This design comes from an exercise in tuning for small area, a short achievable clock period and few clock cycles on the open sky130 flow, not from production work.
The RTL was checked by simulation tests, not by an equivalence proof against the original design.
The series may have gaps, and a smaller design here may also do less where the tests do not look.
Power and IR drop assume default switching activity.

==> design.v <==
typedef struct packed {
  logic enable;
  logic [31:0] pc;
  logic [31:0] inst;
} FetchInfo;
typedef struct packed {
  logic enable;
  logic [31:0] pc;
  logic [6:0] opcode;
  logic [4:0] rd;
  logic [4:0] rs1;
  logic [4:0] rs2;
  logic [31:0] imm;
  logic rd_valid;
  logic rs1_valid;
  logic rs2_valid;
  logic [2:0] funct3;
  logic [6:0] funct7;
  logic reg_write;
  logic alu_src;       
  logic load_imm;      
  logic pc_rel;        
  logic branch;        
  logic uncond;        
  logic mem_read;      
  logic mem_write;     
  logic mem_to_reg;    
} DecodeInfo;
typedef struct packed {
  logic enable;
  logic [4:0] rd;
  logic [31:0] data;
} ForwardInfo;
typedef struct packed {
  logic stall_req;
  logic [3:0] flush_req;
} PipeRequest;
typedef struct packed {
  logic stall;
  logic flush;
} PipeControl;
module bram #(
  parameter WIDTH = 128,                 
  parameter DEPTH = 128,
  parameter ADDRW = $clog2(DEPTH),
  parameter MASKW = WIDTH / 8
) (
  input logic clk,
  input logic ena,
  input logic enb,
  input logic [MASKW-1:0] wea,
  input logic [ADDRW-1:0] addra,
  input logic [ADDRW-1:0] addrb,
  input logic [WIDTH-1:0] dia,
  output logic [WIDTH-1:0] dob
);
logic [WIDTH-1:0] mem [DEPTH-1:0];
always_ff @(posedge clk) begin
  if (ena) begin
    for (integer i = 0; i < MASKW; i = i + 1) begin
      if (wea[i]) begin
        mem[addra][i * 8 +: 8] <= dia[i * 8 +: 8];
      end
    end
  end
end
always_ff @(posedge clk) begin
  if (enb) begin
    dob <= mem[addrb];
  end
end
endmodule
module lutram #(
  parameter WIDTH = 128,                 
  parameter DEPTH = 128,
  parameter ADDRW = $clog2(DEPTH)
) (
  input logic clk,
  input logic we,
  input logic [ADDRW-1:0] a,
  input logic [ADDRW-1:0] dpra,
  input logic [WIDTH-1:0] di,
  output logic [WIDTH-1:0] spo,
  output logic [WIDTH-1:0] dpo
);
logic [WIDTH-1:0] mem [DEPTH-1:0];
always_ff @ (posedge clk) begin
  if (we) begin
    mem[a] <= di;
  end
end
assign spo = mem[a];
assign dpo = mem[dpra];
endmodule
module snoopy_rocache #(
  parameter WIDTH = 128,
  parameter MASKW = WIDTH / 8,
  parameter SIZE = 4 * 1024 * 8,     
  parameter DEPTH = SIZE / WIDTH,
  parameter ADDR_WIDTH = 32,
  parameter SPECULATE_BRAM_OPERATION = 1'b0
) (
  input   logic clk,
  input   logic rst,
  input   logic valid,
  output  logic ready,
  input   logic [ADDR_WIDTH-1:0] speculate_addr,
  input   logic [ADDR_WIDTH-1:0] addr,
  input   logic [MASKW-1:0] wmask,
  input   logic [WIDTH-1:0] wdata,
  output  logic [WIDTH-1:0] rdata,
  input   logic we,
  input   logic ce,
  output logic        bus_rw_valid,
  output logic [31:0] bus_rw_addr,
  output logic        bus_rw_we,
  input  logic        bus_rw_ready,
  input  logic [127:0] bus_r_data,
  output logic [15:0] bus_w_mask,
  output logic [127:0] bus_w_data,
  output logic        bus_w_ce,
  output logic        bus_inv_ready,
  input  logic        bus_inv_valid,
  input  logic [31:0] bus_inv_addr
);
parameter IDX_LSB_POS     = $clog2(WIDTH / 8);
parameter TAG_LSB_POS     = $clog2(SIZE / 8);
parameter TAG_WIDTH       = ADDR_WIDTH - TAG_LSB_POS;
parameter MEM_ADDR_WIDTH  = $clog2(DEPTH);
parameter DATA_LINE_WIDTH = WIDTH;
parameter TAG_LINE_WIDTH  = TAG_WIDTH;
logic [DEPTH-1:0]           valid_ram;
logic [MEM_ADDR_WIDTH-1:0]  valid_ram_r_addr;
logic                       valid_ram_r_data;
logic                       valid_ram_we1;
logic [MEM_ADDR_WIDTH-1:0]  valid_ram_w1_addr;
logic                       valid_ram_w1_data;
logic                       valid_ram_we2;
logic [MEM_ADDR_WIDTH-1:0]  valid_ram_w2_addr;
logic                       valid_ram_w2_data;
logic [MASKW-1:0]           data_ram_w_en;
logic data_ram_r_en;
logic [MEM_ADDR_WIDTH-1:0]  data_ram_w_addr;
logic [MEM_ADDR_WIDTH-1:0]  data_ram_r_addr;
logic [DATA_LINE_WIDTH-1:0] data_ram_w_data;
logic [DATA_LINE_WIDTH-1:0] data_ram_r_data;
logic tag_ram_rw_wen;
logic [MEM_ADDR_WIDTH-1:0]  tag_ram_rw_addr;
logic [MEM_ADDR_WIDTH-1:0]  tag_ram_r_addr;
logic [TAG_LINE_WIDTH-1:0]  tag_ram_rw_wdata;
logic [TAG_LINE_WIDTH-1:0]  tag_ram_rw_rdata;
logic [TAG_LINE_WIDTH-1:0]  tag_ram_r_data;
typedef enum {
  REFILL_IDLE = 0,
  REFILL_BUS,
  REFILL_OPER
} refill_stat_t;
refill_stat_t refill_stat, refill_stat_next;
typedef enum {
  WRITE_IDLE = 0,
  WRITE_BUS,
  WRITE_RESP
} write_stat_t;
write_stat_t write_stat, write_stat_next;
typedef enum {
  INV_IDLE = 0,
  INV_PENDING,
  INV_OPER
} inv_stat_t;
inv_stat_t inv_stat, inv_stat_next;
bram #(
  .WIDTH(DATA_LINE_WIDTH),
  .DEPTH(DEPTH)
) data_ram (
  .clk(clk),
  .ena(| data_ram_w_en),
  .enb(data_ram_r_en),
  .wea(data_ram_w_en),
  .addra(data_ram_w_addr),
  .addrb(data_ram_r_addr),
  .dia(data_ram_w_data),
  .dob(data_ram_r_data)
);
lutram #(
  .WIDTH(TAG_LINE_WIDTH),
  .DEPTH(DEPTH)
) tag_ram (
  .clk(clk),
  .we(tag_ram_rw_wen),
  .a(tag_ram_rw_addr),
  .dpra(tag_ram_r_addr),
  .di(tag_ram_rw_wdata),
  .spo(tag_ram_rw_rdata),
  .dpo(tag_ram_r_data)
);
assign valid_ram_r_data = valid_ram[valid_ram_r_addr];
always_ff @ (posedge clk) begin
  if (rst) begin
    valid_ram <= 0;
  end else begin
    if (valid_ram_we1) valid_ram[valid_ram_w1_addr] <= valid_ram_w1_data;
    if (valid_ram_we2) valid_ram[valid_ram_w2_addr] <= valid_ram_w2_data;
  end
end
logic read_hit;
logic [ADDR_WIDTH-1:0]  refill_addr;
logic [WIDTH-1:0]       refill_data;
generate
if (SPECULATE_BRAM_OPERATION == 1'b0) begin
always_comb begin
  tag_ram_rw_wen = 0;
  tag_ram_rw_addr = 0;
  tag_ram_rw_wdata = 0;
  data_ram_r_en = 0;
  data_ram_r_addr = 0;
  data_ram_w_en = 0;
  data_ram_w_addr = 0;
  data_ram_w_data = 0;
  valid_ram_r_addr = 0;
  valid_ram_we1 = 0;
  valid_ram_w1_addr = 0;
  valid_ram_w1_data = 1;
  if (valid && !we && refill_stat == REFILL_IDLE) begin
    tag_ram_rw_addr = addr[IDX_LSB_POS +: MEM_ADDR_WIDTH];
    data_ram_r_en = 1;
    data_ram_r_addr = addr[IDX_LSB_POS +: MEM_ADDR_WIDTH];
    valid_ram_r_addr = addr[IDX_LSB_POS +: MEM_ADDR_WIDTH];
  end else if (refill_stat == REFILL_OPER) begin
    tag_ram_rw_wen = 1;
    tag_ram_rw_addr = refill_addr[IDX_LSB_POS +: MEM_ADDR_WIDTH];
    tag_ram_rw_wdata = refill_addr[TAG_LSB_POS +: TAG_WIDTH];
    data_ram_w_en = {MASKW{1'b1}};
    data_ram_w_addr = refill_addr[IDX_LSB_POS +: MEM_ADDR_WIDTH];
    data_ram_w_data = refill_data;
    valid_ram_we1 = 1;
    valid_ram_w1_addr = refill_addr[IDX_LSB_POS +: MEM_ADDR_WIDTH];
    valid_ram_w1_data = 1;
  end
end
always_comb begin
  read_hit = (addr[TAG_LSB_POS +: TAG_WIDTH] == tag_ram_rw_rdata && valid_ram_r_data);
end
always_comb begin
  rdata = data_ram_r_data;
end
end else begin  
always_comb begin
  data_ram_r_en = 1;
  data_ram_r_addr = speculate_addr[IDX_LSB_POS +: MEM_ADDR_WIDTH];
end
always_comb begin
  tag_ram_rw_wen = 0;
  tag_ram_rw_addr = 0;
  tag_ram_rw_wdata = 0;
  data_ram_w_en = 0;
  data_ram_w_addr = 0;
  data_ram_w_data = 0;
  valid_ram_r_addr = 0;
  valid_ram_we1 = 0;
  valid_ram_w1_addr = 0;
  valid_ram_w1_data = 1;
  if (valid && !we && refill_stat == REFILL_IDLE) begin
    tag_ram_rw_addr = addr[IDX_LSB_POS +: MEM_ADDR_WIDTH];
    valid_ram_r_addr = addr[IDX_LSB_POS +: MEM_ADDR_WIDTH];
  end else if (refill_stat == REFILL_OPER) begin
    tag_ram_rw_wen = 1;
    tag_ram_rw_addr = refill_addr[IDX_LSB_POS +: MEM_ADDR_WIDTH];
    tag_ram_rw_wdata = refill_addr[TAG_LSB_POS +: TAG_WIDTH];
    data_ram_w_en = {MASKW{1'b1}};
    data_ram_w_addr = refill_addr[IDX_LSB_POS +: MEM_ADDR_WIDTH];
    data_ram_w_data = refill_data;
    valid_ram_we1 = 1;
    valid_ram_w1_addr = refill_addr[IDX_LSB_POS +: MEM_ADDR_WIDTH];
    valid_ram_w1_data = 1;
  end
end
always_comb begin
  read_hit = (addr[TAG_LSB_POS +: TAG_WIDTH] == tag_ram_rw_rdata && valid_ram_r_data);
end
refill_stat_t refill_stat_last;
always_ff @ (posedge clk) begin
  if (rst) begin
    refill_stat_last <= REFILL_IDLE;
  end else begin
    refill_stat_last <= refill_stat;
  end
end
always_ff @ (posedge clk) begin
  if (rst) begin
    rdata <= 0;
  end else if (refill_stat_last == REFILL_OPER) begin
    rdata <= refill_data;
  end else begin
    rdata <= data_ram_r_data;
  end
end
end
endgenerate
always_comb begin
  unique case (refill_stat)
  REFILL_IDLE: begin
    if (valid && !we && !read_hit && inv_stat == INV_IDLE) refill_stat_next = REFILL_BUS;
    else refill_stat_next = REFILL_IDLE;
  end
  REFILL_BUS: begin
    if (bus_rw_ready) refill_stat_next = REFILL_OPER;
    else refill_stat_next = REFILL_BUS;
  end
  REFILL_OPER: begin
    refill_stat_next = REFILL_IDLE;
  end
  default: refill_stat_next = REFILL_IDLE;
  endcase
end
always_ff @ (posedge clk) begin
  if (rst) begin
    refill_stat <= REFILL_IDLE;
  end else begin
    refill_stat <= refill_stat_next;
  end
end
always_ff @ (posedge clk) begin
  if (rst) begin
    refill_addr <= 0;
  end else if (refill_stat == REFILL_IDLE && refill_stat_next == REFILL_BUS) begin
    refill_addr <= addr;
  end
end
always_ff @ (posedge clk) begin
  if (rst) begin
    refill_data <= 0;
  end else if (refill_stat == REFILL_BUS && refill_stat_next == REFILL_OPER) begin
    refill_data <= bus_r_data;
  end
end
always_comb begin
  unique case (write_stat)
  WRITE_IDLE: begin
    if (valid && we) write_stat_next = WRITE_BUS;
    else write_stat_next = WRITE_IDLE;
  end
  WRITE_BUS: begin
    if (bus_rw_ready) write_stat_next = WRITE_RESP;
    else write_stat_next = WRITE_BUS;
  end
  WRITE_RESP: begin
    write_stat_next = WRITE_IDLE;
  end
  endcase
end
always_ff @ (posedge clk) begin
  if (rst) begin
    write_stat <= WRITE_IDLE;
  end else begin
    write_stat <= write_stat_next;
  end
end
always_comb begin
  ready = 0;
  if (valid && !we) begin
    if (refill_stat == REFILL_IDLE && read_hit) begin
      ready = 1;
    end
  end else if (valid && we) begin
    if (write_stat == WRITE_RESP) begin
      ready = 1;
    end
  end
end
always_comb begin
  bus_rw_valid = 0;
  bus_rw_addr = 0;
  bus_rw_we = 0;
  bus_w_mask = 0;
  bus_w_data = 0;
  bus_w_ce = 0;
  if (refill_stat == REFILL_BUS) begin
    bus_rw_valid = 1;
    bus_rw_addr = refill_addr;
    bus_rw_we = 0;
  end else if (write_stat == WRITE_BUS) begin
    bus_rw_valid = 1;
    bus_rw_addr = addr;
    bus_rw_we = 1;
    bus_w_mask = wmask;
    bus_w_data = wdata;
    bus_w_ce = 1;
  end
end
always_comb begin
  unique case (inv_stat)
  INV_IDLE: begin
    if (bus_inv_valid) inv_stat_next = INV_PENDING;
    else inv_stat_next = INV_IDLE;
  end
  INV_PENDING: begin
    if (refill_stat == REFILL_IDLE) inv_stat_next = INV_OPER;
    else inv_stat_next = INV_PENDING;
  end
  INV_OPER: begin
    inv_stat_next = INV_IDLE;
  end
  default: inv_stat_next = INV_IDLE;
  endcase
end
always_ff @ (posedge clk) begin
  if (rst) begin
    inv_stat <= INV_IDLE;
  end else begin
    inv_stat <= inv_stat_next;
  end
end
always_comb begin
  tag_ram_r_addr = 0;
  valid_ram_we2 = 0;
  valid_ram_w2_addr = 0;
  valid_ram_w2_data = 0;
  if (inv_stat == INV_OPER) begin
    tag_ram_r_addr = bus_inv_addr[IDX_LSB_POS +: MEM_ADDR_WIDTH];
    valid_ram_w2_addr = bus_inv_addr[IDX_LSB_POS +: MEM_ADDR_WIDTH];
    valid_ram_we2 = (tag_ram_r_data == bus_inv_addr[TAG_LSB_POS +: TAG_WIDTH]);
  end
end
always_comb begin
  bus_inv_ready = 0;
  if (inv_stat == INV_OPER) begin
    bus_inv_ready = 1;
  end
end
endmodule
module icache(
  input logic clk,
  input logic rst,
  output PipeRequest req,
  input PipeControl pc_pipe,
  input PipeControl if_id_pipe,
  input logic [31:0] addr,
  input logic [31:0] addr_ff,
  output logic [31:0] inst,
  output logic        bus_rw_valid,
  output logic [31:0] bus_rw_addr,
  output logic        bus_rw_we,
  input  logic        bus_rw_ready,
  input  logic [127:0] bus_r_data,
  output logic [15:0] bus_w_mask,
  output logic [127:0] bus_w_data,
  output logic        bus_w_ce,
  output logic        bus_inv_ready,
  input  logic        bus_inv_valid,
  input  logic [31:0] bus_inv_addr,
  output logic error
);
logic icache_ready;
logic [127:0] icache_rdata;
snoopy_rocache #(.SIZE(128 * 8), .SPECULATE_BRAM_OPERATION(1'b0)) icache (
  .clk(clk),
  .rst(rst),
  .valid(!error),
  .ready(icache_ready),
  .speculate_addr(0),
  .addr(addr),
  .rdata(icache_rdata),
  .wdata(0),
  .wmask(0),
  .we(0),
  .ce(0),
  .bus_rw_valid(bus_rw_valid), .bus_rw_addr(bus_rw_addr), .bus_rw_we(bus_rw_we),
    .bus_rw_ready(bus_rw_ready), .bus_r_data(bus_r_data), .bus_w_mask(bus_w_mask),
    .bus_w_data(bus_w_data), .bus_w_ce(bus_w_ce), .bus_inv_ready(bus_inv_ready),
    .bus_inv_valid(bus_inv_valid), .bus_inv_addr(bus_inv_addr)
);
assign error = addr[1:0] != 2'b00 || addr >= 32'h80040000 || addr < 32'h80000000;
logic stall_pending, stall_ff;
logic [127:0] icache_data_ff;
always_ff @(posedge clk) begin
  if (rst) begin
    icache_data_ff <= 0;
  end else if (pc_pipe.stall && !stall_ff) begin
    icache_data_ff <= icache_rdata;
  end else begin
    icache_data_ff <= icache_data_ff;
  end
end
always_ff @(posedge clk) begin
  if (rst) begin
    stall_ff <= 0;
  end else if (pc_pipe.stall) begin
    stall_ff <= 1;
  end else begin
    stall_ff <= 0;
  end
end
always_ff @(posedge clk) begin
  if (rst) begin
    inst <= 32'h00000000;
  end else if (if_id_pipe.flush) begin
    inst <= 32'h00000000;
  end else if (if_id_pipe.stall) begin
    inst <= inst;
  end else begin
    inst <= stall_ff ? icache_data_ff[addr_ff[3:2] * 32 +: 32] : icache_rdata[addr_ff[3:2] * 32 +: 32];
  end
end
assign req.stall_req = !icache_ready;
assign req.flush_req = 4'b0000;
endmodule
module l2cache #(
  parameter PORTS = 2,
  parameter PORT_WIDTH = $clog2(PORTS),
  parameter WIDTH = 128,
  parameter MASKW = WIDTH / 8,
  parameter SIZE = 256 * 1024 * 8,   
  parameter ADDR_WIDTH = 32,
  parameter BRAM_ADDR_WIDTH = $clog2(SIZE / WIDTH),
  parameter BRAM_ADDR_LSB   = $clog2(WIDTH / 8)
) (
  input logic clk,
  input logic rst,
  input  logic [PORTS-1:0]            bus_rw_valid,
  input  logic [PORTS*ADDR_WIDTH-1:0] bus_rw_addr_flat,
  input  logic [PORTS-1:0]            bus_rw_we,
  output logic [PORTS-1:0]            bus_rw_ready,
  output logic [WIDTH-1:0]            bus_r_data,
  input  logic [PORTS*MASKW-1:0]      bus_w_mask_flat,
  input  logic [PORTS*WIDTH-1:0]      bus_w_data_flat,
  input  logic [PORTS-1:0]            bus_w_ce,
  input  logic [PORTS-1:0]            bus_inv_ready,
  output logic [PORTS-1:0]            bus_inv_valid,
  output logic [ADDR_WIDTH-1:0]       bus_inv_addr,
  output logic                        mem_r_en,
  output logic [BRAM_ADDR_WIDTH-1:0]  mem_r_addr,
  input  logic [WIDTH-1:0]            mem_r_data,
  output logic [MASKW-1:0]            mem_w_en,
  output logic [BRAM_ADDR_WIDTH-1:0]  mem_w_addr,
  output logic [WIDTH-1:0]            mem_w_data
);
logic                   bram_r_en;
logic [ADDR_WIDTH-1:0]  bram_r_addr;
logic [WIDTH-1:0]       bram_r_data;
logic [MASKW-1:0]       bram_w_en;
logic [ADDR_WIDTH-1:0]  bram_w_addr;
logic [WIDTH-1:0]       bram_w_data;
assign mem_r_en    = bram_r_en;
assign mem_r_addr  = bram_r_addr[BRAM_ADDR_LSB +: BRAM_ADDR_WIDTH];
assign bram_r_data = mem_r_data;
assign mem_w_en    = bram_w_en;
assign mem_w_addr  = bram_w_addr[BRAM_ADDR_LSB +: BRAM_ADDR_WIDTH];
assign mem_w_data  = bram_w_data;
logic [PORTS-1:0] r_pri [PORTS-1:0];
logic [PORTS-1:0] r_valid;
logic [PORT_WIDTH-1:0] r_port_sel [PORTS:0];
logic [PORT_WIDTH-1:0] r_port_sel_ff;
generate
  for (genvar i = 0; i < PORTS; i = i + 1) begin
    assign r_valid[i] = bus_rw_valid[i] && (!bus_rw_we[i]);
  end
endgenerate
typedef enum {
  READ_IDLE = 0,
  READ_OPER,
  READ_RESP
} read_stat_t;
read_stat_t read_stat, read_stat_next;
always_ff @ (posedge clk) begin
  if (rst) begin
    for (integer i = 0; i < PORTS; i = i + 1)
      r_pri[i] <= ({{(PORTS-1){1'b0}}, {1'b1}} << i);
  end else if (read_stat == READ_OPER) begin
    for (integer i = 0; i < PORTS; i = i + 1)
      r_pri[i] <= ({{(PORTS-1){1'b0}}, {1'b1}} << (r_port_sel_ff - i[PORT_WIDTH-1:0]));
  end
end
logic [PORTS-1:0] current_r_pri [PORTS:0];
always_comb begin
  r_port_sel[0] = 0;
  current_r_pri[0] = 0;
  for (integer i = 0; i < PORTS; i = i + 1) begin
    r_port_sel[i+1] = (r_valid[i] && current_r_pri[i] < r_pri[i]) ? i[PORT_WIDTH-1:0] : r_port_sel[i];
    current_r_pri[i+1] = (r_valid[i] && current_r_pri[i] < r_pri[i]) ? r_pri[i] : current_r_pri[i];
  end
end
always_ff @ (posedge clk) begin
  if (rst) begin
    r_port_sel_ff <= 0;
  end else if (read_stat == READ_IDLE) begin
    r_port_sel_ff <= r_port_sel[PORTS];
  end
end
logic [ADDR_WIDTH-1:0] bus_rw_addr [PORTS-1:0];
generate
  for (genvar i = 0; i < PORTS; i = i + 1) begin
    assign bus_rw_addr[i] = bus_rw_addr_flat[i * ADDR_WIDTH +: ADDR_WIDTH];
  end
endgenerate
always_comb begin
  bram_r_en = 0;
  bram_r_addr = 0;
  if (read_stat == READ_OPER) begin
    bram_r_en = 1;
    bram_r_addr = bus_rw_addr[r_port_sel_ff];
  end
end
always_comb begin
  unique case (read_stat)
  READ_IDLE: begin
    if (| r_valid) read_stat_next = READ_OPER;
    else read_stat_next = READ_IDLE;
  end
  READ_OPER:
    read_stat_next = READ_RESP;
  READ_RESP:
    read_stat_next = READ_IDLE;
  default:
    read_stat_next = READ_IDLE;
  endcase
end
always_ff @ (posedge clk) begin
  if (rst) begin
    read_stat <= READ_IDLE;
  end else begin
    read_stat <= read_stat_next;
  end
end
logic [PORTS-1:0] w_pri [PORTS-1:0];
logic [PORTS-1:0] w_valid;
logic [PORT_WIDTH-1:0] w_port_sel [PORTS:0];
logic [PORT_WIDTH-1:0] w_port_sel_ff;
generate
  for (genvar i = 0; i < PORTS; i = i + 1) begin
    assign w_valid[i] = bus_rw_valid[i] && (bus_rw_we[i]);
  end
endgenerate
typedef enum {
  WRITE_IDLE = 0,
  WRITE_OPER,
  WRITE_BROADCAST,
  WRITE_RESP
} write_stat_t;
write_stat_t write_stat, write_stat_next;
always_ff @ (posedge clk) begin
  if (rst) begin
    for (integer i = 0; i < PORTS; i = i + 1)
      w_pri[i] <= ({{(PORTS-1){1'b0}}, {1'b1}} << i);
  end if (write_stat == WRITE_OPER) begin
    for (integer i = 0; i < PORTS; i = i + 1)
      w_pri[i] <= ({{(PORTS-1){1'b0}}, {1'b1}} << (w_port_sel_ff - i[PORT_WIDTH-1:0]));
  end
end
logic [PORTS-1:0] current_w_pri [PORTS:0];
always_comb begin
  w_port_sel[0] = 0;
  current_w_pri[0] = 0;
  for (integer i = 0; i < PORTS; i = i + 1) begin
    w_port_sel[i+1] = (w_valid[i] && current_w_pri[i] < w_pri[i]) ? i[PORT_WIDTH-1:0] : w_port_sel[i];
    current_w_pri[i+1] = (w_valid[i] && current_w_pri[i] < w_pri[i]) ? w_pri[i] : current_w_pri[i];
  end
end
always_ff @ (posedge clk) begin
  if (rst) begin
    w_port_sel_ff <= 0;
  end else if (write_stat == WRITE_IDLE) begin
    w_port_sel_ff <= w_port_sel[PORTS];
  end
end
logic [PORTS-1:0] broadcast_ready;
logic [PORTS-1:0] broadcast_board;
generate
  for (genvar i = 0; i < PORTS; i = i + 1) begin
    assign broadcast_ready[i] = bus_inv_ready[i];
  end
endgenerate
always_comb begin
  bus_inv_valid = 0;
  bus_inv_addr = 0;
  if (write_stat == WRITE_BROADCAST) begin
    bus_inv_valid = ~broadcast_board;
    bus_inv_addr = bus_rw_addr[w_port_sel_ff];
  end
end
always_ff @ (posedge clk) begin
  if (rst) begin
    broadcast_board <= 0;
  end else if (write_stat == WRITE_BROADCAST) begin
    broadcast_board <= broadcast_board | broadcast_ready;
  end else begin
    broadcast_board <= 0;
  end
end
logic [MASKW-1:0] bus_w_mask [PORTS-1:0];
logic [WIDTH-1:0] bus_w_data [PORTS-1:0];
generate
  for (genvar i = 0; i < PORTS; i = i + 1) begin
    assign bus_w_mask[i] = bus_w_mask_flat[i * MASKW +: MASKW];
    assign bus_w_data[i] = bus_w_data_flat[i * WIDTH +: WIDTH];
  end
endgenerate
always_comb begin
  bram_w_en = 0;
  bram_w_addr = 0;
  bram_w_data = 0;
  if (write_stat == WRITE_OPER) begin
    bram_w_en = bus_w_mask[w_port_sel_ff];
    bram_w_addr = bus_rw_addr[w_port_sel_ff];
    bram_w_data = bus_w_data[w_port_sel_ff];
  end
end
always_comb begin
  unique case (write_stat)
  WRITE_IDLE:
    if (| w_valid) write_stat_next = WRITE_OPER;
    else write_stat_next = WRITE_IDLE;
  WRITE_OPER:
    if (bus_w_ce[w_port_sel[PORTS]]) write_stat_next = WRITE_BROADCAST;
    else write_stat_next = WRITE_RESP;
  WRITE_BROADCAST:
    if (broadcast_board == {PORTS{1'b1}}) write_stat_next = WRITE_RESP;
    else write_stat_next = WRITE_BROADCAST;
  WRITE_RESP:
    write_stat_next = WRITE_IDLE;
  default:
    write_stat_next = WRITE_IDLE;
  endcase
end
always_ff @ (posedge clk) begin
  if (rst) begin
    write_stat <= WRITE_IDLE;
  end else begin
    write_stat <= write_stat_next;
  end
end
assign bus_r_data = bram_r_data;
always_comb begin
  bus_rw_ready = 0;
  if (read_stat == READ_RESP) begin
    bus_rw_ready[r_port_sel_ff] = 1;
  end
  if (write_stat == WRITE_RESP) begin
    bus_rw_ready[w_port_sel_ff] = 1;
  end
end
endmodule
module control(
  input PipeRequest if_req,
  input PipeRequest id_req,
  input PipeRequest ex_req,
  input PipeRequest ma_req,
  output PipeControl pc_ctrl,
  output PipeControl if_id_ctrl,
  output PipeControl id_ex_ctrl,
  output PipeControl ex_ma_ctrl
);
always_comb begin
  pc_ctrl.stall = if_req.stall_req || id_req.stall_req || ex_req.stall_req || ma_req.stall_req;
  pc_ctrl.flush = if_req.flush_req[0] || id_req.flush_req[0] || ex_req.flush_req[0] || ma_req.flush_req[0];
end
always_comb begin
  if_id_ctrl.stall = id_req.stall_req || ex_req.stall_req || ma_req.stall_req;
  if_id_ctrl.flush = id_req.flush_req[1] || ex_req.flush_req[1] || ma_req.flush_req[1];
end
always_comb begin
  id_ex_ctrl.stall = ex_req.stall_req || ma_req.stall_req;
  id_ex_ctrl.flush = ex_req.flush_req[2] || ma_req.flush_req[2];
end
always_comb begin
  ex_ma_ctrl.stall = ma_req.stall_req;
  ex_ma_ctrl.flush = ma_req.flush_req[3];
end
endmodule
module fetch(
  input logic clk,
  input logic rst,
  output PipeRequest req,
  input PipeControl pc_pipe,
  input PipeControl if_id_pipe,
  input logic pc_w_enable,
  input logic [31:0] pc_data,
  output FetchInfo info,
  output logic error,
  output logic        bus_rw_valid,
  output logic [31:0] bus_rw_addr,
  output logic        bus_rw_we,
  input  logic        bus_rw_ready,
  input  logic [127:0] bus_r_data,
  output logic [15:0] bus_w_mask,
  output logic [127:0] bus_w_data,
  output logic        bus_w_ce,
  output logic        bus_inv_ready,
  input  logic        bus_inv_valid,
  input  logic [31:0] bus_inv_addr
);
logic [31:0] pc, shadow_pc, to_icache_pc, inst, last_pc;
logic current_pc_drop;
logic shadow_pc_pending;
logic ic_error;
logic enable, last_enable;
icache icache(.clk(clk), .rst(rst), .req(req), .pc_pipe(pc_pipe), .if_id_pipe(if_id_pipe), .addr(to_icache_pc), .addr_ff(pc), .bus_rw_valid(bus_rw_valid), .bus_rw_addr(bus_rw_addr), .bus_rw_we(bus_rw_we),
    .bus_rw_ready(bus_rw_ready), .bus_r_data(bus_r_data), .bus_w_mask(bus_w_mask),
    .bus_w_data(bus_w_data), .bus_w_ce(bus_w_ce), .bus_inv_ready(bus_inv_ready),
    .bus_inv_valid(bus_inv_valid), .bus_inv_addr(bus_inv_addr), .inst(inst), .error(ic_error));
assign info = {last_enable, last_pc, inst};
assign error = 1'b0;
always_ff @ (posedge clk) begin
  if (rst) begin
    shadow_pc <= 32'h80000000;
  end else if (pc_w_enable && !shadow_pc_pending) begin
    shadow_pc <= pc_data;
  end
end
always_ff @ (posedge clk) begin
  if (rst) begin
    shadow_pc_pending <= 0;
  end else if (pc_w_enable) begin
    shadow_pc_pending <= 1;
  end else if (shadow_pc_pending && !current_pc_drop && !pc_pipe.stall) begin
    shadow_pc_pending <= 0;
  end else begin
    shadow_pc_pending <= shadow_pc_pending;
  end
end
always_ff @ (posedge clk) begin
  if (rst) begin
    current_pc_drop <= 0;
  end else if (pc_w_enable) begin
    current_pc_drop <= 1;
  end else if (current_pc_drop && !pc_pipe.stall) begin
    current_pc_drop <= 0;
  end else begin
    current_pc_drop <= current_pc_drop;
  end
end
always_comb begin
  if (rst) begin
    to_icache_pc = 32'h80000000;
  end else if (shadow_pc_pending && !current_pc_drop) begin
    to_icache_pc = shadow_pc;
  end else begin
    to_icache_pc = pc + 32'h4;
  end
end
always_ff @(posedge clk) begin
  if (rst) begin
    pc <= 32'h80000000 - 32'h4;
  end else if (pc_pipe.stall) begin
    pc <= pc;
  end else begin
    pc <= to_icache_pc;
  end
end
always_ff @(posedge clk) begin
  if (rst) begin
    enable <= 0;
  end else if (pc_pipe.flush) begin
    enable <= 0;
  end else if (pc_pipe.stall) begin
    enable <= enable;
  end else if (req.stall_req) begin
    enable <= 0;
  end else begin
    enable <= 1;
  end
end
always_ff @(posedge clk) begin
  if (rst) begin
    last_pc <= 32'h80000000;
  end else if (if_id_pipe.flush) begin
    last_pc <= 32'h80000000;
  end else if (if_id_pipe.stall) begin
    last_pc <= last_pc;
  end else begin
    last_pc <= pc;
  end
end
always_ff @(posedge clk) begin
  if (rst) begin
    last_enable <= 0;
  end else if (if_id_pipe.flush) begin
    last_enable <= 0;
  end else if (if_id_pipe.stall) begin
    last_enable <= last_enable;
  end else if (req.stall_req) begin
    last_enable <= 0;
  end else begin
    last_enable <= enable && (!shadow_pc_pending);
  end
end
endmodule
module decode(
  input logic clk,
  input logic rst,
  output PipeRequest req,
  input PipeControl pipe,
  input FetchInfo fetch_info,
  output logic error,
  output DecodeInfo info,
  output DecodeInfo info_ff
);
assign req.flush_req = 4'b0000;
logic [31:0] pc;
logic [31:0] inst;
assign pc = fetch_info.pc;
assign inst = fetch_info.inst;
logic [6:0] opcode;
logic [4:0] rd;
logic [4:0] rs1;
logic [4:0] rs2;
logic [2:0] funct3;
logic [6:0] funct7;
logic rd_valid, rs1_valid, rs2_valid;
logic reg_write;
logic alu_src;
logic branch;
logic mem_read;
logic mem_write;
logic mem_to_reg;
assign rd_valid = info.rd_valid;
assign rs1_valid = info.rs1_valid;
assign rs2_valid = info.rs2_valid;
assign reg_write = info.reg_write;
assign alu_src = info.alu_src;
assign branch = info.branch;
assign mem_read = info.mem_read;
assign mem_write = info.mem_write;
assign mem_to_reg = info.mem_to_reg;
assign opcode = inst[6:0];
assign rd = inst[11:7];
assign rs1 = inst[19:15];
assign rs2 = inst[24:20];
assign funct3 = inst[14:12];
assign funct7 = inst[31:25];
logic [31:0] imm_i, imm_s, imm_b, imm_u, imm_j;
assign imm_i = {{21{inst[31]}}, inst[30:20]};
assign imm_s = {{21{inst[31]}}, inst[30:25], inst[11:7]};
assign imm_b = {{20{inst[31]}}, inst[7], inst[30:25], inst[11:8], 1'b0};
assign imm_u = {inst[31:12], {12{1'b0}}};
assign imm_j = {{12{inst[31]}}, inst[19:12], inst[20], inst[30:21], 1'b0};
always_comb begin
  case (opcode)
    7'b0010011: begin  
      info = {1'b1, pc, opcode, rd, rs1, rs2, imm_i, 1'b1, 1'b1, 1'b0, funct3, funct7, 1'b1, 1'b1, 1'b0, 1'b0, 1'b0, 1'b0, 1'b0, 1'b0, 1'b0};
      error = 1'b0;
    end
    7'b0110011: begin  
      info = {1'b1, pc, opcode, rd, rs1, rs2, imm_i, 1'b1, 1'b1, 1'b1, funct3, funct7, 1'b1, 1'b0, 1'b0, 1'b0, 1'b0, 1'b0, 1'b0, 1'b0, 1'b0};
      error = 1'b0;
    end
    7'b0000011: begin  
      info = {1'b1, pc, opcode, rd, rs1, rs2, imm_i, 1'b1, 1'b1, 1'b0, funct3, funct7, 1'b1, 1'b1, 1'b0, 1'b0, 1'b0, 1'b0, 1'b1, 1'b0, 1'b1};
      error = 1'b0;
    end
    7'b0100011: begin  
      info = {1'b1, pc, opcode, rd, rs1, rs2, imm_s, 1'b0, 1'b1, 1'b1, funct3, funct7, 1'b0, 1'b1, 1'b0, 1'b0, 1'b0, 1'b0, 1'b0, 1'b1, 1'b0};
      error = 1'b0;
    end
    7'b1100011: begin  
      info = {1'b1, pc, opcode, rd, rs1, rs2, imm_b, 1'b0, 1'b1, 1'b1, funct3, funct7, 1'b0, 1'b0, 1'b0, 1'b1, 1'b1, 1'b0, 1'b0, 1'b0, 1'b0};
      error = 1'b0;
    end
    7'b0110111: begin  
      info = {1'b1, pc, opcode, rd, rs1, rs2, imm_u, 1'b1, 1'b0, 1'b0, funct3, funct7, 1'b1, 1'b1, 1'b1, 1'b0, 1'b0, 1'b0, 1'b0, 1'b0, 1'b0};
      error = 1'b0;
    end
    7'b0010111: begin  
      info = {1'b1, pc, opcode, rd, rs1, rs2, imm_u, 1'b1, 1'b0, 1'b0, funct3, funct7, 1'b1, 1'b1, 1'b1, 1'b1, 1'b0, 1'b0, 1'b0, 1'b0, 1'b0};
      error = 1'b0;
    end
    7'b1101111: begin  
      info = {1'b1, pc, opcode, rd, rs1, rs2, imm_j, 1'b1, 1'b0, 1'b0, funct3, funct7, 1'b1, 1'b1, 1'b0, 1'b1, 1'b1, 1'b1, 1'b0, 1'b0, 1'b0};
      error = 1'b0;
    end
    7'b1100111: begin  
      info = {1'b1, pc, opcode, rd, rs1, rs2, imm_i, 1'b1, 1'b1, 1'b0, funct3, funct7, 1'b1, 1'b1, 1'b0, 1'b0, 1'b1, 1'b1, 1'b0, 1'b0, 1'b0};
      error = 1'b0;
    end
    default: begin
      info = 0;
      error = 1'b1;
    end
  endcase
  if (!fetch_info.enable) begin
    info = 0;
    error = 0;
  end
end
logic ma_ex_hazard;
assign ma_ex_hazard = info.enable && info_ff.enable && info_ff.mem_to_reg && ((info.rs1_valid && info.rs1 != 5'b00000 && info.rs1 == info_ff.rd) || (info.rs2_valid && info.rs2 != 5'b00000 && info.rs2 == info_ff.rd));
assign req.stall_req = (!pipe.stall) && ma_ex_hazard;
always_ff @ (posedge clk) begin
  if (rst) begin
    info_ff <= 0;
  end else if (pipe.flush) begin
    info_ff <= 0;
  end else if (pipe.stall && (!req.stall_req)) begin
    info_ff <= info_ff;
  end else if (req.stall_req) begin
    info_ff <= 0;
  end else begin
    info_ff <= info;
  end
end
endmodule
module regfile(
  input logic clk,
  input logic rst,
  input PipeControl pipe,
  input logic [4:0] r1_addr,
  output logic [31:0] r1_data,
  input logic [4:0] r2_addr,
  output logic [31:0] r2_data,
  input logic w_enable,
  input logic [4:0] w_addr,
  input logic [31:0] w_data
);
logic [31:0] regs [0:31];
always_ff @ (posedge clk) begin
  if (rst) begin
    r1_data <= 32'h00000000;
  end else if (pipe.flush) begin
    r1_data <= 32'h00000000;
  end else if (pipe.stall) begin
    r1_data <= r1_data;
  end else if (r1_addr == 5'b00000) begin
    r1_data <= 32'h00000000;
  end else if (w_enable && r1_addr == w_addr) begin
    r1_data <= w_data;
  end else begin
    r1_data <= regs[r1_addr];
  end
end
always_ff @ (posedge clk) begin
  if (rst) begin
    r2_data <= 32'h00000000;
  end else if (pipe.flush) begin
    r2_data <= 32'h00000000;
  end else if (pipe.stall) begin
    r2_data <= r2_data;
  end else if (r2_addr == 5'b00000) begin
    r2_data <= 32'h00000000;
  end else if (w_enable && r2_addr == w_addr) begin
    r2_data <= w_data;
  end else begin
    r2_data <= regs[r2_addr];
  end
end
always_ff @ (posedge clk) begin
  if (rst) begin
    regs[0] <= 32'h00000000;
    regs[1] <= 32'h00000000;
    regs[2] <= 32'h00000000;
    regs[3] <= 32'h00000000;
    regs[4] <= 32'h00000000;
    regs[5] <= 32'h00000000;
    regs[6] <= 32'h00000000;
    regs[7] <= 32'h00000000;
    regs[8] <= 32'h00000000;
    regs[9] <= 32'h00000000;
    regs[10] <= 32'h00000000;
    regs[11] <= 32'h00000000;
    regs[12] <= 32'h00000000;
    regs[13] <= 32'h00000000;
    regs[14] <= 32'h00000000;
    regs[15] <= 32'h00000000;
    regs[16] <= 32'h00000000;
    regs[17] <= 32'h00000000;
    regs[18] <= 32'h00000000;
    regs[19] <= 32'h00000000;
    regs[20] <= 32'h00000000;
    regs[21] <= 32'h00000000;
    regs[22] <= 32'h00000000;
    regs[23] <= 32'h00000000;
    regs[24] <= 32'h00000000;
    regs[25] <= 32'h00000000;
    regs[26] <= 32'h00000000;
    regs[27] <= 32'h00000000;
    regs[28] <= 32'h00000000;
    regs[29] <= 32'h00000000;
    regs[30] <= 32'h00000000;
    regs[31] <= 32'h00000000;
  end else if (w_enable && w_addr != 5'b00000) begin
    regs[w_addr] <= w_data;
  end else begin
    regs[w_addr] <= regs[w_addr];
  end
end
endmodule
module execute(
  input logic clk,
  input logic rst,
  output PipeRequest req,
  input PipeControl pipe,
  input DecodeInfo info,
  input logic [31:0] rs1_data,
  input logic [31:0] rs2_data,
  input DecodeInfo mem_info,
  input logic [31:0] mem_out,
  output logic [31:0] addr_gen,
  output logic [31:0] alu_out,
  output logic [31:0] r2_out,
  output logic pc_w_enable,
  output logic [31:0] new_pc,
  output DecodeInfo info_ff
);
assign req.stall_req = 1'b0;
logic [31:0] exe_pc;
assign exe_pc = info.pc;
logic [31:0] opr1, forward_rs2, opr2;
logic [31:0] opr1_ff, forward_rs2_ff, opr2_ff;
logic stall_ff;
logic forward_rs1_from_exe;
assign forward_rs1_from_exe = info.enable && info_ff.enable && info_ff.rd_valid && info.rs1_valid && info.rs1 != 5'b00000 && info.rs1 == info_ff.rd;
logic forward_rs2_from_exe;
assign forward_rs2_from_exe = info.enable && info_ff.enable && info_ff.rd_valid && info.rs2_valid && info.rs2 != 5'b00000 && info.rs2 == info_ff.rd;
logic forward_rs1_from_mem;
assign forward_rs1_from_mem = info.enable && mem_info.enable && mem_info.rd_valid && info.rs1_valid && info.rs1 != 5'b00000 && info.rs1 == mem_info.rd;
logic forward_rs2_from_mem;
assign forward_rs2_from_mem = info.enable && mem_info.enable && mem_info.rd_valid && info.rs2_valid && info.rs2 != 5'b00000 && info.rs2 == mem_info.rd;
assign opr1 = stall_ff ? opr1_ff : forward_rs1_from_exe ? alu_out : forward_rs1_from_mem ? mem_out : rs1_data;
assign forward_rs2 = stall_ff ? forward_rs2_ff : forward_rs2_from_exe ? alu_out : forward_rs2_from_mem ? mem_out : rs2_data;
assign opr2 = stall_ff ? opr2_ff : info.alu_src ? info.imm : forward_rs2;
always_ff @ (posedge clk) begin
  if (rst) begin
    stall_ff <= 1'b0;
  end else if (pipe.stall) begin
    stall_ff <= 1'b1;
  end else begin
    stall_ff <= 1'b0;
  end
end
always_ff @ (posedge clk) begin
  if (rst) begin
    opr1_ff <= 0;
    forward_rs2_ff <= 0;
    opr2_ff <= 0;
  end if ((!stall_ff) && pipe.stall) begin
    opr1_ff <= opr1;
    forward_rs2_ff <= forward_rs2;
    opr2_ff <= opr2;
  end else begin
    opr1_ff <= opr1_ff;
    forward_rs2_ff <= forward_rs2_ff;
    opr2_ff <= opr2_ff;
  end
end
logic logic_out;
logic [31:0] u_out;
logic [31:0] out;
always_comb begin
  u_out = info.load_imm ? (info.pc_rel ? info.pc + info.imm : info.imm) : 32'h00000000;
end
always_comb begin
  case (info.funct3)
  3'b000: begin  
    logic_out = (opr1 == opr2);
  end
  3'b001: begin  
    logic_out = (opr1 != opr2);
  end
  3'b100: begin  
    logic_out = $signed(opr1) < $signed(opr2);
  end
  3'b101: begin  
    logic_out = $signed(opr1) >= $signed(opr2);
  end
  3'b110: begin  
    logic_out = opr1 < opr2;
  end
  3'b111: begin  
    logic_out = opr1 >= opr2;
  end
  default: begin
    logic_out = 1'b0;
  end
  endcase
end
logic [31:0] next_pc;
always_comb begin
  next_pc = info.pc + 32'h00000004;
  new_pc = info.pc_rel ? info.pc + info.imm : opr1 + info.imm;
end
always_comb begin
  pc_w_enable = (!pipe.stall) && (info.branch && (logic_out || info.uncond));
  req.flush_req = (!pipe.stall) && (info.branch && (logic_out || info.uncond)) ? 4'b0111 : 4'b0000;
end
always_comb begin
  casez ({info.alu_src, info.funct3, info.funct7[5]})
  5'b1_000_?, 5'b0_000_0: begin  
    out = opr1 + opr2;
  end
  5'b0_000_1: begin  
    out = opr1 - opr2;
  end
  5'b?_100_?: begin  
    out = opr1 ^ opr2;
  end
  5'b?_110_?: begin  
    out = opr1 | opr2;
  end
  5'b?_111_?: begin  
    out = opr1 & opr2;
  end
  5'b?_001_?: begin  
    out = opr1 << opr2[4:0];
  end
  5'b?_101_0: begin  
    out = opr1 >> opr2[4:0];
  end
  5'b?_101_1: begin  
    out = $signed(opr1) >>> opr2[4:0];
  end
  5'b?_010_?: begin  
    out = ($signed(opr1) < $signed(opr2)) ? 32'h00000001 : 32'h00000000;
  end
  5'b?_011_?: begin  
    out = (opr1 < opr2) ? 32'h00000001 : 32'h00000000;
  end
  default: begin
    out = 32'h00000000;
  end
  endcase
end
always_comb begin
  addr_gen = opr1 + info.imm;
end
always_ff @ (posedge clk) begin
  if (rst) begin
    alu_out <= 32'h00000000;
  end else if (pipe.flush) begin
    alu_out <= 32'h00000000;
  end else if (pipe.stall) begin
    alu_out <= alu_out;
  end else begin
    alu_out <= info.enable ? (info.load_imm ? u_out : (info.uncond ? next_pc : ((info.mem_read || info.mem_write) ? addr_gen : out))) : 32'h00000000;
  end
end
always_ff @(posedge clk) begin
  if (rst) begin
    r2_out <= 32'h00000000;
  end else if (pipe.flush) begin
    r2_out <= 32'h00000000;
  end else if (pipe.stall) begin
    r2_out <= r2_out;
  end else begin
    r2_out <= info.enable ? forward_rs2 : 32'h00000000;
  end
end
always_ff @ (posedge clk) begin
  if (rst) begin
    info_ff <= 0;
  end else if (pipe.flush) begin
    info_ff <= 0;
  end else if (pipe.stall) begin
    info_ff <= info_ff;
  end else begin
    info_ff <= info;
  end
end
endmodule
module memory(
  input logic clk,
  input logic rst,
  output PipeRequest req,
  input DecodeInfo info,
  input logic [31:0] speculate_addr,
  input logic [31:0] addr,
  input logic [31:0] data,
  output logic uart_valid,
  input logic uart_ready,
  output logic [7:0] uart_data,
  output logic [31:0] mem_out,
  output DecodeInfo info_ff,
  output logic        bus_rw_valid,
  output logic [31:0] bus_rw_addr,
  output logic        bus_rw_we,
  input  logic        bus_rw_ready,
  input  logic [127:0] bus_r_data,
  output logic [15:0] bus_w_mask,
  output logic [127:0] bus_w_data,
  output logic        bus_w_ce,
  output logic        bus_inv_ready,
  input  logic        bus_inv_valid,
  input  logic [31:0] bus_inv_addr
);
logic error;
assign error = addr[1:0] != 2'b00 || addr >= 32'h80040000 || addr < 32'h80000000;
logic [31:0] mem_pc;
assign mem_pc = info.pc;
logic dcache_valid;
logic dcache_ready;
logic dcache_we;
logic [127:0] dcache_rdata;
logic [15:0] dcache_wmask;
logic [127:0] dcache_wdata;
snoopy_rocache #(.SIZE(128 * 8), .SPECULATE_BRAM_OPERATION(1'b1)) dcache (
  .clk(clk),
  .rst(rst),
  .valid(dcache_valid),
  .ready(dcache_ready),
  .speculate_addr(speculate_addr),
  .addr(addr),
  .rdata(dcache_rdata),
  .wdata(dcache_wdata),
  .wmask(dcache_wmask),
  .we(dcache_we),
  .ce(1),
  .bus_rw_valid(bus_rw_valid), .bus_rw_addr(bus_rw_addr), .bus_rw_we(bus_rw_we),
    .bus_rw_ready(bus_rw_ready), .bus_r_data(bus_r_data), .bus_w_mask(bus_w_mask),
    .bus_w_data(bus_w_data), .bus_w_ce(bus_w_ce), .bus_inv_ready(bus_inv_ready),
    .bus_inv_valid(bus_inv_valid), .bus_inv_addr(bus_inv_addr)
);
logic [15:0] wmask;
always_comb begin
  unique case (info.funct3)
  3'b000: begin
    wmask = 16'h0001 << addr[3:0];
  end
  3'b001: begin
    wmask = 16'h0003 << addr[3:0];
  end
  3'b010: begin
    wmask = 16'h000f << addr[3:0];
  end
  default: begin
    wmask = 0;
  end
  endcase
end
always_comb begin
  dcache_valid = 0;
  dcache_we = 0;
  dcache_wmask = 0;
  dcache_wdata = 0;
  if (info.mem_read && addr < 32'he0000000) begin
    dcache_valid = 1;
    dcache_we = 0;
    dcache_wmask = 0;
    dcache_wdata = 0;
  end else if (info.mem_write && addr < 32'he0000000) begin
    dcache_valid = 1;
    dcache_we = 1;
    dcache_wmask = wmask;
    dcache_wdata = {{96{1'b0}}, data} << (addr[3:0] * 8);
  end
end
always_comb begin
  uart_valid = 0;
  uart_data = 0;
  if (info.mem_write && addr == 32'he0000000) begin
    uart_valid = 1;
    uart_data = data[7:0];
  end
end
logic [31:0] addr_ff;
logic [31:0] mem_rdata;
always_ff @ (posedge clk) begin
  if (rst) begin
    addr_ff <= 0;
  end else begin
    addr_ff <= addr;
  end
end
always_comb begin
  unique case (info_ff.funct3)
  3'b000: begin
    mem_rdata = {{24{dcache_rdata[addr_ff[3:0] * 8 + 7]}}, dcache_rdata[addr_ff[3:0] * 8 +: 8]};
  end
  3'b001: begin
    mem_rdata = {{16{dcache_rdata[addr_ff[3:1] * 16 + 15]}}, dcache_rdata[addr_ff[3:1] * 16 +: 16]};
  end
  3'b010: begin
    mem_rdata = dcache_rdata[addr_ff[3:2] * 32 +: 32];
  end
  3'b100: begin
    mem_rdata = {{24{1'b0}}, dcache_rdata[addr_ff[3:0] * 8 +: 8]};
  end
  3'b101: begin
    mem_rdata = {{16{1'b0}}, dcache_rdata[addr_ff[3:1] * 16 +: 16]};
  end
  default: begin
    mem_rdata = 0;
  end
  endcase
  mem_out = info_ff.mem_to_reg ? mem_rdata : addr_ff;
end
always_ff @ (posedge clk) begin
  if (rst) begin
    info_ff <= 0;
  end else if (req.stall_req) begin
    info_ff <= 0;
  end else begin
    info_ff <= info;
  end
end
logic mem_stall_req;
assign mem_stall_req = !dcache_ready && info.enable && (info.mem_read || info.mem_write) && addr < 32'he0000000;
logic uart_stall_req;
assign uart_stall_req = !uart_ready && info.enable && info.mem_write && addr == 32'he0000000;
assign req.stall_req = mem_stall_req || uart_stall_req;
assign req.flush_req = 4'b0000;
endmodule
module writeback(
  input logic clk,
  input logic rst,
  input DecodeInfo info,
  input logic [31:0] mem_in,
  output logic w_enable,
  output logic [4:0] w_addr,
  output logic [31:0] w_data
);
always_comb begin
  w_enable = info.enable && info.reg_write;
  w_addr = info.rd;
  w_data = mem_in;
end
endmodule
module rv5stage_top(
  input  logic         clk,
  input  logic         rst,
  output logic         error,
  output logic         mem_r_en,
  output logic [13:0]  mem_r_addr,
  input  logic [127:0] mem_r_data,
  output logic [15:0]  mem_w_en,
  output logic [13:0]  mem_w_addr,
  output logic [127:0] mem_w_data,
  output logic         io_valid,
  output logic [7:0]   io_data,
  input  logic         io_ready
);
logic [31:0] fetch_inst;
logic fetch_error, decode_error;
FetchInfo fetch_info;
DecodeInfo decode_info, decode_info_ff, execute_info_ff, memory_info_ff;
logic [31:0] regfile_r1_data, regfile_r2_data, regfile_w_data, regfile_r2_data_ff;
logic [4:0] regfile_w_addr;
logic regfile_w_enable;
logic [31:0] addr_gen;
logic [31:0] execute_out, execute_out_ff;
logic pc_w_enable;
logic [31:0] new_pc;
logic [31:0] mem_out;
logic uart_ready, uart_valid;
logic [7:0] uart_data;
PipeRequest if_req, id_req, ex_req, ma_req;
PipeControl pc_ctrl, if_id_ctrl, id_ex_ctrl, ex_ma_ctrl;
logic        ib_rw_valid, db_rw_valid;
logic [31:0] ib_rw_addr, db_rw_addr;
logic        ib_rw_we, db_rw_we;
logic        ib_rw_ready, db_rw_ready;
logic [127:0] b_r_data;
logic [15:0] ib_w_mask, db_w_mask;
logic [127:0] ib_w_data, db_w_data;
logic        ib_w_ce, db_w_ce;
logic        ib_inv_ready, db_inv_ready;
logic        ib_inv_valid, db_inv_valid;
logic [31:0] b_inv_addr;
l2cache l2cache (
  .clk(clk),
  .rst(rst),
  .bus_rw_valid({db_rw_valid, ib_rw_valid}),
  .bus_rw_addr_flat({db_rw_addr, ib_rw_addr}),
  .bus_rw_we({db_rw_we, ib_rw_we}),
  .bus_rw_ready({db_rw_ready, ib_rw_ready}),
  .bus_r_data(b_r_data),
  .bus_w_mask_flat({db_w_mask, ib_w_mask}),
  .bus_w_data_flat({db_w_data, ib_w_data}),
  .bus_w_ce({db_w_ce, ib_w_ce}),
  .bus_inv_ready({db_inv_ready, ib_inv_ready}),
  .bus_inv_valid({db_inv_valid, ib_inv_valid}),
  .bus_inv_addr(b_inv_addr),
  .mem_r_en(mem_r_en),
  .mem_r_addr(mem_r_addr),
  .mem_r_data(mem_r_data),
  .mem_w_en(mem_w_en),
  .mem_w_addr(mem_w_addr),
  .mem_w_data(mem_w_data)
);
assign io_valid = uart_valid;
assign io_data = uart_data;
assign uart_ready = io_ready;
control control(
  .if_req(if_req),
  .id_req(id_req),
  .ex_req(ex_req),
  .ma_req(ma_req),
  .pc_ctrl(pc_ctrl),
  .if_id_ctrl(if_id_ctrl),
  .id_ex_ctrl(id_ex_ctrl),
  .ex_ma_ctrl(ex_ma_ctrl)
);
fetch fetch(
  .clk(clk),
  .rst(rst),
  .req(if_req),
  .pc_pipe(pc_ctrl),
  .if_id_pipe(if_id_ctrl),
  .pc_w_enable(pc_w_enable),
  .pc_data(new_pc),
  .info(fetch_info),
  .error(fetch_error),
  .bus_rw_valid(ib_rw_valid), .bus_rw_addr(ib_rw_addr), .bus_rw_we(ib_rw_we),
  .bus_rw_ready(ib_rw_ready), .bus_r_data(b_r_data), .bus_w_mask(ib_w_mask),
  .bus_w_data(ib_w_data), .bus_w_ce(ib_w_ce), .bus_inv_ready(ib_inv_ready),
  .bus_inv_valid(ib_inv_valid), .bus_inv_addr(b_inv_addr)
);
decode decode(
  .clk(clk),
  .rst(rst),
  .req(id_req),
  .pipe(id_ex_ctrl),
  .fetch_info(fetch_info),
  .error(decode_error),
  .info(decode_info),
  .info_ff(decode_info_ff)
);
regfile regfile(
  .clk(clk),
  .rst(rst),
  .pipe(id_ex_ctrl),
  .r1_addr(decode_info.rs1),
  .r1_data(regfile_r1_data),
  .r2_addr(decode_info.rs2),
  .r2_data(regfile_r2_data),
  .w_enable(regfile_w_enable),
  .w_addr(regfile_w_addr),
  .w_data(regfile_w_data)
);
execute execute(
  .clk(clk),
  .rst(rst),
  .req(ex_req),
  .pipe(ex_ma_ctrl),
  .info(decode_info_ff),
  .rs1_data(regfile_r1_data),
  .rs2_data(regfile_r2_data),
  .mem_info(memory_info_ff),
  .mem_out(mem_out),
  .addr_gen(addr_gen),
  .alu_out(execute_out),
  .r2_out(regfile_r2_data_ff),
  .pc_w_enable(pc_w_enable),
  .new_pc(new_pc),
  .info_ff(execute_info_ff)
);
memory memory(
  .clk(clk),
  .rst(rst),
  .req(ma_req),
  .info(execute_info_ff),
  .speculate_addr(addr_gen),
  .addr(execute_out),
  .data(regfile_r2_data_ff),
  .uart_valid(uart_valid),
  .uart_ready(uart_ready),
  .uart_data(uart_data),
  .mem_out(mem_out),
  .info_ff(memory_info_ff),
  .bus_rw_valid(db_rw_valid), .bus_rw_addr(db_rw_addr), .bus_rw_we(db_rw_we),
  .bus_rw_ready(db_rw_ready), .bus_r_data(b_r_data), .bus_w_mask(db_w_mask),
  .bus_w_data(db_w_data), .bus_w_ce(db_w_ce), .bus_inv_ready(db_inv_ready),
  .bus_inv_valid(db_inv_valid), .bus_inv_addr(b_inv_addr)
);
writeback writeback(
  .clk(clk),
  .rst(rst),
  .info(memory_info_ff),
  .mem_in(mem_out),
  .w_enable(regfile_w_enable),
  .w_addr(regfile_w_addr),
  .w_data(regfile_w_data)
);
assign error = fetch_error || decode_error;
endmodule
==> run.sh <==
#!/bin/bash
# synth_recipe.tcl (not shown) runs the flow's synth.tcl, then flattens the netlist and writes it again
# the make line also repeats each setting of config.mk as NAME=value (left out here)
make -C /OpenROAD-flow-scripts/flow DESIGN_CONFIG=/design/flow/config.mk WORK_HOME=/design/flow/orfs CLKGATE_MAP_FILE= SYNTH_SCRIPT=/design/flow/synth_recipe.tcl finish
==> config.mk <==
export PLATFORM = sky130hd
export DESIGN_NAME = rv5stage_top
export DESIGN_NICKNAME = rv5stage_top
export VERILOG_FILES = /design/flow/design.v
export SDC_FILE = /design/flow/constraint.sdc
export NUM_CORES = 8
export LEC_CHECK = 0
export CAP_MARGIN = 20
export CORE_MARGIN = 2
export CORE_UTILIZATION = 30
export SLEW_MARGIN = 20
==> constraint.sdc <==
create_clock -name core_clock -period 11.0 [get_ports {clk}]
set_input_delay 2.2000 -clock core_clock [delete_from_list [all_inputs] [get_ports {clk}]]
set_output_delay 2.2000 -clock core_clock [all_outputs]
set_load 0.01 [all_outputs]
==> summary.txt, run 1 <==
* Post-CTS Setup Bufs at 0
* Mapped Avg Cell Area at ~11 um^2
* Maximum clock frequency at 100.8 MHz
* Crit-path slowest cell: dfxtp_4
* First-pass GRT wire length at 1282 mm
* CP Data Required Time at 11,940 ps
* Critical path's top delay family: compound AO/OA/AOI/OAI gates
* Reg area at 134,100 um^2
* TritonCTS buffer count at 530
* Clock latency on the worst-skew pair at 1130 ps
* CP endpoint kind: flip-flop
* Post-synthesis cell count at 21,836
* DP Worst Slack at 1433 ps
* Static Leakage at 86.41 nW
* Ys flop type: edfxtp_1
* FF+latch count, synth at between 4,000 and 5,000
* Final setup violation count at 0
* VDD IR max at 0.1559 mV
* Max incr delay on CP at between 900 and 1000 ps
* Final Power at ~39 mW
* Crit path launch type: flip-flop
* EDFF count, synth at ~3,700
* CTS H-Tree Depth at 6
* Initial core utilization at 0.3008
* CTS tree: yes
* Max clock buf depth at 4
* Number of global-route vias before repair at 169,105
* RSZ-0062 raised after global routing: false
* Initial antenna violation count at 66
* Period utilisation layout at 0.9021
* CP arrival at around 11,000 ps
* Multi-input gate area at slightly below 90,000 um^2
* Post-route minimum period at 9923 ps
* Clock slew at reported path FFs at 60 ps
* Max-slew violation count at 0
* Actual slew at the worst max-slew pin at 1356 ps
* Status: timing/DRC/antenna clean
* Final HPWL DP at between 500 and 600 mm
* Die X at 879.0 um
* ANT nets after route at 0
* Post_cts resized at 0
* Commonest cells in the netlist: 4,633 x nand2_1, 3,698 x edfxtp_1, 1,970 x nor2_1, 1,607 x clkbuf_1, 1,147 x dfxtp_1
* Sequential share of the synthesized area at 0.5834
* Placer Congestion at 0.9783
* Most common cell in the synthesized netlist: nand2_1
* Post-synth top area cell: edfxtp_1
* Yosys Warn Count at 27
* Synth area leaders: edfxtp_1 48%, dfxtp_1 10%, nand2_1 7.6%
* Vias at approximately 180k
* Core area at 763,500 um^2
* Max-Cap Viols at 0
* HP Class: flip-flop to flip-flop
* Final Hold Fails at 0
* Setup slack after layout at 1077 ps
* Final TNS setup at 0 ps
* Routed len/inst at ~29 um
* Cell Pwr Density at around 150 nW/um^2
* Fraction of registers with async set/reset at 0
* Die extent in y at 879.0 um
* First-iteration detailed-routing DRC count at 25,915
* Row count at 321
* DR pass1 iterations at 10
* Top cell type's share of synthesized area at 0.4835
* IO buf count at 313
* Root Buffer: clkbuf_16
* Area of the die at between 700,000 and 800,000 um^2
* Cell mode on critical path: o21ai_0
* Layout Nets at 21,686
* Synth-to-layout area growth at 13.72%
* Number of I/O pins at around 310
* Critical Path Fanout Max at 62
* Synthesized cell area at 229,700 um^2
* Worst clock skew at 59.43 ps
* Post-route DRC violation count at 0
* Layout cells sized above 1 at 0.09887
* Via density at around 5.7
* Setup CP Type: flip-flop to flip-flop
* Largest net degree at the start of global routing at 189
* Slew headroom at 0.08810
* CTS sink count at 4,845
* GR Overflow Total at 0
* Netlist cell types at 105
* GR Util All Layers at 0.2256
* WP buf/inv at 3
* Fillers at 75,363
* Cts hold-fix bufs at 0
Testbench counts for the RTL of run 1, summed over its fixed seeds: cycles 123,616.
run 1: tightest hold or removal path, delay by kind of cell (launching register included):
kind / cells / cell delay (ps)
flops: 1 / 300
simple gates: 1 / 50
compound gates: 1 / 50
run 1: placed cells by master, fill, tap and decap left out, drive strengths merged, types with 165 or more instances in the layout:
master,count
clkinv,165
nor3,196
nor2b,205
and2,379
nand2,4634
clkbuf,715
dfxtp,1147
inv,212
buf,511
ha,182
a32oi,212
a31oi,464
nand3,1055
mux2i,465
o21ai,639
nor2,1972
edfxtp,3698
a211oi,314
mux2,234
and3,369
clkdlybuf4s50,312
mux4,387
a21oi,1131
a311oi,223
o22ai,281
run 1: per-layer routing:
layer	wire (um)	global-route usage
met5	163	0
met4	64000	0.1305
met1	352200	0.2951
met2	398800	0.3411
met3	104500	0.05453
run 1: layout make-up:
type | instances | share of cell area
clock inverter | 245 | 0.009302
antenna | 48 | 0.0004599
timing repair buffer | 823 | 0.02864
sequential | 4845 | 0.5132
inverter | 176 | 0.002615
clock buffer | 715 | 0.05512
tap | 10174 | 0.04873
multi-input combinational | 14993 | 0.3419
run 1: path summary, 6_finish.rpt:
| check | from | depth (start not counted) | to | slack (ps) |
|---|---|---|---|---|
| hold reg to reg | memory.dcache.data_ram.dob[114]$_DFF_P_ | 2 | memory.dcache.rdata[114]$_SDFF_PP0_ | 440 |
| setup / recovery | memory.addr_ff[3]$_SDFF_PP0_ | 27 | fetch.last_pc[18]$_SDFFE_PP0N_ | 1080 |
| hold / removal | memory.dcache.data_ram.dob[114]$_DFF_P_ | 2 | memory.dcache.rdata[114]$_SDFF_PP0_ | 440 |
| setup reg to reg | memory.addr_ff[3]$_SDFF_PP0_ | 27 | fetch.last_pc[18]$_SDFFE_PP0N_ | 1080 |
run 1: report_power, final:
group / leakage (nW) / total (mW) / internal (mW) / switching [mW]
Clock: 8.18 / 17.6 / 9.96 / 7.64
Combinational: 36.7 / 1.07 / 0.295 / 0.777
Sequential: 41.5 / 19.9 / 19.8 / 0.171
run 1: stage by stage:
step / util / cell area (um^2) / hold WS, ps / instances
floorplan: - / 229800 / 421.8 / 21867
global placement: 0.3197 / 244100 / 428.9 / 31005
detailed placement: 0.3198 / 244200 / 429.8 / 31010
CTS: 0.3419 / 261000 / 441.0 / 31970
global route: 0.3421 / 261200 / 465.1 / 32002
finish: 0.3421 / 261200 / 441.6 / 32019
run 1: sequential cells by signal (all words and copies together) (netlist names), 128 cells and up:
register	flops
fetch.icache.icache.tag_ram.mem	200
memory.dcache.tag_ram.mem	200
fetch.icache.icache.data_ram.dob	128
memory.dcache.data_ram.mem	1024
fetch.icache.icache.refill_data	128
fetch.icache.icache.data_ram.mem	1024
fetch.icache.icache_data_ff	128
memory.dcache.rdata	128
memory.dcache.refill_data	128
memory.dcache.data_ram.dob	128
regfile.regs	1024
run 1: cell families (layout without fill, tap and decap cells):
family	Yosys count	count (layout)	share of synthesized area
buf+inv	2029	1959	0.03395
flops	4845	4845	0.5834
other cells	1	80	0.00001633
compound gates	4047	4047	0.1138
fa+ha+maj	186	186	0.01026
simple gates	9377	9377	0.1787
xor+xnor	265	265	0.01011
mux	1086	1086	0.06970
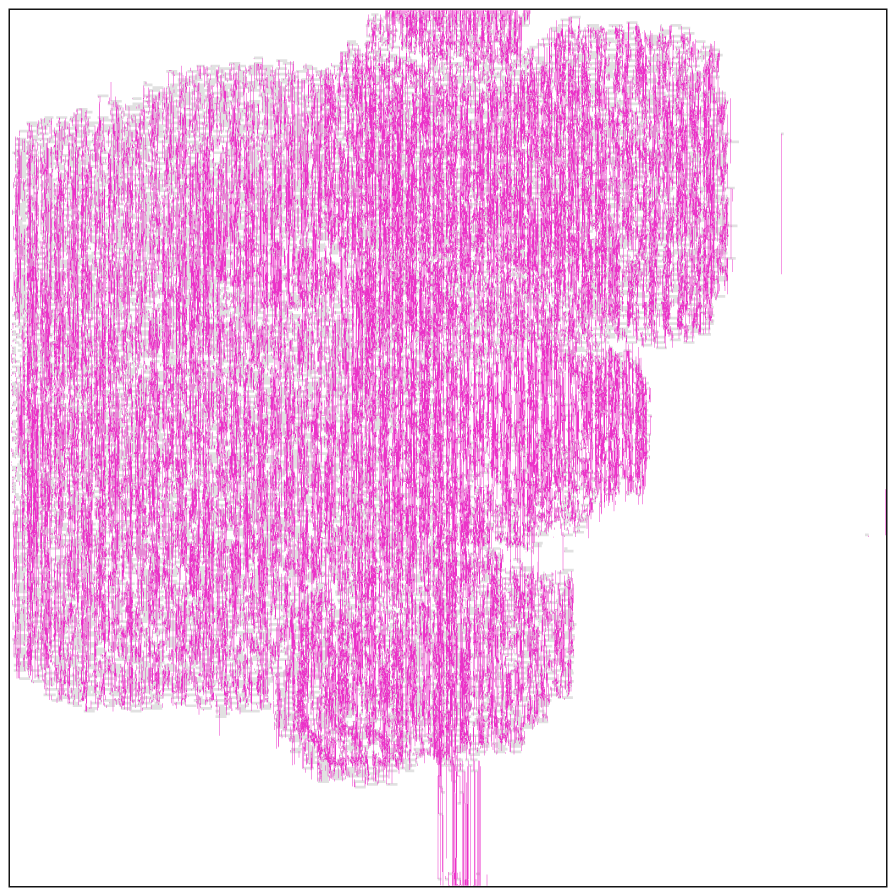
*The metal 2 layer, run 1*
nets with wire on the layer = 17,219
longest straight run = 205 um

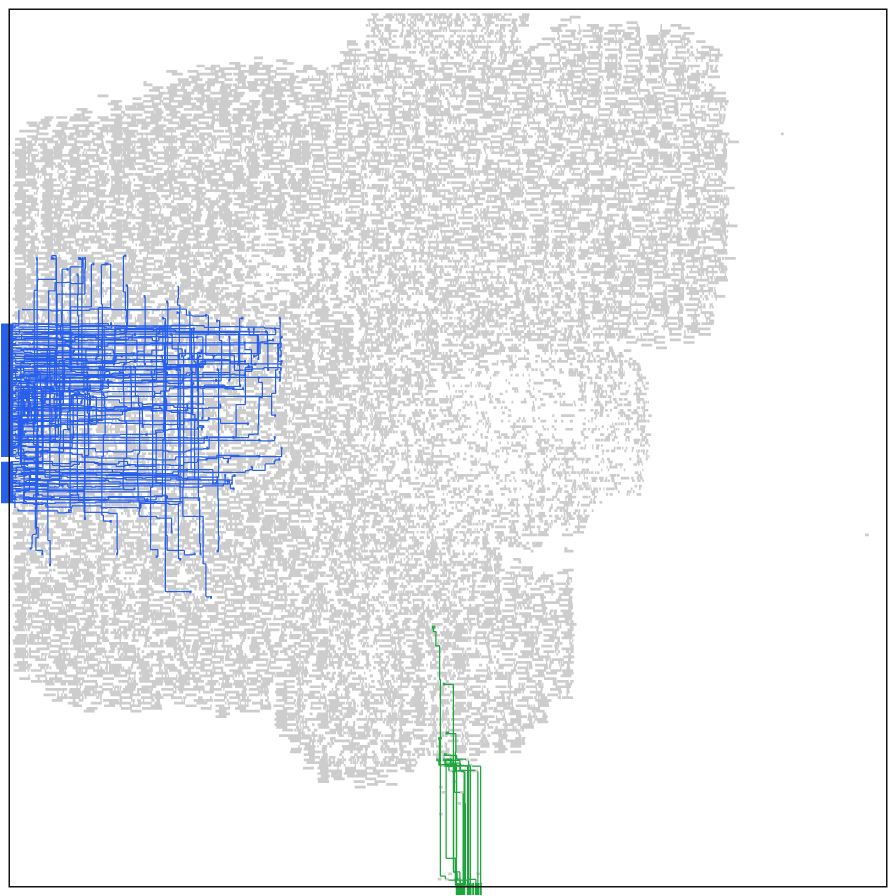
*I/O nets highlighted, run 1*
mem_w_addr -> green  # bits 14, direction output, edge south, end cells 14, buffers 14, wire 2,260 um
mem_r_data -> blue  # bits 128, direction input, edge west, end cells 256, buffers 128, wire 27.1 mm

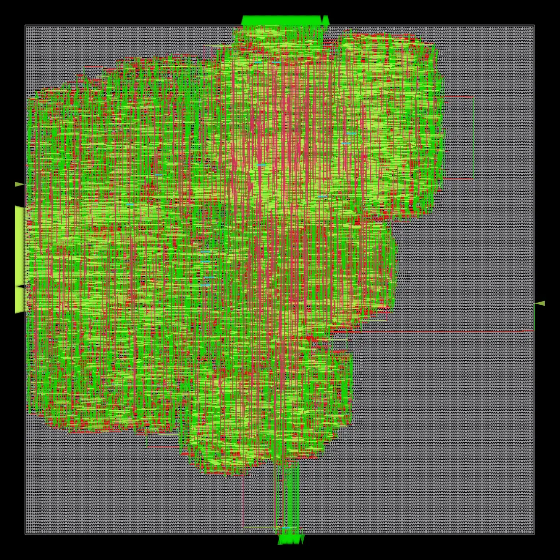
*Wires after detailed routing, run 1*
metal2 WL: 398.8 mm
drt total wl: 919.6 mm
uppermost layer routed: met5

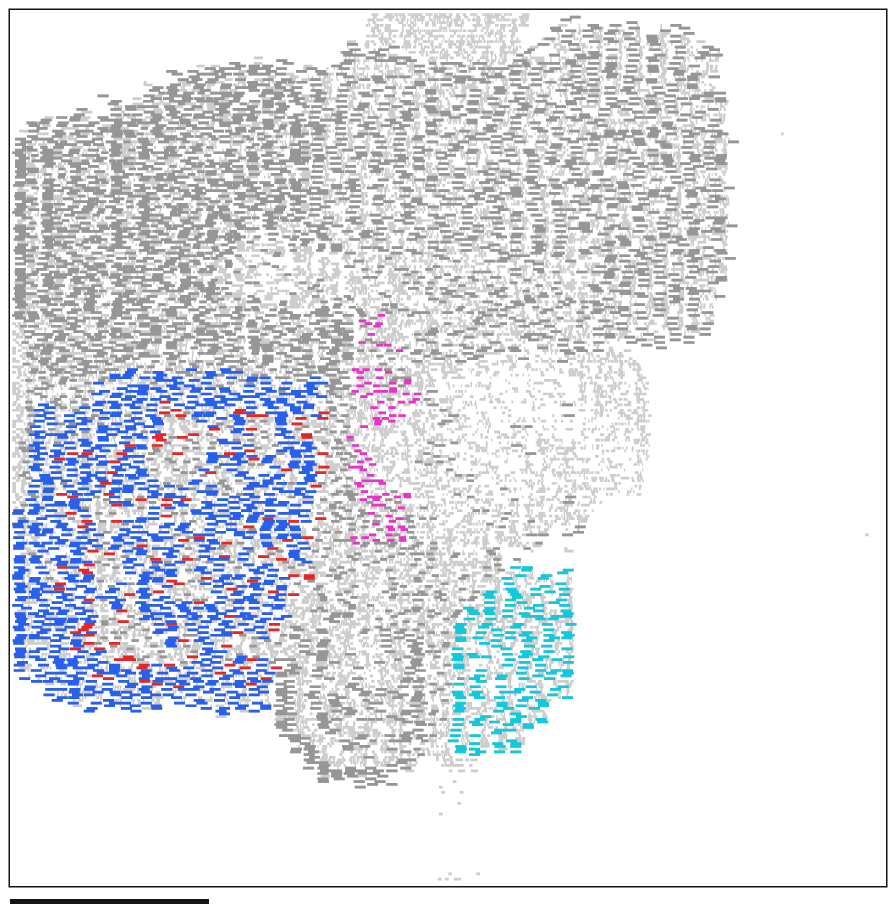
*Sequential cells grouped by signal name, run 1*
Bar = 200 um. Other sequential cells in the stronger grey, the rest of the logic in the fainter grey.
memory.dcache.tag_ram.mem -> cyan  # sequential cells 200, where south
fetch.icache.icache.data_ram.dob -> red  # sequential cells 128
fetch.icache.icache.data_ram.mem -> blue  # sequential cells 1,024
decode.info_ff -> magenta  # sequential cells 94, where centre
not coloured = 3,399

==> run 1 -> run 2 <==
--- a/config.mk
+++ b/config.mk
@@ -8,4 +8,5 @@
 export CAP_MARGIN = 20
 export CORE_MARGIN = 2
 export CORE_UTILIZATION = 30
+export SETUP_SLACK_MARGIN = 5
 export SLEW_MARGIN = 20
==> summary.txt, run 2 <==
* Clock slew at reported path FFs at 70 ps (was 60 ps)
* Number of I/O pins at 314 (unchanged)
* Synthesized cell area at 229,700 um^2 (unchanged)
* DR pass1 iterations at 9 (was 10)
* Row count at 321 (unchanged)
* Top cell type's share of synthesized area at 0.4835 (unchanged)
* Status: timing/DRC/antenna clean (unchanged)
* Routed len/inst at 29.96 um (was 28.72 um)
* Post-synthesis xor/xnor area fraction at 0.01011 (unchanged)
* CP Data Required Time at 12,050 ps (was 11,940 ps)
* Maximum clock frequency at 148.7 MHz (was 100.8 MHz)
* Ys flop type: edfxtp_1 (unchanged)
* CP arrival at 7780 ps (was 10,860 ps)
* Most common cell in the synthesized netlist: nand2_1 (unchanged)
* Static Leakage at 92.66 nW (was 86.41 nW)
* Placed insts at 31,015 (was 31,010)
* Core area at 763,500 um^2 (unchanged)
* Final Hold Fails at 0 (unchanged)
* Initial antenna violation count at 59 (was 66)
* Largest regs: fetch.icache.icache.data_ram.mem: 1024 flops, memory.dcache.data_ram.mem: 1024 flops, regfile.regs: 1024 flops (unchanged)
* Root Buffer: clkbuf_16 (unchanged)
* Hold slack at 438.6 ps (was 441.6 ps)
* Cell mode on critical path: buf_12 (was o21ai_0)
* Critical Path Fanout Max at 18 (was 62)
* Critical Path Start: memory.addr_ff[2]$_SDFF_PP0_ (was memory.addr_ff[3]$_SDFF_PP0_)
* Cts hold-fix bufs at 0 (unchanged)
* Largest family of logic cells by synthesized area: simple AND/OR/NAND/NOR gates (unchanged)
* CTS H-Tree Depth at 6 (unchanged)
* ANT nets after route at 0 (unchanged)
* Post-route minimum period at 6726 ps (was 9923 ps)
* Actual slew at the worst max-slew pin at 1398 ps (was 1356 ps)
* Post-synthesis cell count at 21,836 (unchanged)
* RSZ-0062 raised after global routing: true (was false)
* Fraction of registers with async set/reset at 0 (unchanged)
* Worst R2R Start: memory.addr_ff[2]$_SDFF_PP0_ (was memory.addr_ff[3]$_SDFF_PP0_)
* Crit-path slowest cell: or4_4 (was dfxtp_4)
* Setup slack after layout at 4274 ps (was 1077 ps)
* Max-Cap Viols at 0 (unchanged)
* Synth Area in Simple Gates at 0.1787 (unchanged)
* CTS tree: yes (unchanged)
* VDD IR max at 0.1435 mV (was 0.1559 mV)
* Worst clock skew at 83.31 ps (was 59.43 ps)
* TritonCTS buffer count at 530 (unchanged)
* Number of global-route vias before repair at 175,255 (was 169,105)
* Netlist cell types at 105 (unchanged)
* Synth-to-layout area growth at 19.69% (was 13.72%)
* Layout Cells excl Fill at 32,603 (was 32,019)
* Die X at 879.0 um (unchanged)
* Hold Crit Start: memory.dcache.data_ram.dob[27]$_DFF_P_ (was memory.dcache.data_ram.dob[114]$_DFF_P_)
* Max incr delay on CP at 570 ps (was 930 ps)
* FF+latch count, synth at 4,845 (unchanged)
* Cell Pwr Density at 142.1 nW/um^2 (was 147.8 nW/um^2)
* EDFF count, synth at 3,698 (unchanged)
* Adder-cell share of the synthesized area at 0.01026 (unchanged)
* First-iteration detailed-routing DRC count at 27,740 (was 25,915)
* Initial core utilization at 0.3008 (unchanged)
* Commonest cells in the netlist: 4,633 x nand2_1, 3,698 x edfxtp_1, 1,970 x nor2_1, 1,607 x clkbuf_1, 1,147 x dfxtp_1 (unchanged)
* Final setup violation count at 0 (unchanged)
* Crit path launch type: flip-flop (unchanged)
* Final TNS setup at 0 ps (unchanged)
* Placer Congestion at 0.9880 (was 0.9783)
* Most common cell after layout, fill and taps aside: nand2_1 (unchanged)
* Die extent in y at 879.0 um (unchanged)
* HP Class: flip-flop to flip-flop (unchanged)
* DP Worst Slack at 1090 ps (was 1433 ps)
* Period utilisation layout at 0.6114 (was 0.9021)
* Yosys Warn Count at 27 (unchanged)
* Final HPWL DP at 585.5 mm (was 582.8 mm)
* GR Overflow Total at 0 (unchanged)
* Max clock buf depth at 4 (unchanged)
* Mapped Avg Cell Area at 10.52 um^2 (unchanged)
* Post-route DRC violation count at 0 (unchanged)
* Layout cells sized above 1 at 0.1579 (was 0.09887)
* First-pass GRT wire length at 1347 mm (was 1282 mm)
* Compound-Gate Fraction of Synth Area at 0.1138 (unchanged)
* Synth area leaders: edfxtp_1 48%, dfxtp_1 10%, nand2_1 7.6% (unchanged)
* Post-synth top area cell: edfxtp_1 (unchanged)
* Via density at 5.817 (was 5.712)
* IO buf count at 313 (unchanged)
* Drt total wl at 976.6 mm (was 919.6 mm)
* Largest net degree at the start of global routing at 177 (was 189)
* Slew headroom at 0.06033 (was 0.08810)
* CTS sink count at 4,845 (unchanged)
* Layout Nets at 22,274 (was 21,686)
* Max-slew violation count at 0 (unchanged)
* Commonest non-fill, non-tap cells in the layout: 4,577 x nand2_1, 3,698 x edfxtp_1, 1,848 x nor2_1, 1,108 x dfxtp_1, 1,039 x nand3_1 (was 4,594 x nand2_1, 3,698 x edfxtp_1, 1,942 x nor2_1, 1,128 x dfxtp_1, 1,119 x a21oi_1)
* Setup CP Type: flip-flop to flip-flop (unchanged)
* Clock latency on the worst-skew pair at 1130 ps (about the same)
* CP endpoint kind: flip-flop (unchanged)
* Multiplexer area fraction after synthesis at 0.06970 (unchanged)
* Sequential share of the synthesized area at 0.5834 (unchanged)
* Area of the die at 772,600 um^2 (unchanged)
-- run 2: cell counts after synthesis --
Identical to the previous run, type by type.
-- run 2: final timing paths --
path                            depth (start not counted)  slack [ps]                            endpoint
worst max-delay path                                   33        4270     regfile.r2_data[6]$_SDFFE_PP0N_
worst max register to register                         33        4270     regfile.r2_data[6]$_SDFFE_PP0N_
worst min register to register                          2         440  memory.dcache.rdata[27]$_SDFF_PP0_
worst min-delay path                                    2         440  memory.dcache.rdata[27]$_SDFF_PP0_
-- run 2: logic make-up after synthesis --
logic type | Yosys count
AO/OA/AOI/OAI | 4047
XOR/XNOR | 265
adder cells (fa/ha/maj) | 186
buffers and inverters | 2029
flip-flops | 4845
multiplexers | 1086
other | 1
AND/OR/NAND/NOR | 9377
-- run 2: what timing repair did --
item | in CTS | in global routing
endpoints found under the setup margin | 1238 | 786
pin swaps | 235 | 235
setup buffers | 316 | 115
gates resized for setup | 1190 | 485
gates cloned | 128 | 21
-- run 2: metal layers --
metal,up-vias,share of wire,global-route usage
met3,2708,0.13,0.06578
met5,-,0.00025,0
met4,36,0.076,0.1460
met1,94308,0.37,0.3071
met2,12878,0.43,0.3566
li1,79736,-,-
-- run 2: power by group --
part / leakage, nW / internal, mW / switching [mW]
registers: 41.5 / 19.8 / 0.169
logic: 42.8 / 0.376 / 0.877
clock network: 8.38 / 10.2 / 7.66
total: 92.7 / 30.4 / 8.71
-- run 2: metrics by stage --
step	power (mW)	util	instance area, um^2
floorplan	20.80	-	230000
global placement	21.34	0.3199	244200
detailed placement	21.35	0.3200	244300
CTS	39.06	0.3556	271500
global route	39.89	0.3600	274800
finish	39.07	0.3601	274900
-- run 2: worst max-delay path, delay by kind of cell (launching register included) --
kind,cells,cell delay (ps)
AO/OA/AOI/OAI,10,1700
adder cells (fa/ha/maj),1,560
multiplexers,1,130
flip-flops,1,380
AND/OR/NAND/NOR,10,1990
buffers and inverters,11,1810
-- run 2: cell type report --
type | instances | area, um^2
Antenna cell | 38 | 95.09
Clock buffer | 728 | 14780
Clock inverter | 238 | 2404
Fill cell | 73991 | 488600
Inverter | 176 | 774.5
Multi-Input combinational cell | 15024 | 94300
Sequential cell | 4845 | 134100
Tap cell | 10174 | 12730
Timing Repair Buffer | 1378 | 15700
Timing Repair inverter | 2 | 25.02
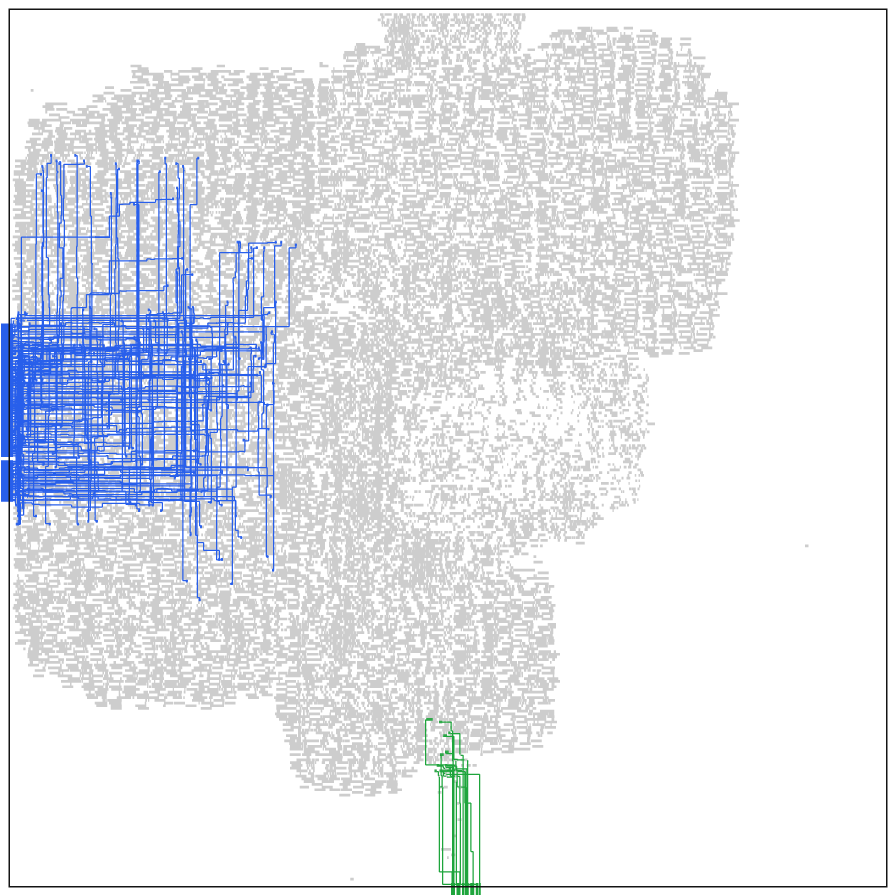
*I/O nets highlighted, run 2*
mem_w_addr -> green  # bits 14, direction output, edge south, end cells 14, buffers 14, wire 2,100 um
mem_r_data -> blue  # bits 128, direction input, edge west, end cells 256, buffers 128, wire 36.1 mm

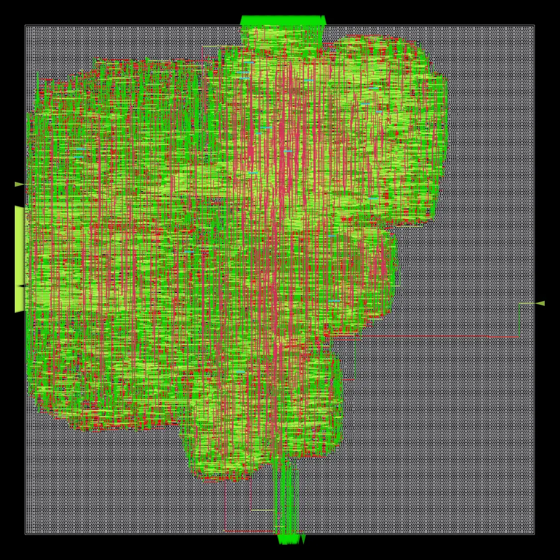
*Wires after detailed routing, run 2*
vias: 189,666
GR Util All Layers: 0.2385
wire length on met1: 361.9 mm

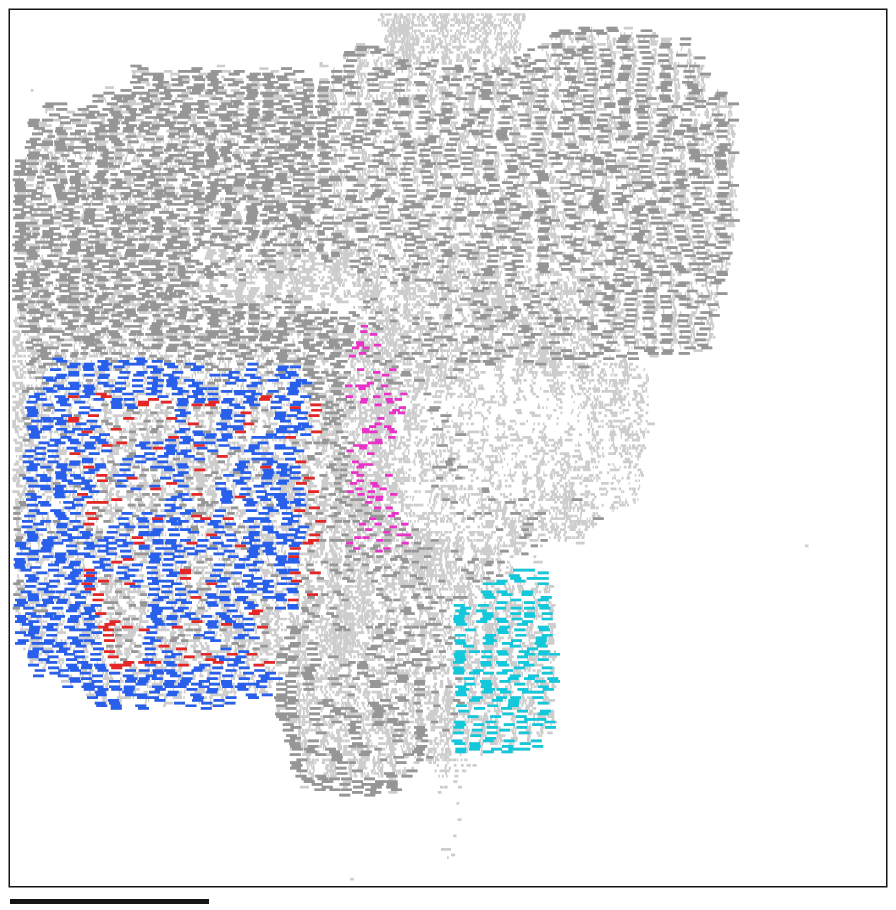
*Sequential cells grouped by signal name, run 2*
Bar = 200 um. Other sequential cells in the stronger grey, the rest of the logic in the fainter grey.
fetch.icache.icache.data_ram.dob -> red  # sequential cells 128, where west
memory.dcache.tag_ram.mem -> cyan  # sequential cells 200, where south
decode.info_ff -> magenta  # sequential cells 94, where centre
fetch.icache.icache.data_ram.mem -> blue  # sequential cells 1,024
not coloured = 3,399

==> run 2 -> run 3 <==
--- a/design.v
+++ b/design.v
@@ -98,7 +98,8 @@
   parameter SIZE = 4 * 1024 * 8,     
   parameter DEPTH = SIZE / WIDTH,
   parameter ADDR_WIDTH = 32,
-  parameter SPECULATE_BRAM_OPERATION = 1'b0
+  parameter SPECULATE_BRAM_OPERATION = 1'b0,
+  parameter NO_DATA_RAM = 1'b0
 ) (
   input   logic clk,
   input   logic rst,
@@ -121,7 +122,9 @@
   output logic        bus_w_ce,
   output logic        bus_inv_ready,
   input  logic        bus_inv_valid,
-  input  logic [31:0] bus_inv_addr
+  input  logic [31:0] bus_inv_addr,
+  output logic        ext_ren,
+  input  logic [WIDTH-1:0] ext_rdata
 );
 parameter IDX_LSB_POS     = $clog2(WIDTH / 8);
 parameter TAG_LSB_POS     = $clog2(SIZE / 8);
@@ -168,6 +171,18 @@
   INV_OPER
 } inv_stat_t;
 inv_stat_t inv_stat, inv_stat_next;
+generate
+if (NO_DATA_RAM) begin : nodata
+  assign data_ram_r_data = ext_rdata;
+end else if (SPECULATE_BRAM_OPERATION) begin : data_spec
+logic [DATA_LINE_WIDTH-1:0] mem [DEPTH-1:0];
+logic [MEM_ADDR_WIDTH-1:0]  r_addr_ff;
+always_ff @(posedge clk) begin
+  if (| data_ram_w_en) mem[data_ram_w_addr] <= data_ram_w_data;
+  r_addr_ff <= data_ram_r_addr;
+end
+assign data_ram_r_data = mem[r_addr_ff];
+end else begin : data
 bram #(
   .WIDTH(DATA_LINE_WIDTH),
   .DEPTH(DEPTH)
@@ -181,6 +196,9 @@
   .dia(data_ram_w_data),
   .dob(data_ram_r_data)
 );
+end
+endgenerate
+assign ext_ren = data_ram_r_en;
 lutram #(
   .WIDTH(TAG_LINE_WIDTH),
   .DEPTH(DEPTH)
@@ -448,11 +466,13 @@
   output logic        bus_inv_ready,
   input  logic        bus_inv_valid,
   input  logic [31:0] bus_inv_addr,
-  output logic error
+  output logic error,
+  output logic ext_ren,
+  input  logic [127:0] ext_rdata
 );
 logic icache_ready;
 logic [127:0] icache_rdata;
-snoopy_rocache #(.SIZE(128 * 8), .SPECULATE_BRAM_OPERATION(1'b0)) icache (
+snoopy_rocache #(.SIZE(128 * 8), .ADDR_WIDTH(18), .SPECULATE_BRAM_OPERATION(1'b0), .NO_DATA_RAM(1'b1)) icache (
   .clk(clk),
   .rst(rst),
   .valid(!error),
@@ -467,16 +487,17 @@
   .bus_rw_valid(bus_rw_valid), .bus_rw_addr(bus_rw_addr), .bus_rw_we(bus_rw_we),
     .bus_rw_ready(bus_rw_ready), .bus_r_data(bus_r_data), .bus_w_mask(bus_w_mask),
     .bus_w_data(bus_w_data), .bus_w_ce(bus_w_ce), .bus_inv_ready(bus_inv_ready),
-    .bus_inv_valid(bus_inv_valid), .bus_inv_addr(bus_inv_addr)
+    .bus_inv_valid(bus_inv_valid), .bus_inv_addr(bus_inv_addr),
+    .ext_ren(ext_ren), .ext_rdata(ext_rdata)
 );
 assign error = addr[1:0] != 2'b00 || addr >= 32'h80040000 || addr < 32'h80000000;
 logic stall_pending, stall_ff;
-logic [127:0] icache_data_ff;
+logic [31:0] icache_data_ff;
 always_ff @(posedge clk) begin
   if (rst) begin
     icache_data_ff <= 0;
   end else if (pc_pipe.stall && !stall_ff) begin
-    icache_data_ff <= icache_rdata;
+    icache_data_ff <= icache_rdata[addr_ff[3:2] * 32 +: 32];
   end else begin
     icache_data_ff <= icache_data_ff;
   end
@@ -498,7 +519,7 @@
   end else if (if_id_pipe.stall) begin
     inst <= inst;
   end else begin
-    inst <= stall_ff ? icache_data_ff[addr_ff[3:2] * 32 +: 32] : icache_rdata[addr_ff[3:2] * 32 +: 32];
+    inst <= stall_ff ? icache_data_ff : icache_rdata[addr_ff[3:2] * 32 +: 32];
   end
 end
 assign req.stall_req = !icache_ready;
@@ -786,7 +807,10 @@
   output logic        bus_w_ce,
   output logic        bus_inv_ready,
   input  logic        bus_inv_valid,
-  input  logic [31:0] bus_inv_addr
+  input  logic [31:0] bus_inv_addr,
+  output logic        ic_ren,
+  output logic [31:0] ic_addr,
+  input  logic [127:0] ic_rdata
 );
 logic [31:0] pc, shadow_pc, to_icache_pc, inst, last_pc;
 logic current_pc_drop;
@@ -796,7 +820,9 @@
 icache icache(.clk(clk), .rst(rst), .req(req), .pc_pipe(pc_pipe), .if_id_pipe(if_id_pipe), .addr(to_icache_pc), .addr_ff(pc), .bus_rw_valid(bus_rw_valid), .bus_rw_addr(bus_rw_addr), .bus_rw_we(bus_rw_we),
     .bus_rw_ready(bus_rw_ready), .bus_r_data(bus_r_data), .bus_w_mask(bus_w_mask),
     .bus_w_data(bus_w_data), .bus_w_ce(bus_w_ce), .bus_inv_ready(bus_inv_ready),
-    .bus_inv_valid(bus_inv_valid), .bus_inv_addr(bus_inv_addr), .inst(inst), .error(ic_error));
+    .bus_inv_valid(bus_inv_valid), .bus_inv_addr(bus_inv_addr), .inst(inst), .error(ic_error),
+    .ext_ren(ic_ren), .ext_rdata(ic_rdata));
+assign ic_addr = to_icache_pc;
 assign info = {last_enable, last_pc, inst};
 assign error = 1'b0;
 always_ff @ (posedge clk) begin
@@ -1010,75 +1036,31 @@
   input logic [4:0] w_addr,
   input logic [31:0] w_data
 );
-logic [31:0] regs [0:31];
-always_ff @ (posedge clk) begin
-  if (rst) begin
-    r1_data <= 32'h00000000;
-  end else if (pipe.flush) begin
-    r1_data <= 32'h00000000;
-  end else if (pipe.stall) begin
-    r1_data <= r1_data;
-  end else if (r1_addr == 5'b00000) begin
-    r1_data <= 32'h00000000;
-  end else if (w_enable && r1_addr == w_addr) begin
-    r1_data <= w_data;
-  end else begin
-    r1_data <= regs[r1_addr];
+logic [32*32-1:0] flat;
+logic             we;
+assign flat[31:0] = 32'h0;
+assign we = w_enable && w_addr != 5'b00000;
+genvar g;
+generate
+  for (g = 1; g < 32; g = g + 1) begin : r
+    logic [31:0] q;
+    always_ff @(posedge clk) begin
+      if (rst) q <= 32'h0;
+      else if (we && w_addr == g) q <= w_data;
+    end
+    assign flat[g*32 +: 32] = q;
   end
-end
+endgenerate
+logic [31:0] r1_next, r2_next;
+assign r1_next = (we && r1_addr == w_addr) ? w_data : flat[r1_addr*32 +: 32];
+assign r2_next = (we && r2_addr == w_addr) ? w_data : flat[r2_addr*32 +: 32];
 always_ff @ (posedge clk) begin
-  if (rst) begin
-    r2_data <= 32'h00000000;
-  end else if (pipe.flush) begin
-    r2_data <= 32'h00000000;
-  end else if (pipe.stall) begin
-    r2_data <= r2_data;
-  end else if (r2_addr == 5'b00000) begin
+  if (rst || pipe.flush) begin
+    r1_data <= 32'h00000000;
     r2_data <= 32'h00000000;
-  end else if (w_enable && r2_addr == w_addr) begin
-    r2_data <= w_data;
-  end else begin
-    r2_data <= regs[r2_addr];
-  end
-end
-always_ff @ (posedge clk) begin
-  if (rst) begin
-    regs[0] <= 32'h00000000;
-    regs[1] <= 32'h00000000;
-    regs[2] <= 32'h00000000;
-    regs[3] <= 32'h00000000;
-    regs[4] <= 32'h00000000;
-    regs[5] <= 32'h00000000;
-    regs[6] <= 32'h00000000;
-    regs[7] <= 32'h00000000;
-    regs[8] <= 32'h00000000;
-    regs[9] <= 32'h00000000;
-    regs[10] <= 32'h00000000;
-    regs[11] <= 32'h00000000;
-    regs[12] <= 32'h00000000;
-    regs[13] <= 32'h00000000;
-    regs[14] <= 32'h00000000;
-    regs[15] <= 32'h00000000;
-    regs[16] <= 32'h00000000;
-    regs[17] <= 32'h00000000;
-    regs[18] <= 32'h00000000;
-    regs[19] <= 32'h00000000;
-    regs[20] <= 32'h00000000;
-    regs[21] <= 32'h00000000;
-    regs[22] <= 32'h00000000;
-    regs[23] <= 32'h00000000;
-    regs[24] <= 32'h00000000;
-    regs[25] <= 32'h00000000;
-    regs[26] <= 32'h00000000;
-    regs[27] <= 32'h00000000;
-    regs[28] <= 32'h00000000;
-    regs[29] <= 32'h00000000;
-    regs[30] <= 32'h00000000;
-    regs[31] <= 32'h00000000;
-  end else if (w_enable && w_addr != 5'b00000) begin
-    regs[w_addr] <= w_data;
-  end else begin
-    regs[w_addr] <= regs[w_addr];
+  end else if (!pipe.stall) begin
+    r1_data <= r1_next;
+    r2_data <= r2_next;
   end
 end
 endmodule
@@ -1146,29 +1128,19 @@
 always_comb begin
   u_out = info.load_imm ? (info.pc_rel ? info.pc + info.imm : info.imm) : 32'h00000000;
 end
+logic cmp_eq, cmp_ltu, cmp_lts;
+assign cmp_eq  = opr1 == opr2;
+assign cmp_ltu = opr1 < opr2;
+assign cmp_lts = (opr1[31] ^ opr2[31]) ? opr1[31] : cmp_ltu;
 always_comb begin
   case (info.funct3)
-  3'b000: begin  
-    logic_out = (opr1 == opr2);
-  end
-  3'b001: begin  
-    logic_out = (opr1 != opr2);
-  end
-  3'b100: begin  
-    logic_out = $signed(opr1) < $signed(opr2);
-  end
-  3'b101: begin  
-    logic_out = $signed(opr1) >= $signed(opr2);
-  end
-  3'b110: begin  
-    logic_out = opr1 < opr2;
-  end
-  3'b111: begin  
-    logic_out = opr1 >= opr2;
-  end
-  default: begin
-    logic_out = 1'b0;
-  end
+  3'b000: logic_out = cmp_eq;     
+  3'b001: logic_out = !cmp_eq;    
+  3'b100: logic_out = cmp_lts;    
+  3'b101: logic_out = !cmp_lts;   
+  3'b110: logic_out = cmp_ltu;    
+  3'b111: logic_out = !cmp_ltu;   
+  default: logic_out = 1'b0;
   endcase
 end
 logic [31:0] next_pc;
@@ -1180,6 +1152,15 @@
   pc_w_enable = (!pipe.stall) && (info.branch && (logic_out || info.uncond));
   req.flush_req = (!pipe.stall) && (info.branch && (logic_out || info.uncond)) ? 4'b0111 : 4'b0000;
 end
+function automatic [31:0] rev32(input [31:0] x);
+  for (int i = 0; i < 32; i++) rev32[i] = x[31 - i];
+endfunction
+logic        sh_left, sh_fill;
+logic [31:0] sh_in, sh_out;
+assign sh_left = info.funct3 == 3'b001;
+assign sh_fill = info.funct3[2] & info.funct7[5] & opr1[31];
+assign sh_in   = sh_left ? rev32(opr1) : opr1;
+assign sh_out  = 32'($signed({sh_fill, sh_in}) >>> opr2[4:0]);
 always_comb begin
   casez ({info.alu_src, info.funct3, info.funct7[5]})
   5'b1_000_?, 5'b0_000_0: begin  
@@ -1198,19 +1179,16 @@
     out = opr1 & opr2;
   end
   5'b?_001_?: begin  
-    out = opr1 << opr2[4:0];
-  end
-  5'b?_101_0: begin  
-    out = opr1 >> opr2[4:0];
+    out = rev32(sh_out);
   end
-  5'b?_101_1: begin  
-    out = $signed(opr1) >>> opr2[4:0];
+  5'b?_101_?: begin  
+    out = sh_out;
   end
   5'b?_010_?: begin  
-    out = ($signed(opr1) < $signed(opr2)) ? 32'h00000001 : 32'h00000000;
+    out = {31'b0, cmp_lts};
   end
   5'b?_011_?: begin  
-    out = (opr1 < opr2) ? 32'h00000001 : 32'h00000000;
+    out = {31'b0, cmp_ltu};
   end
   default: begin
     out = 32'h00000000;
@@ -1289,7 +1267,7 @@
 logic [127:0] dcache_rdata;
 logic [15:0] dcache_wmask;
 logic [127:0] dcache_wdata;
-snoopy_rocache #(.SIZE(128 * 8), .SPECULATE_BRAM_OPERATION(1'b1)) dcache (
+snoopy_rocache #(.SIZE(128 * 8), .ADDR_WIDTH(18), .SPECULATE_BRAM_OPERATION(1'b1)) dcache (
   .clk(clk),
   .rst(rst),
   .valid(dcache_valid),
@@ -1304,7 +1282,8 @@
   .bus_rw_valid(bus_rw_valid), .bus_rw_addr(bus_rw_addr), .bus_rw_we(bus_rw_we),
     .bus_rw_ready(bus_rw_ready), .bus_r_data(bus_r_data), .bus_w_mask(bus_w_mask),
     .bus_w_data(bus_w_data), .bus_w_ce(bus_w_ce), .bus_inv_ready(bus_inv_ready),
-    .bus_inv_valid(bus_inv_valid), .bus_inv_addr(bus_inv_addr)
+    .bus_inv_valid(bus_inv_valid), .bus_inv_addr(bus_inv_addr),
+    .ext_ren(), .ext_rdata(128'h0)
 );
 logic [15:0] wmask;
 always_comb begin
@@ -1337,7 +1316,11 @@
     dcache_valid = 1;
     dcache_we = 1;
     dcache_wmask = wmask;
-    dcache_wdata = {{96{1'b0}}, data} << (addr[3:0] * 8);
+    unique case (info.funct3[1:0])
+    2'b00:   dcache_wdata = {16{data[7:0]}};
+    2'b01:   dcache_wdata = {8{data[15:0]}};
+    default: dcache_wdata = {4{data}};
+    endcase
   end
 end
 always_comb begin
@@ -1441,6 +1424,11 @@
 logic [7:0] uart_data;
 PipeRequest if_req, id_req, ex_req, ma_req;
 PipeControl pc_ctrl, if_id_ctrl, id_ex_ctrl, ex_ma_ctrl;
+logic        l2_r_en, ic_ren;
+logic [13:0] l2_r_addr;
+logic [31:0] ic_addr;
+assign mem_r_en   = l2_r_en || ic_ren;
+assign mem_r_addr = l2_r_en ? l2_r_addr : ic_addr[17:4];
 logic        ib_rw_valid, db_rw_valid;
 logic [31:0] ib_rw_addr, db_rw_addr;
 logic        ib_rw_we, db_rw_we;
@@ -1466,8 +1454,8 @@
   .bus_inv_ready({db_inv_ready, ib_inv_ready}),
   .bus_inv_valid({db_inv_valid, ib_inv_valid}),
   .bus_inv_addr(b_inv_addr),
-  .mem_r_en(mem_r_en),
-  .mem_r_addr(mem_r_addr),
+  .mem_r_en(l2_r_en),
+  .mem_r_addr(l2_r_addr),
   .mem_r_data(mem_r_data),
   .mem_w_en(mem_w_en),
   .mem_w_addr(mem_w_addr),
@@ -1499,7 +1487,8 @@
   .bus_rw_valid(ib_rw_valid), .bus_rw_addr(ib_rw_addr), .bus_rw_we(ib_rw_we),
   .bus_rw_ready(ib_rw_ready), .bus_r_data(b_r_data), .bus_w_mask(ib_w_mask),
   .bus_w_data(ib_w_data), .bus_w_ce(ib_w_ce), .bus_inv_ready(ib_inv_ready),
-  .bus_inv_valid(ib_inv_valid), .bus_inv_addr(b_inv_addr)
+  .bus_inv_valid(ib_inv_valid), .bus_inv_addr(b_inv_addr),
+  .ic_ren(ic_ren), .ic_addr(ic_addr), .ic_rdata(mem_r_data)
 );
 decode decode(
   .clk(clk),
==> summary.txt, run 3 <==
* Status: timing/DRC/antenna clean (unchanged)
* GR Overflow Total at 0 (unchanged)
* Period utilisation layout at 0.5992 (was 0.6114)
* Commonest cells in the netlist: 1,949 x nor2_1, 1,762 x dfxtp_1, 1,601 x nand2_1, 1,343 x a211oi_1, 1,298 x edfxtp_1 (was 4,633 x nand2_1, 3,698 x edfxtp_1, 1,970 x nor2_1, 1,607 x clkbuf_1, 1,147 x dfxtp_1)
* Crit path launch type: flip-flop (unchanged)
* Final setup violation count at 0 (unchanged)
* Clock slew at reported path FFs at 60 ps (was 70 ps)
* Fillers at 50,251 (was 73,991)
* IO buf count at 313 (unchanged)
* ANT nets after route at 0 (unchanged)
* FF-to-FF setup slack at 4410 ps (was 4270 ps)
* Most common cell after layout, fill and taps aside: nor2_1 (was nand2_1)
* Met1 Resource Use GR at 0.3275 (was 0.3071)
* Hold Path End: fetch.enable$_SDFFE_PP0N_ (was memory.dcache.rdata[27]$_SDFF_PP0_)
* Slew headroom at 0.1073 (was 0.06033)
* Synthesized cell area at 152,900 um^2 (was 229,700 um^2)
* Final Power at 24.32 mW (was 39.07 mW)
* Post-route minimum period at 6591 ps (was 6726 ps)
* Via density at 5.907 (was 5.817)
* CP Data Required Time at 11,900 ps (was 12,050 ps)
* GRT met3 Usage at 0.06332 (was 0.06578)
* Yosys Warn Count at 30 (was 27)
* DR pass1 iterations at 8 (was 9)
* Initial antenna violation count at 53 (was 59)
* Number of I/O pins at 314 (unchanged)
* Fraction of registers with async set/reset at 0 (unchanged)
* Vias at 131,274 (was 189,666)
* First-iteration detailed-routing DRC count at 19,813 (was 27,740)
* Critical Path Fanout Max at 18 (unchanged)
* CTS tree: yes (unchanged)
* Setup CP Type: flip-flop to flip-flop (unchanged)
* Layout cells sized above 1 at 0.1719 (was 0.1579)
* Placer Congestion at 1.009 (was 0.9880)
* Final TNS setup at 0 ps (unchanged)
* Cell Pwr Density at 133.9 nW/um^2 (was 142.1 nW/um^2)
* Root Buffer: clkbuf_16 (unchanged)
* Hold Crit Start: fetch.enable$_SDFFE_PP0N_ (was memory.dcache.data_ram.dob[27]$_DFF_P_)
* FF+latch count, synth at 3,060 (was 4,845)
* Clock latency on the worst-skew pair at 1040 ps (was 1130 ps)
* VDD IR max at 0.1378 mV (was 0.1435 mV)
* Row count at 262 (was 321)
* Core area at 508,400 um^2 (was 763,500 um^2)
* Cts hold-fix bufs at 0 (unchanged)
* HP Class: flip-flop to flip-flop (unchanged)
* Actual slew at the worst max-slew pin at 1339 ps (was 1398 ps)
* Max-Cap Viols at 0 (unchanged)
* Drt total wl at 647.1 mm (was 976.6 mm)
* Final Hold Fails at 0 (unchanged)
* Busiest grt layer: met2 (unchanged)
* Worst r2r dst: fetch.last_enable$_SDFFE_PP0N_ (was regfile.r2_data[6]$_SDFFE_PP0N_)
* GR Util met2 at 0.3445 (was 0.3566)
* CTS sink count at 3,060 (was 4,845)
* CP arrival at 7490 ps (was 7780 ps)
* Synth-to-layout area growth at 18.79% (was 19.69%)
* GR Util All Layers at 0.2377 (was 0.2385)
* Hold Path Depth at 2 (unchanged)
* RSZ-0062 raised after global routing: true (unchanged)
* Largest regs: memory.dcache.genblk1.data_spec.mem: 1024 flops, regfile.r.q: 992 flops (was fetch.icache.icache.data_ram.mem: 1024 flops, memory.dcache.data_ram.mem: 1024 flops, regfile.regs: 1024 flops)
* Layout Nets at 15,493 (was 22,274)
* Largest net degree at the start of global routing at 186 (was 177)
* Sequential share of the synthesized area at 0.4857 (was 0.5834)
* Top cell type's share of synthesized area at 0.2550 (was 0.4835)
* Mapped Avg Cell Area at 9.947 um^2 (was 10.52 um^2)
* Synth area leaders: edfxtp_1 25%, dfxtp_1 23%, a211oi_1 6.6% (was edfxtp_1 48%, dfxtp_1 10%, nand2_1 7.6%)
* EDFF count, synth at 1,298 (was 3,698)
* Area of the die at 515,300 um^2 (was 772,600 um^2)
* Largest register FFs at 1,024
* Critical Path Start: memory.addr_ff[1]$_SDFF_PP0_ (was memory.addr_ff[2]$_SDFF_PP0_)
* Max-slew violation count at 0 (unchanged)
* Ys flop type: dfxtp_1 (was edfxtp_1)
* Worst R2R Start: memory.addr_ff[1]$_SDFF_PP0_ (was memory.addr_ff[2]$_SDFF_PP0_)
* Die X at 717.9 um (was 879.0 um)
* CP endpoint kind: flip-flop (unchanged)
* Maximum clock frequency at 151.7 MHz (was 148.7 MHz)
* Initial core utilization at 0.3007 (was 0.3008)
* Worst clock skew at 100.3 ps (was 83.31 ps)
* Commonest non-fill, non-tap cells in the layout: 1,830 x nor2_1, 1,710 x dfxtp_1, 1,570 x nand2_1, 1,298 x edfxtp_1, 1,283 x a211oi_1 (was 4,577 x nand2_1, 3,698 x edfxtp_1, 1,848 x nor2_1, 1,108 x dfxtp_1, 1,039 x nand3_1)
* Post-synth top area cell: edfxtp_1 (unchanged)
* Netlist cell types at 96 (was 105)
* Static Leakage at 62.52 nW (was 92.66 nW)
* Most flops, register: memory.dcache.genblk1.data_spec.mem
* Most common cell in the synthesized netlist: nor2_1 (was nand2_1)
* Number of global-route vias before repair at 120,487 (was 175,255)
* Post-layout util at 0.3572 (was 0.3601)
* Max clock buf depth at 4 (unchanged)
* Post-route DRC violation count at 0 (unchanged)
* Reg2reg path depth at 27 (was 33)
* Post-synthesis cell count at 15,369 (was 21,836)
* First-pass GRT wire length at 907.4 mm (was 1347 mm)
* Routed len/inst at 29.12 um (was 29.96 um)
* CTS H-Tree Depth at 5 (was 6)
* Die extent in y at 717.9 um (was 879.0 um)
* TritonCTS buffer count at 339 (was 530)
* Final HPWL DP at 404.7 mm (was 585.5 mm)
Testbench counts for the RTL of run 3, summed over its fixed seeds: cycles 123,616.
==> run 3: cell count changes in the layout (fill, tap and decap cells not counted), sizes merged, moves of 389 or more <==
| cell | delta |
|---|---|
| nand2 | -3039 |
| edfxtp | -2400 |
| a211oi | +1029 |
| nand3 | -709 |
| dfxtp | +615 |
| buf | -389 |
==> run 3: critical path, cell delays in order (launching register included) <==
cell and delay [ps]:
dfxtp_4 390, mux4_2 490, or2_4 290, and3_4 190
buf_12 140, buf_4 140, o41ai_4 540, nor2b_4 280
buf_12 190, a211oi_1 110, a21oi_2 180, a211oi_1 130
a21oi_2 250, ha_2 400, nor2_2 210, nand4_1 270
or4_4 500, nand2_2 80, nand2_1 50, o32a_1 210
o311a_4 400, buf_12 160, clkinv_8 70, buf_12 120
nand2_8 160, buf_12 210, buf_16 150, a21oi_2 100
==> run 3: cell families after synthesis <==
group / synth area share
buffers and inverters: 0.04439
flip-flops: 0.4857
adder cells (fa/ha/maj): 0.01542
AO/OA/AOI/OAI: 0.1780
XOR/XNOR: 0.01169
multiplexers: 0.1254
AND/OR/NAND/NOR: 0.1394
==> run 3: how the worst max path moves through the flow <==
stage / endpoint / cells past startpoint
6_report: fetch.last_enable$_SDFFE_PP0N_ / 27
5_1_grt: fetch.icache.inst[28]$_SDFFE_PP0N_ / 29
4_1_cts: decode.info_ff[28]$_SDFFE_PP0N_ / 28
3_5_place_dp: fetch.icache.inst[24]$_SDFFE_PP0N_ / 27
3_3_place_gp: decode.info_ff[14]$_SDFFE_PP0N_ / 26
2_1_floorplan: memory.dcache.genblk1.data_spec.mem[6][0]$_DFFE_PP_ / 6
==> run 3: cell type report <==
type / instances / area, um^2 / area share
multi-input combinational: 10629 / 76310 / 0.4202
antenna: 33 / 82.58 / 0.0004547
inverter: 174 / 701.9 / 0.003865
sequential: 3060 / 74370 / 0.4095
timing repair buffer: 971 / 10250 / 0.05645
tap: 6732 / 8423 / 0.04638
timing repair inverter: 1 / 8.758 / 0.00004823
clock buffer: 479 / 9821 / 0.05408
clock inverter: 145 / 1635 / 0.009005
==> run 3: power breakdown <==
part           internal, mW  switching [mW]
sequential             11.8          0.0440
clock                  6.83            5.00
combinational         0.223           0.461
==> run 3: metrics by stage <==
| stage | hold slack, ps | std cells | cell area, um^2 | setup WS, ps |
|---|---|---|---|---|
| finish | 449.4 | 22224 | 181600 | 4409 |
| global placement | 433.0 | 21282 | 162500 | 2201 |
| detailed placement | 440.4 | 21282 | 162500 | 2121 |
| floorplan | 424.1 | 15369 | 153100 | 3755 |
| global route | 463.8 | 22199 | 181500 | 4329 |
| CTS | 447.6 | 22120 | 179800 | 4606 |
==> run 3: timing repair <==
action,in CTS,in global routing
hold endpoints to repair,0,0
buffers inserted,158,63
setup endpoints to repair,661,414
pin swaps,163,85
resized for setup,744,235
gates cloned,56,7
==> run 3: layer usage <==
layer  part of all wire  wire [um]
met2               0.41     268300
met4              0.057      36900
met5            0.00050        324
met1               0.40     260900
met3               0.12      80700
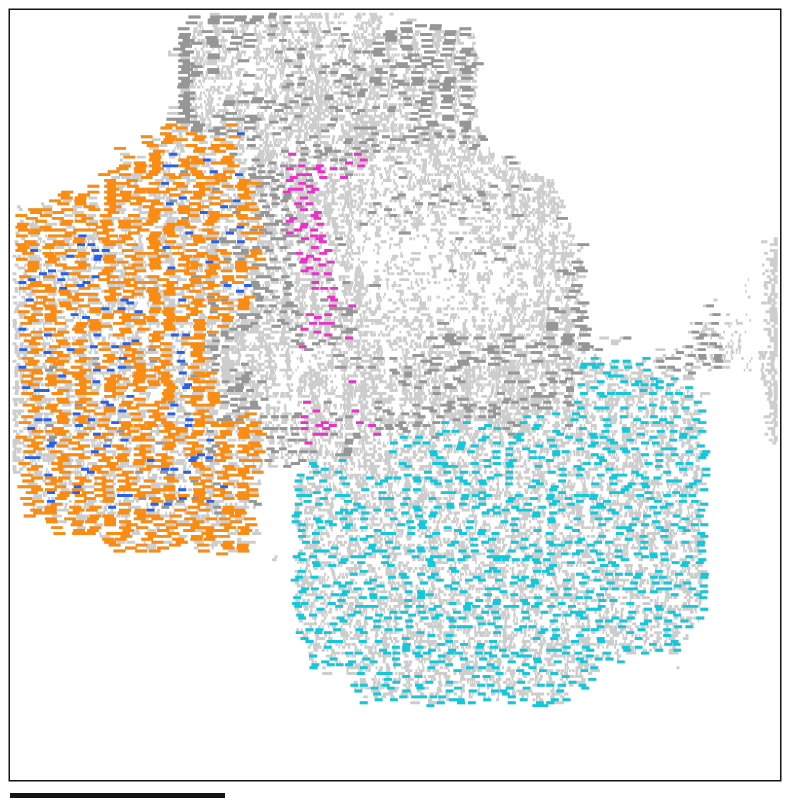
*Sequential cells grouped by signal name, run 3*
Bar = 200 um. Other sequential cells in the stronger grey, the rest of the logic in the fainter grey.
decode.info_ff -> magenta  # sequential cells 94
memory.dcache.genblk1.data_spec.mem -> orange  # sequential cells 1,024
memory.dcache.refill_data -> blue  # sequential cells 128, where west
regfile.r.q -> cyan  # sequential cells 992

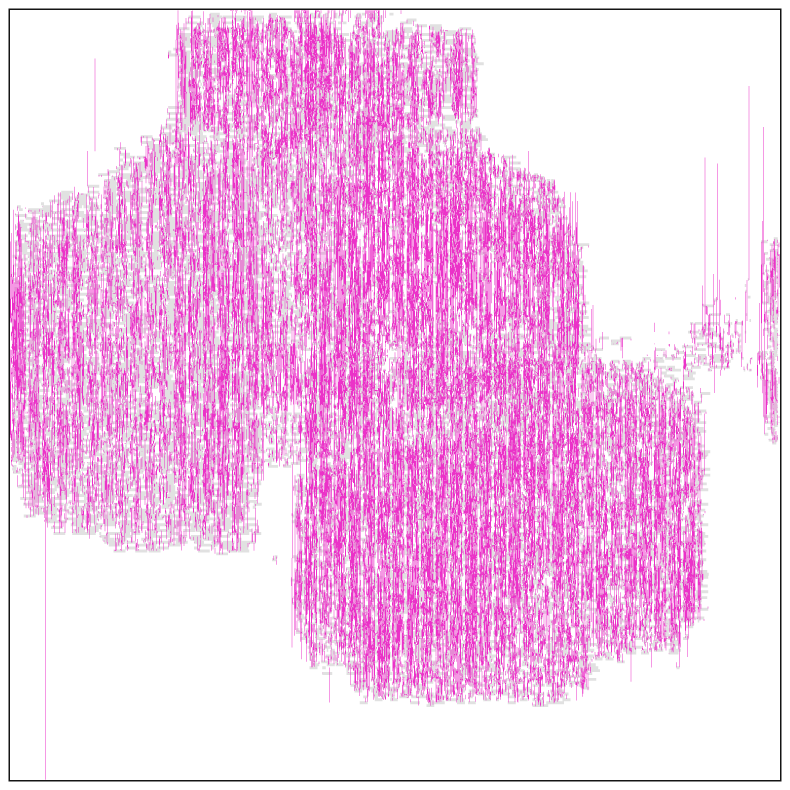
*The metal 2 layer, run 3*
main direction = vertical
share of all routed wire = 41%
nets with wire on the layer = 12,323
longest straight run = 278 um
wire length on this layer = 268 mm

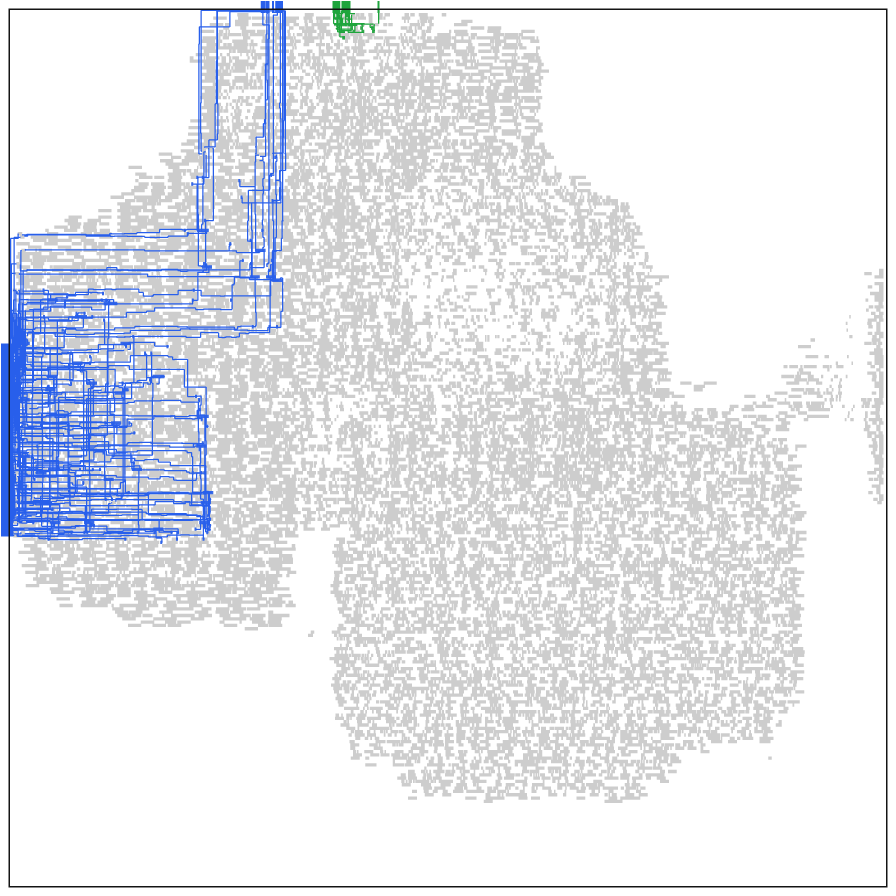
*I/O nets highlighted, run 3*
mem_r_data -> blue  # bits 128, direction input, edge 116 west, 12 north, end cells 160, buffers 128, wire 21.0 mm
mem_w_addr -> green  # bits 14, direction output, edge north, end cells 14, buffers 14, wire 357 um

[re-timing with driven ports]
The results above use ideal ports. As a check the final layouts listed here were re-extracted and re-timed, cells and wires unchanged.
Step 1, drivers: a clkbuf_16 drives clk and a buf_2 each remaining input, both assumed.
Step 2 moves the port delays by t, midway between the first and last clock arrival at a register: inputs arrive t later, outputs are due t later. That takes back most of the time a late clock gives input paths.
Slacks: ideal ports / drivers / drivers and shift; pairs: ideal ports / drivers.
run	shift t [ns]	setup slack, ns	hold slack, ns	cell pins on the clock port's net
run 1	1.199	1.077 / 1.077 / 1.077	0.442 / 0.442 / 0.442	1
run 2	1.204	4.274 / 4.274 / 3.361	0.439 / 0.439 / 0.439	1
run 3	1.095	4.409 / 4.409 / 3.943	0.449 / 0.449 / 0.449	1
After both steps setup and hold are still met in every run listed. The setup slack of run 2, which loses most, moves by 0.000 ns with the drivers and by -0.913 ns with both steps.
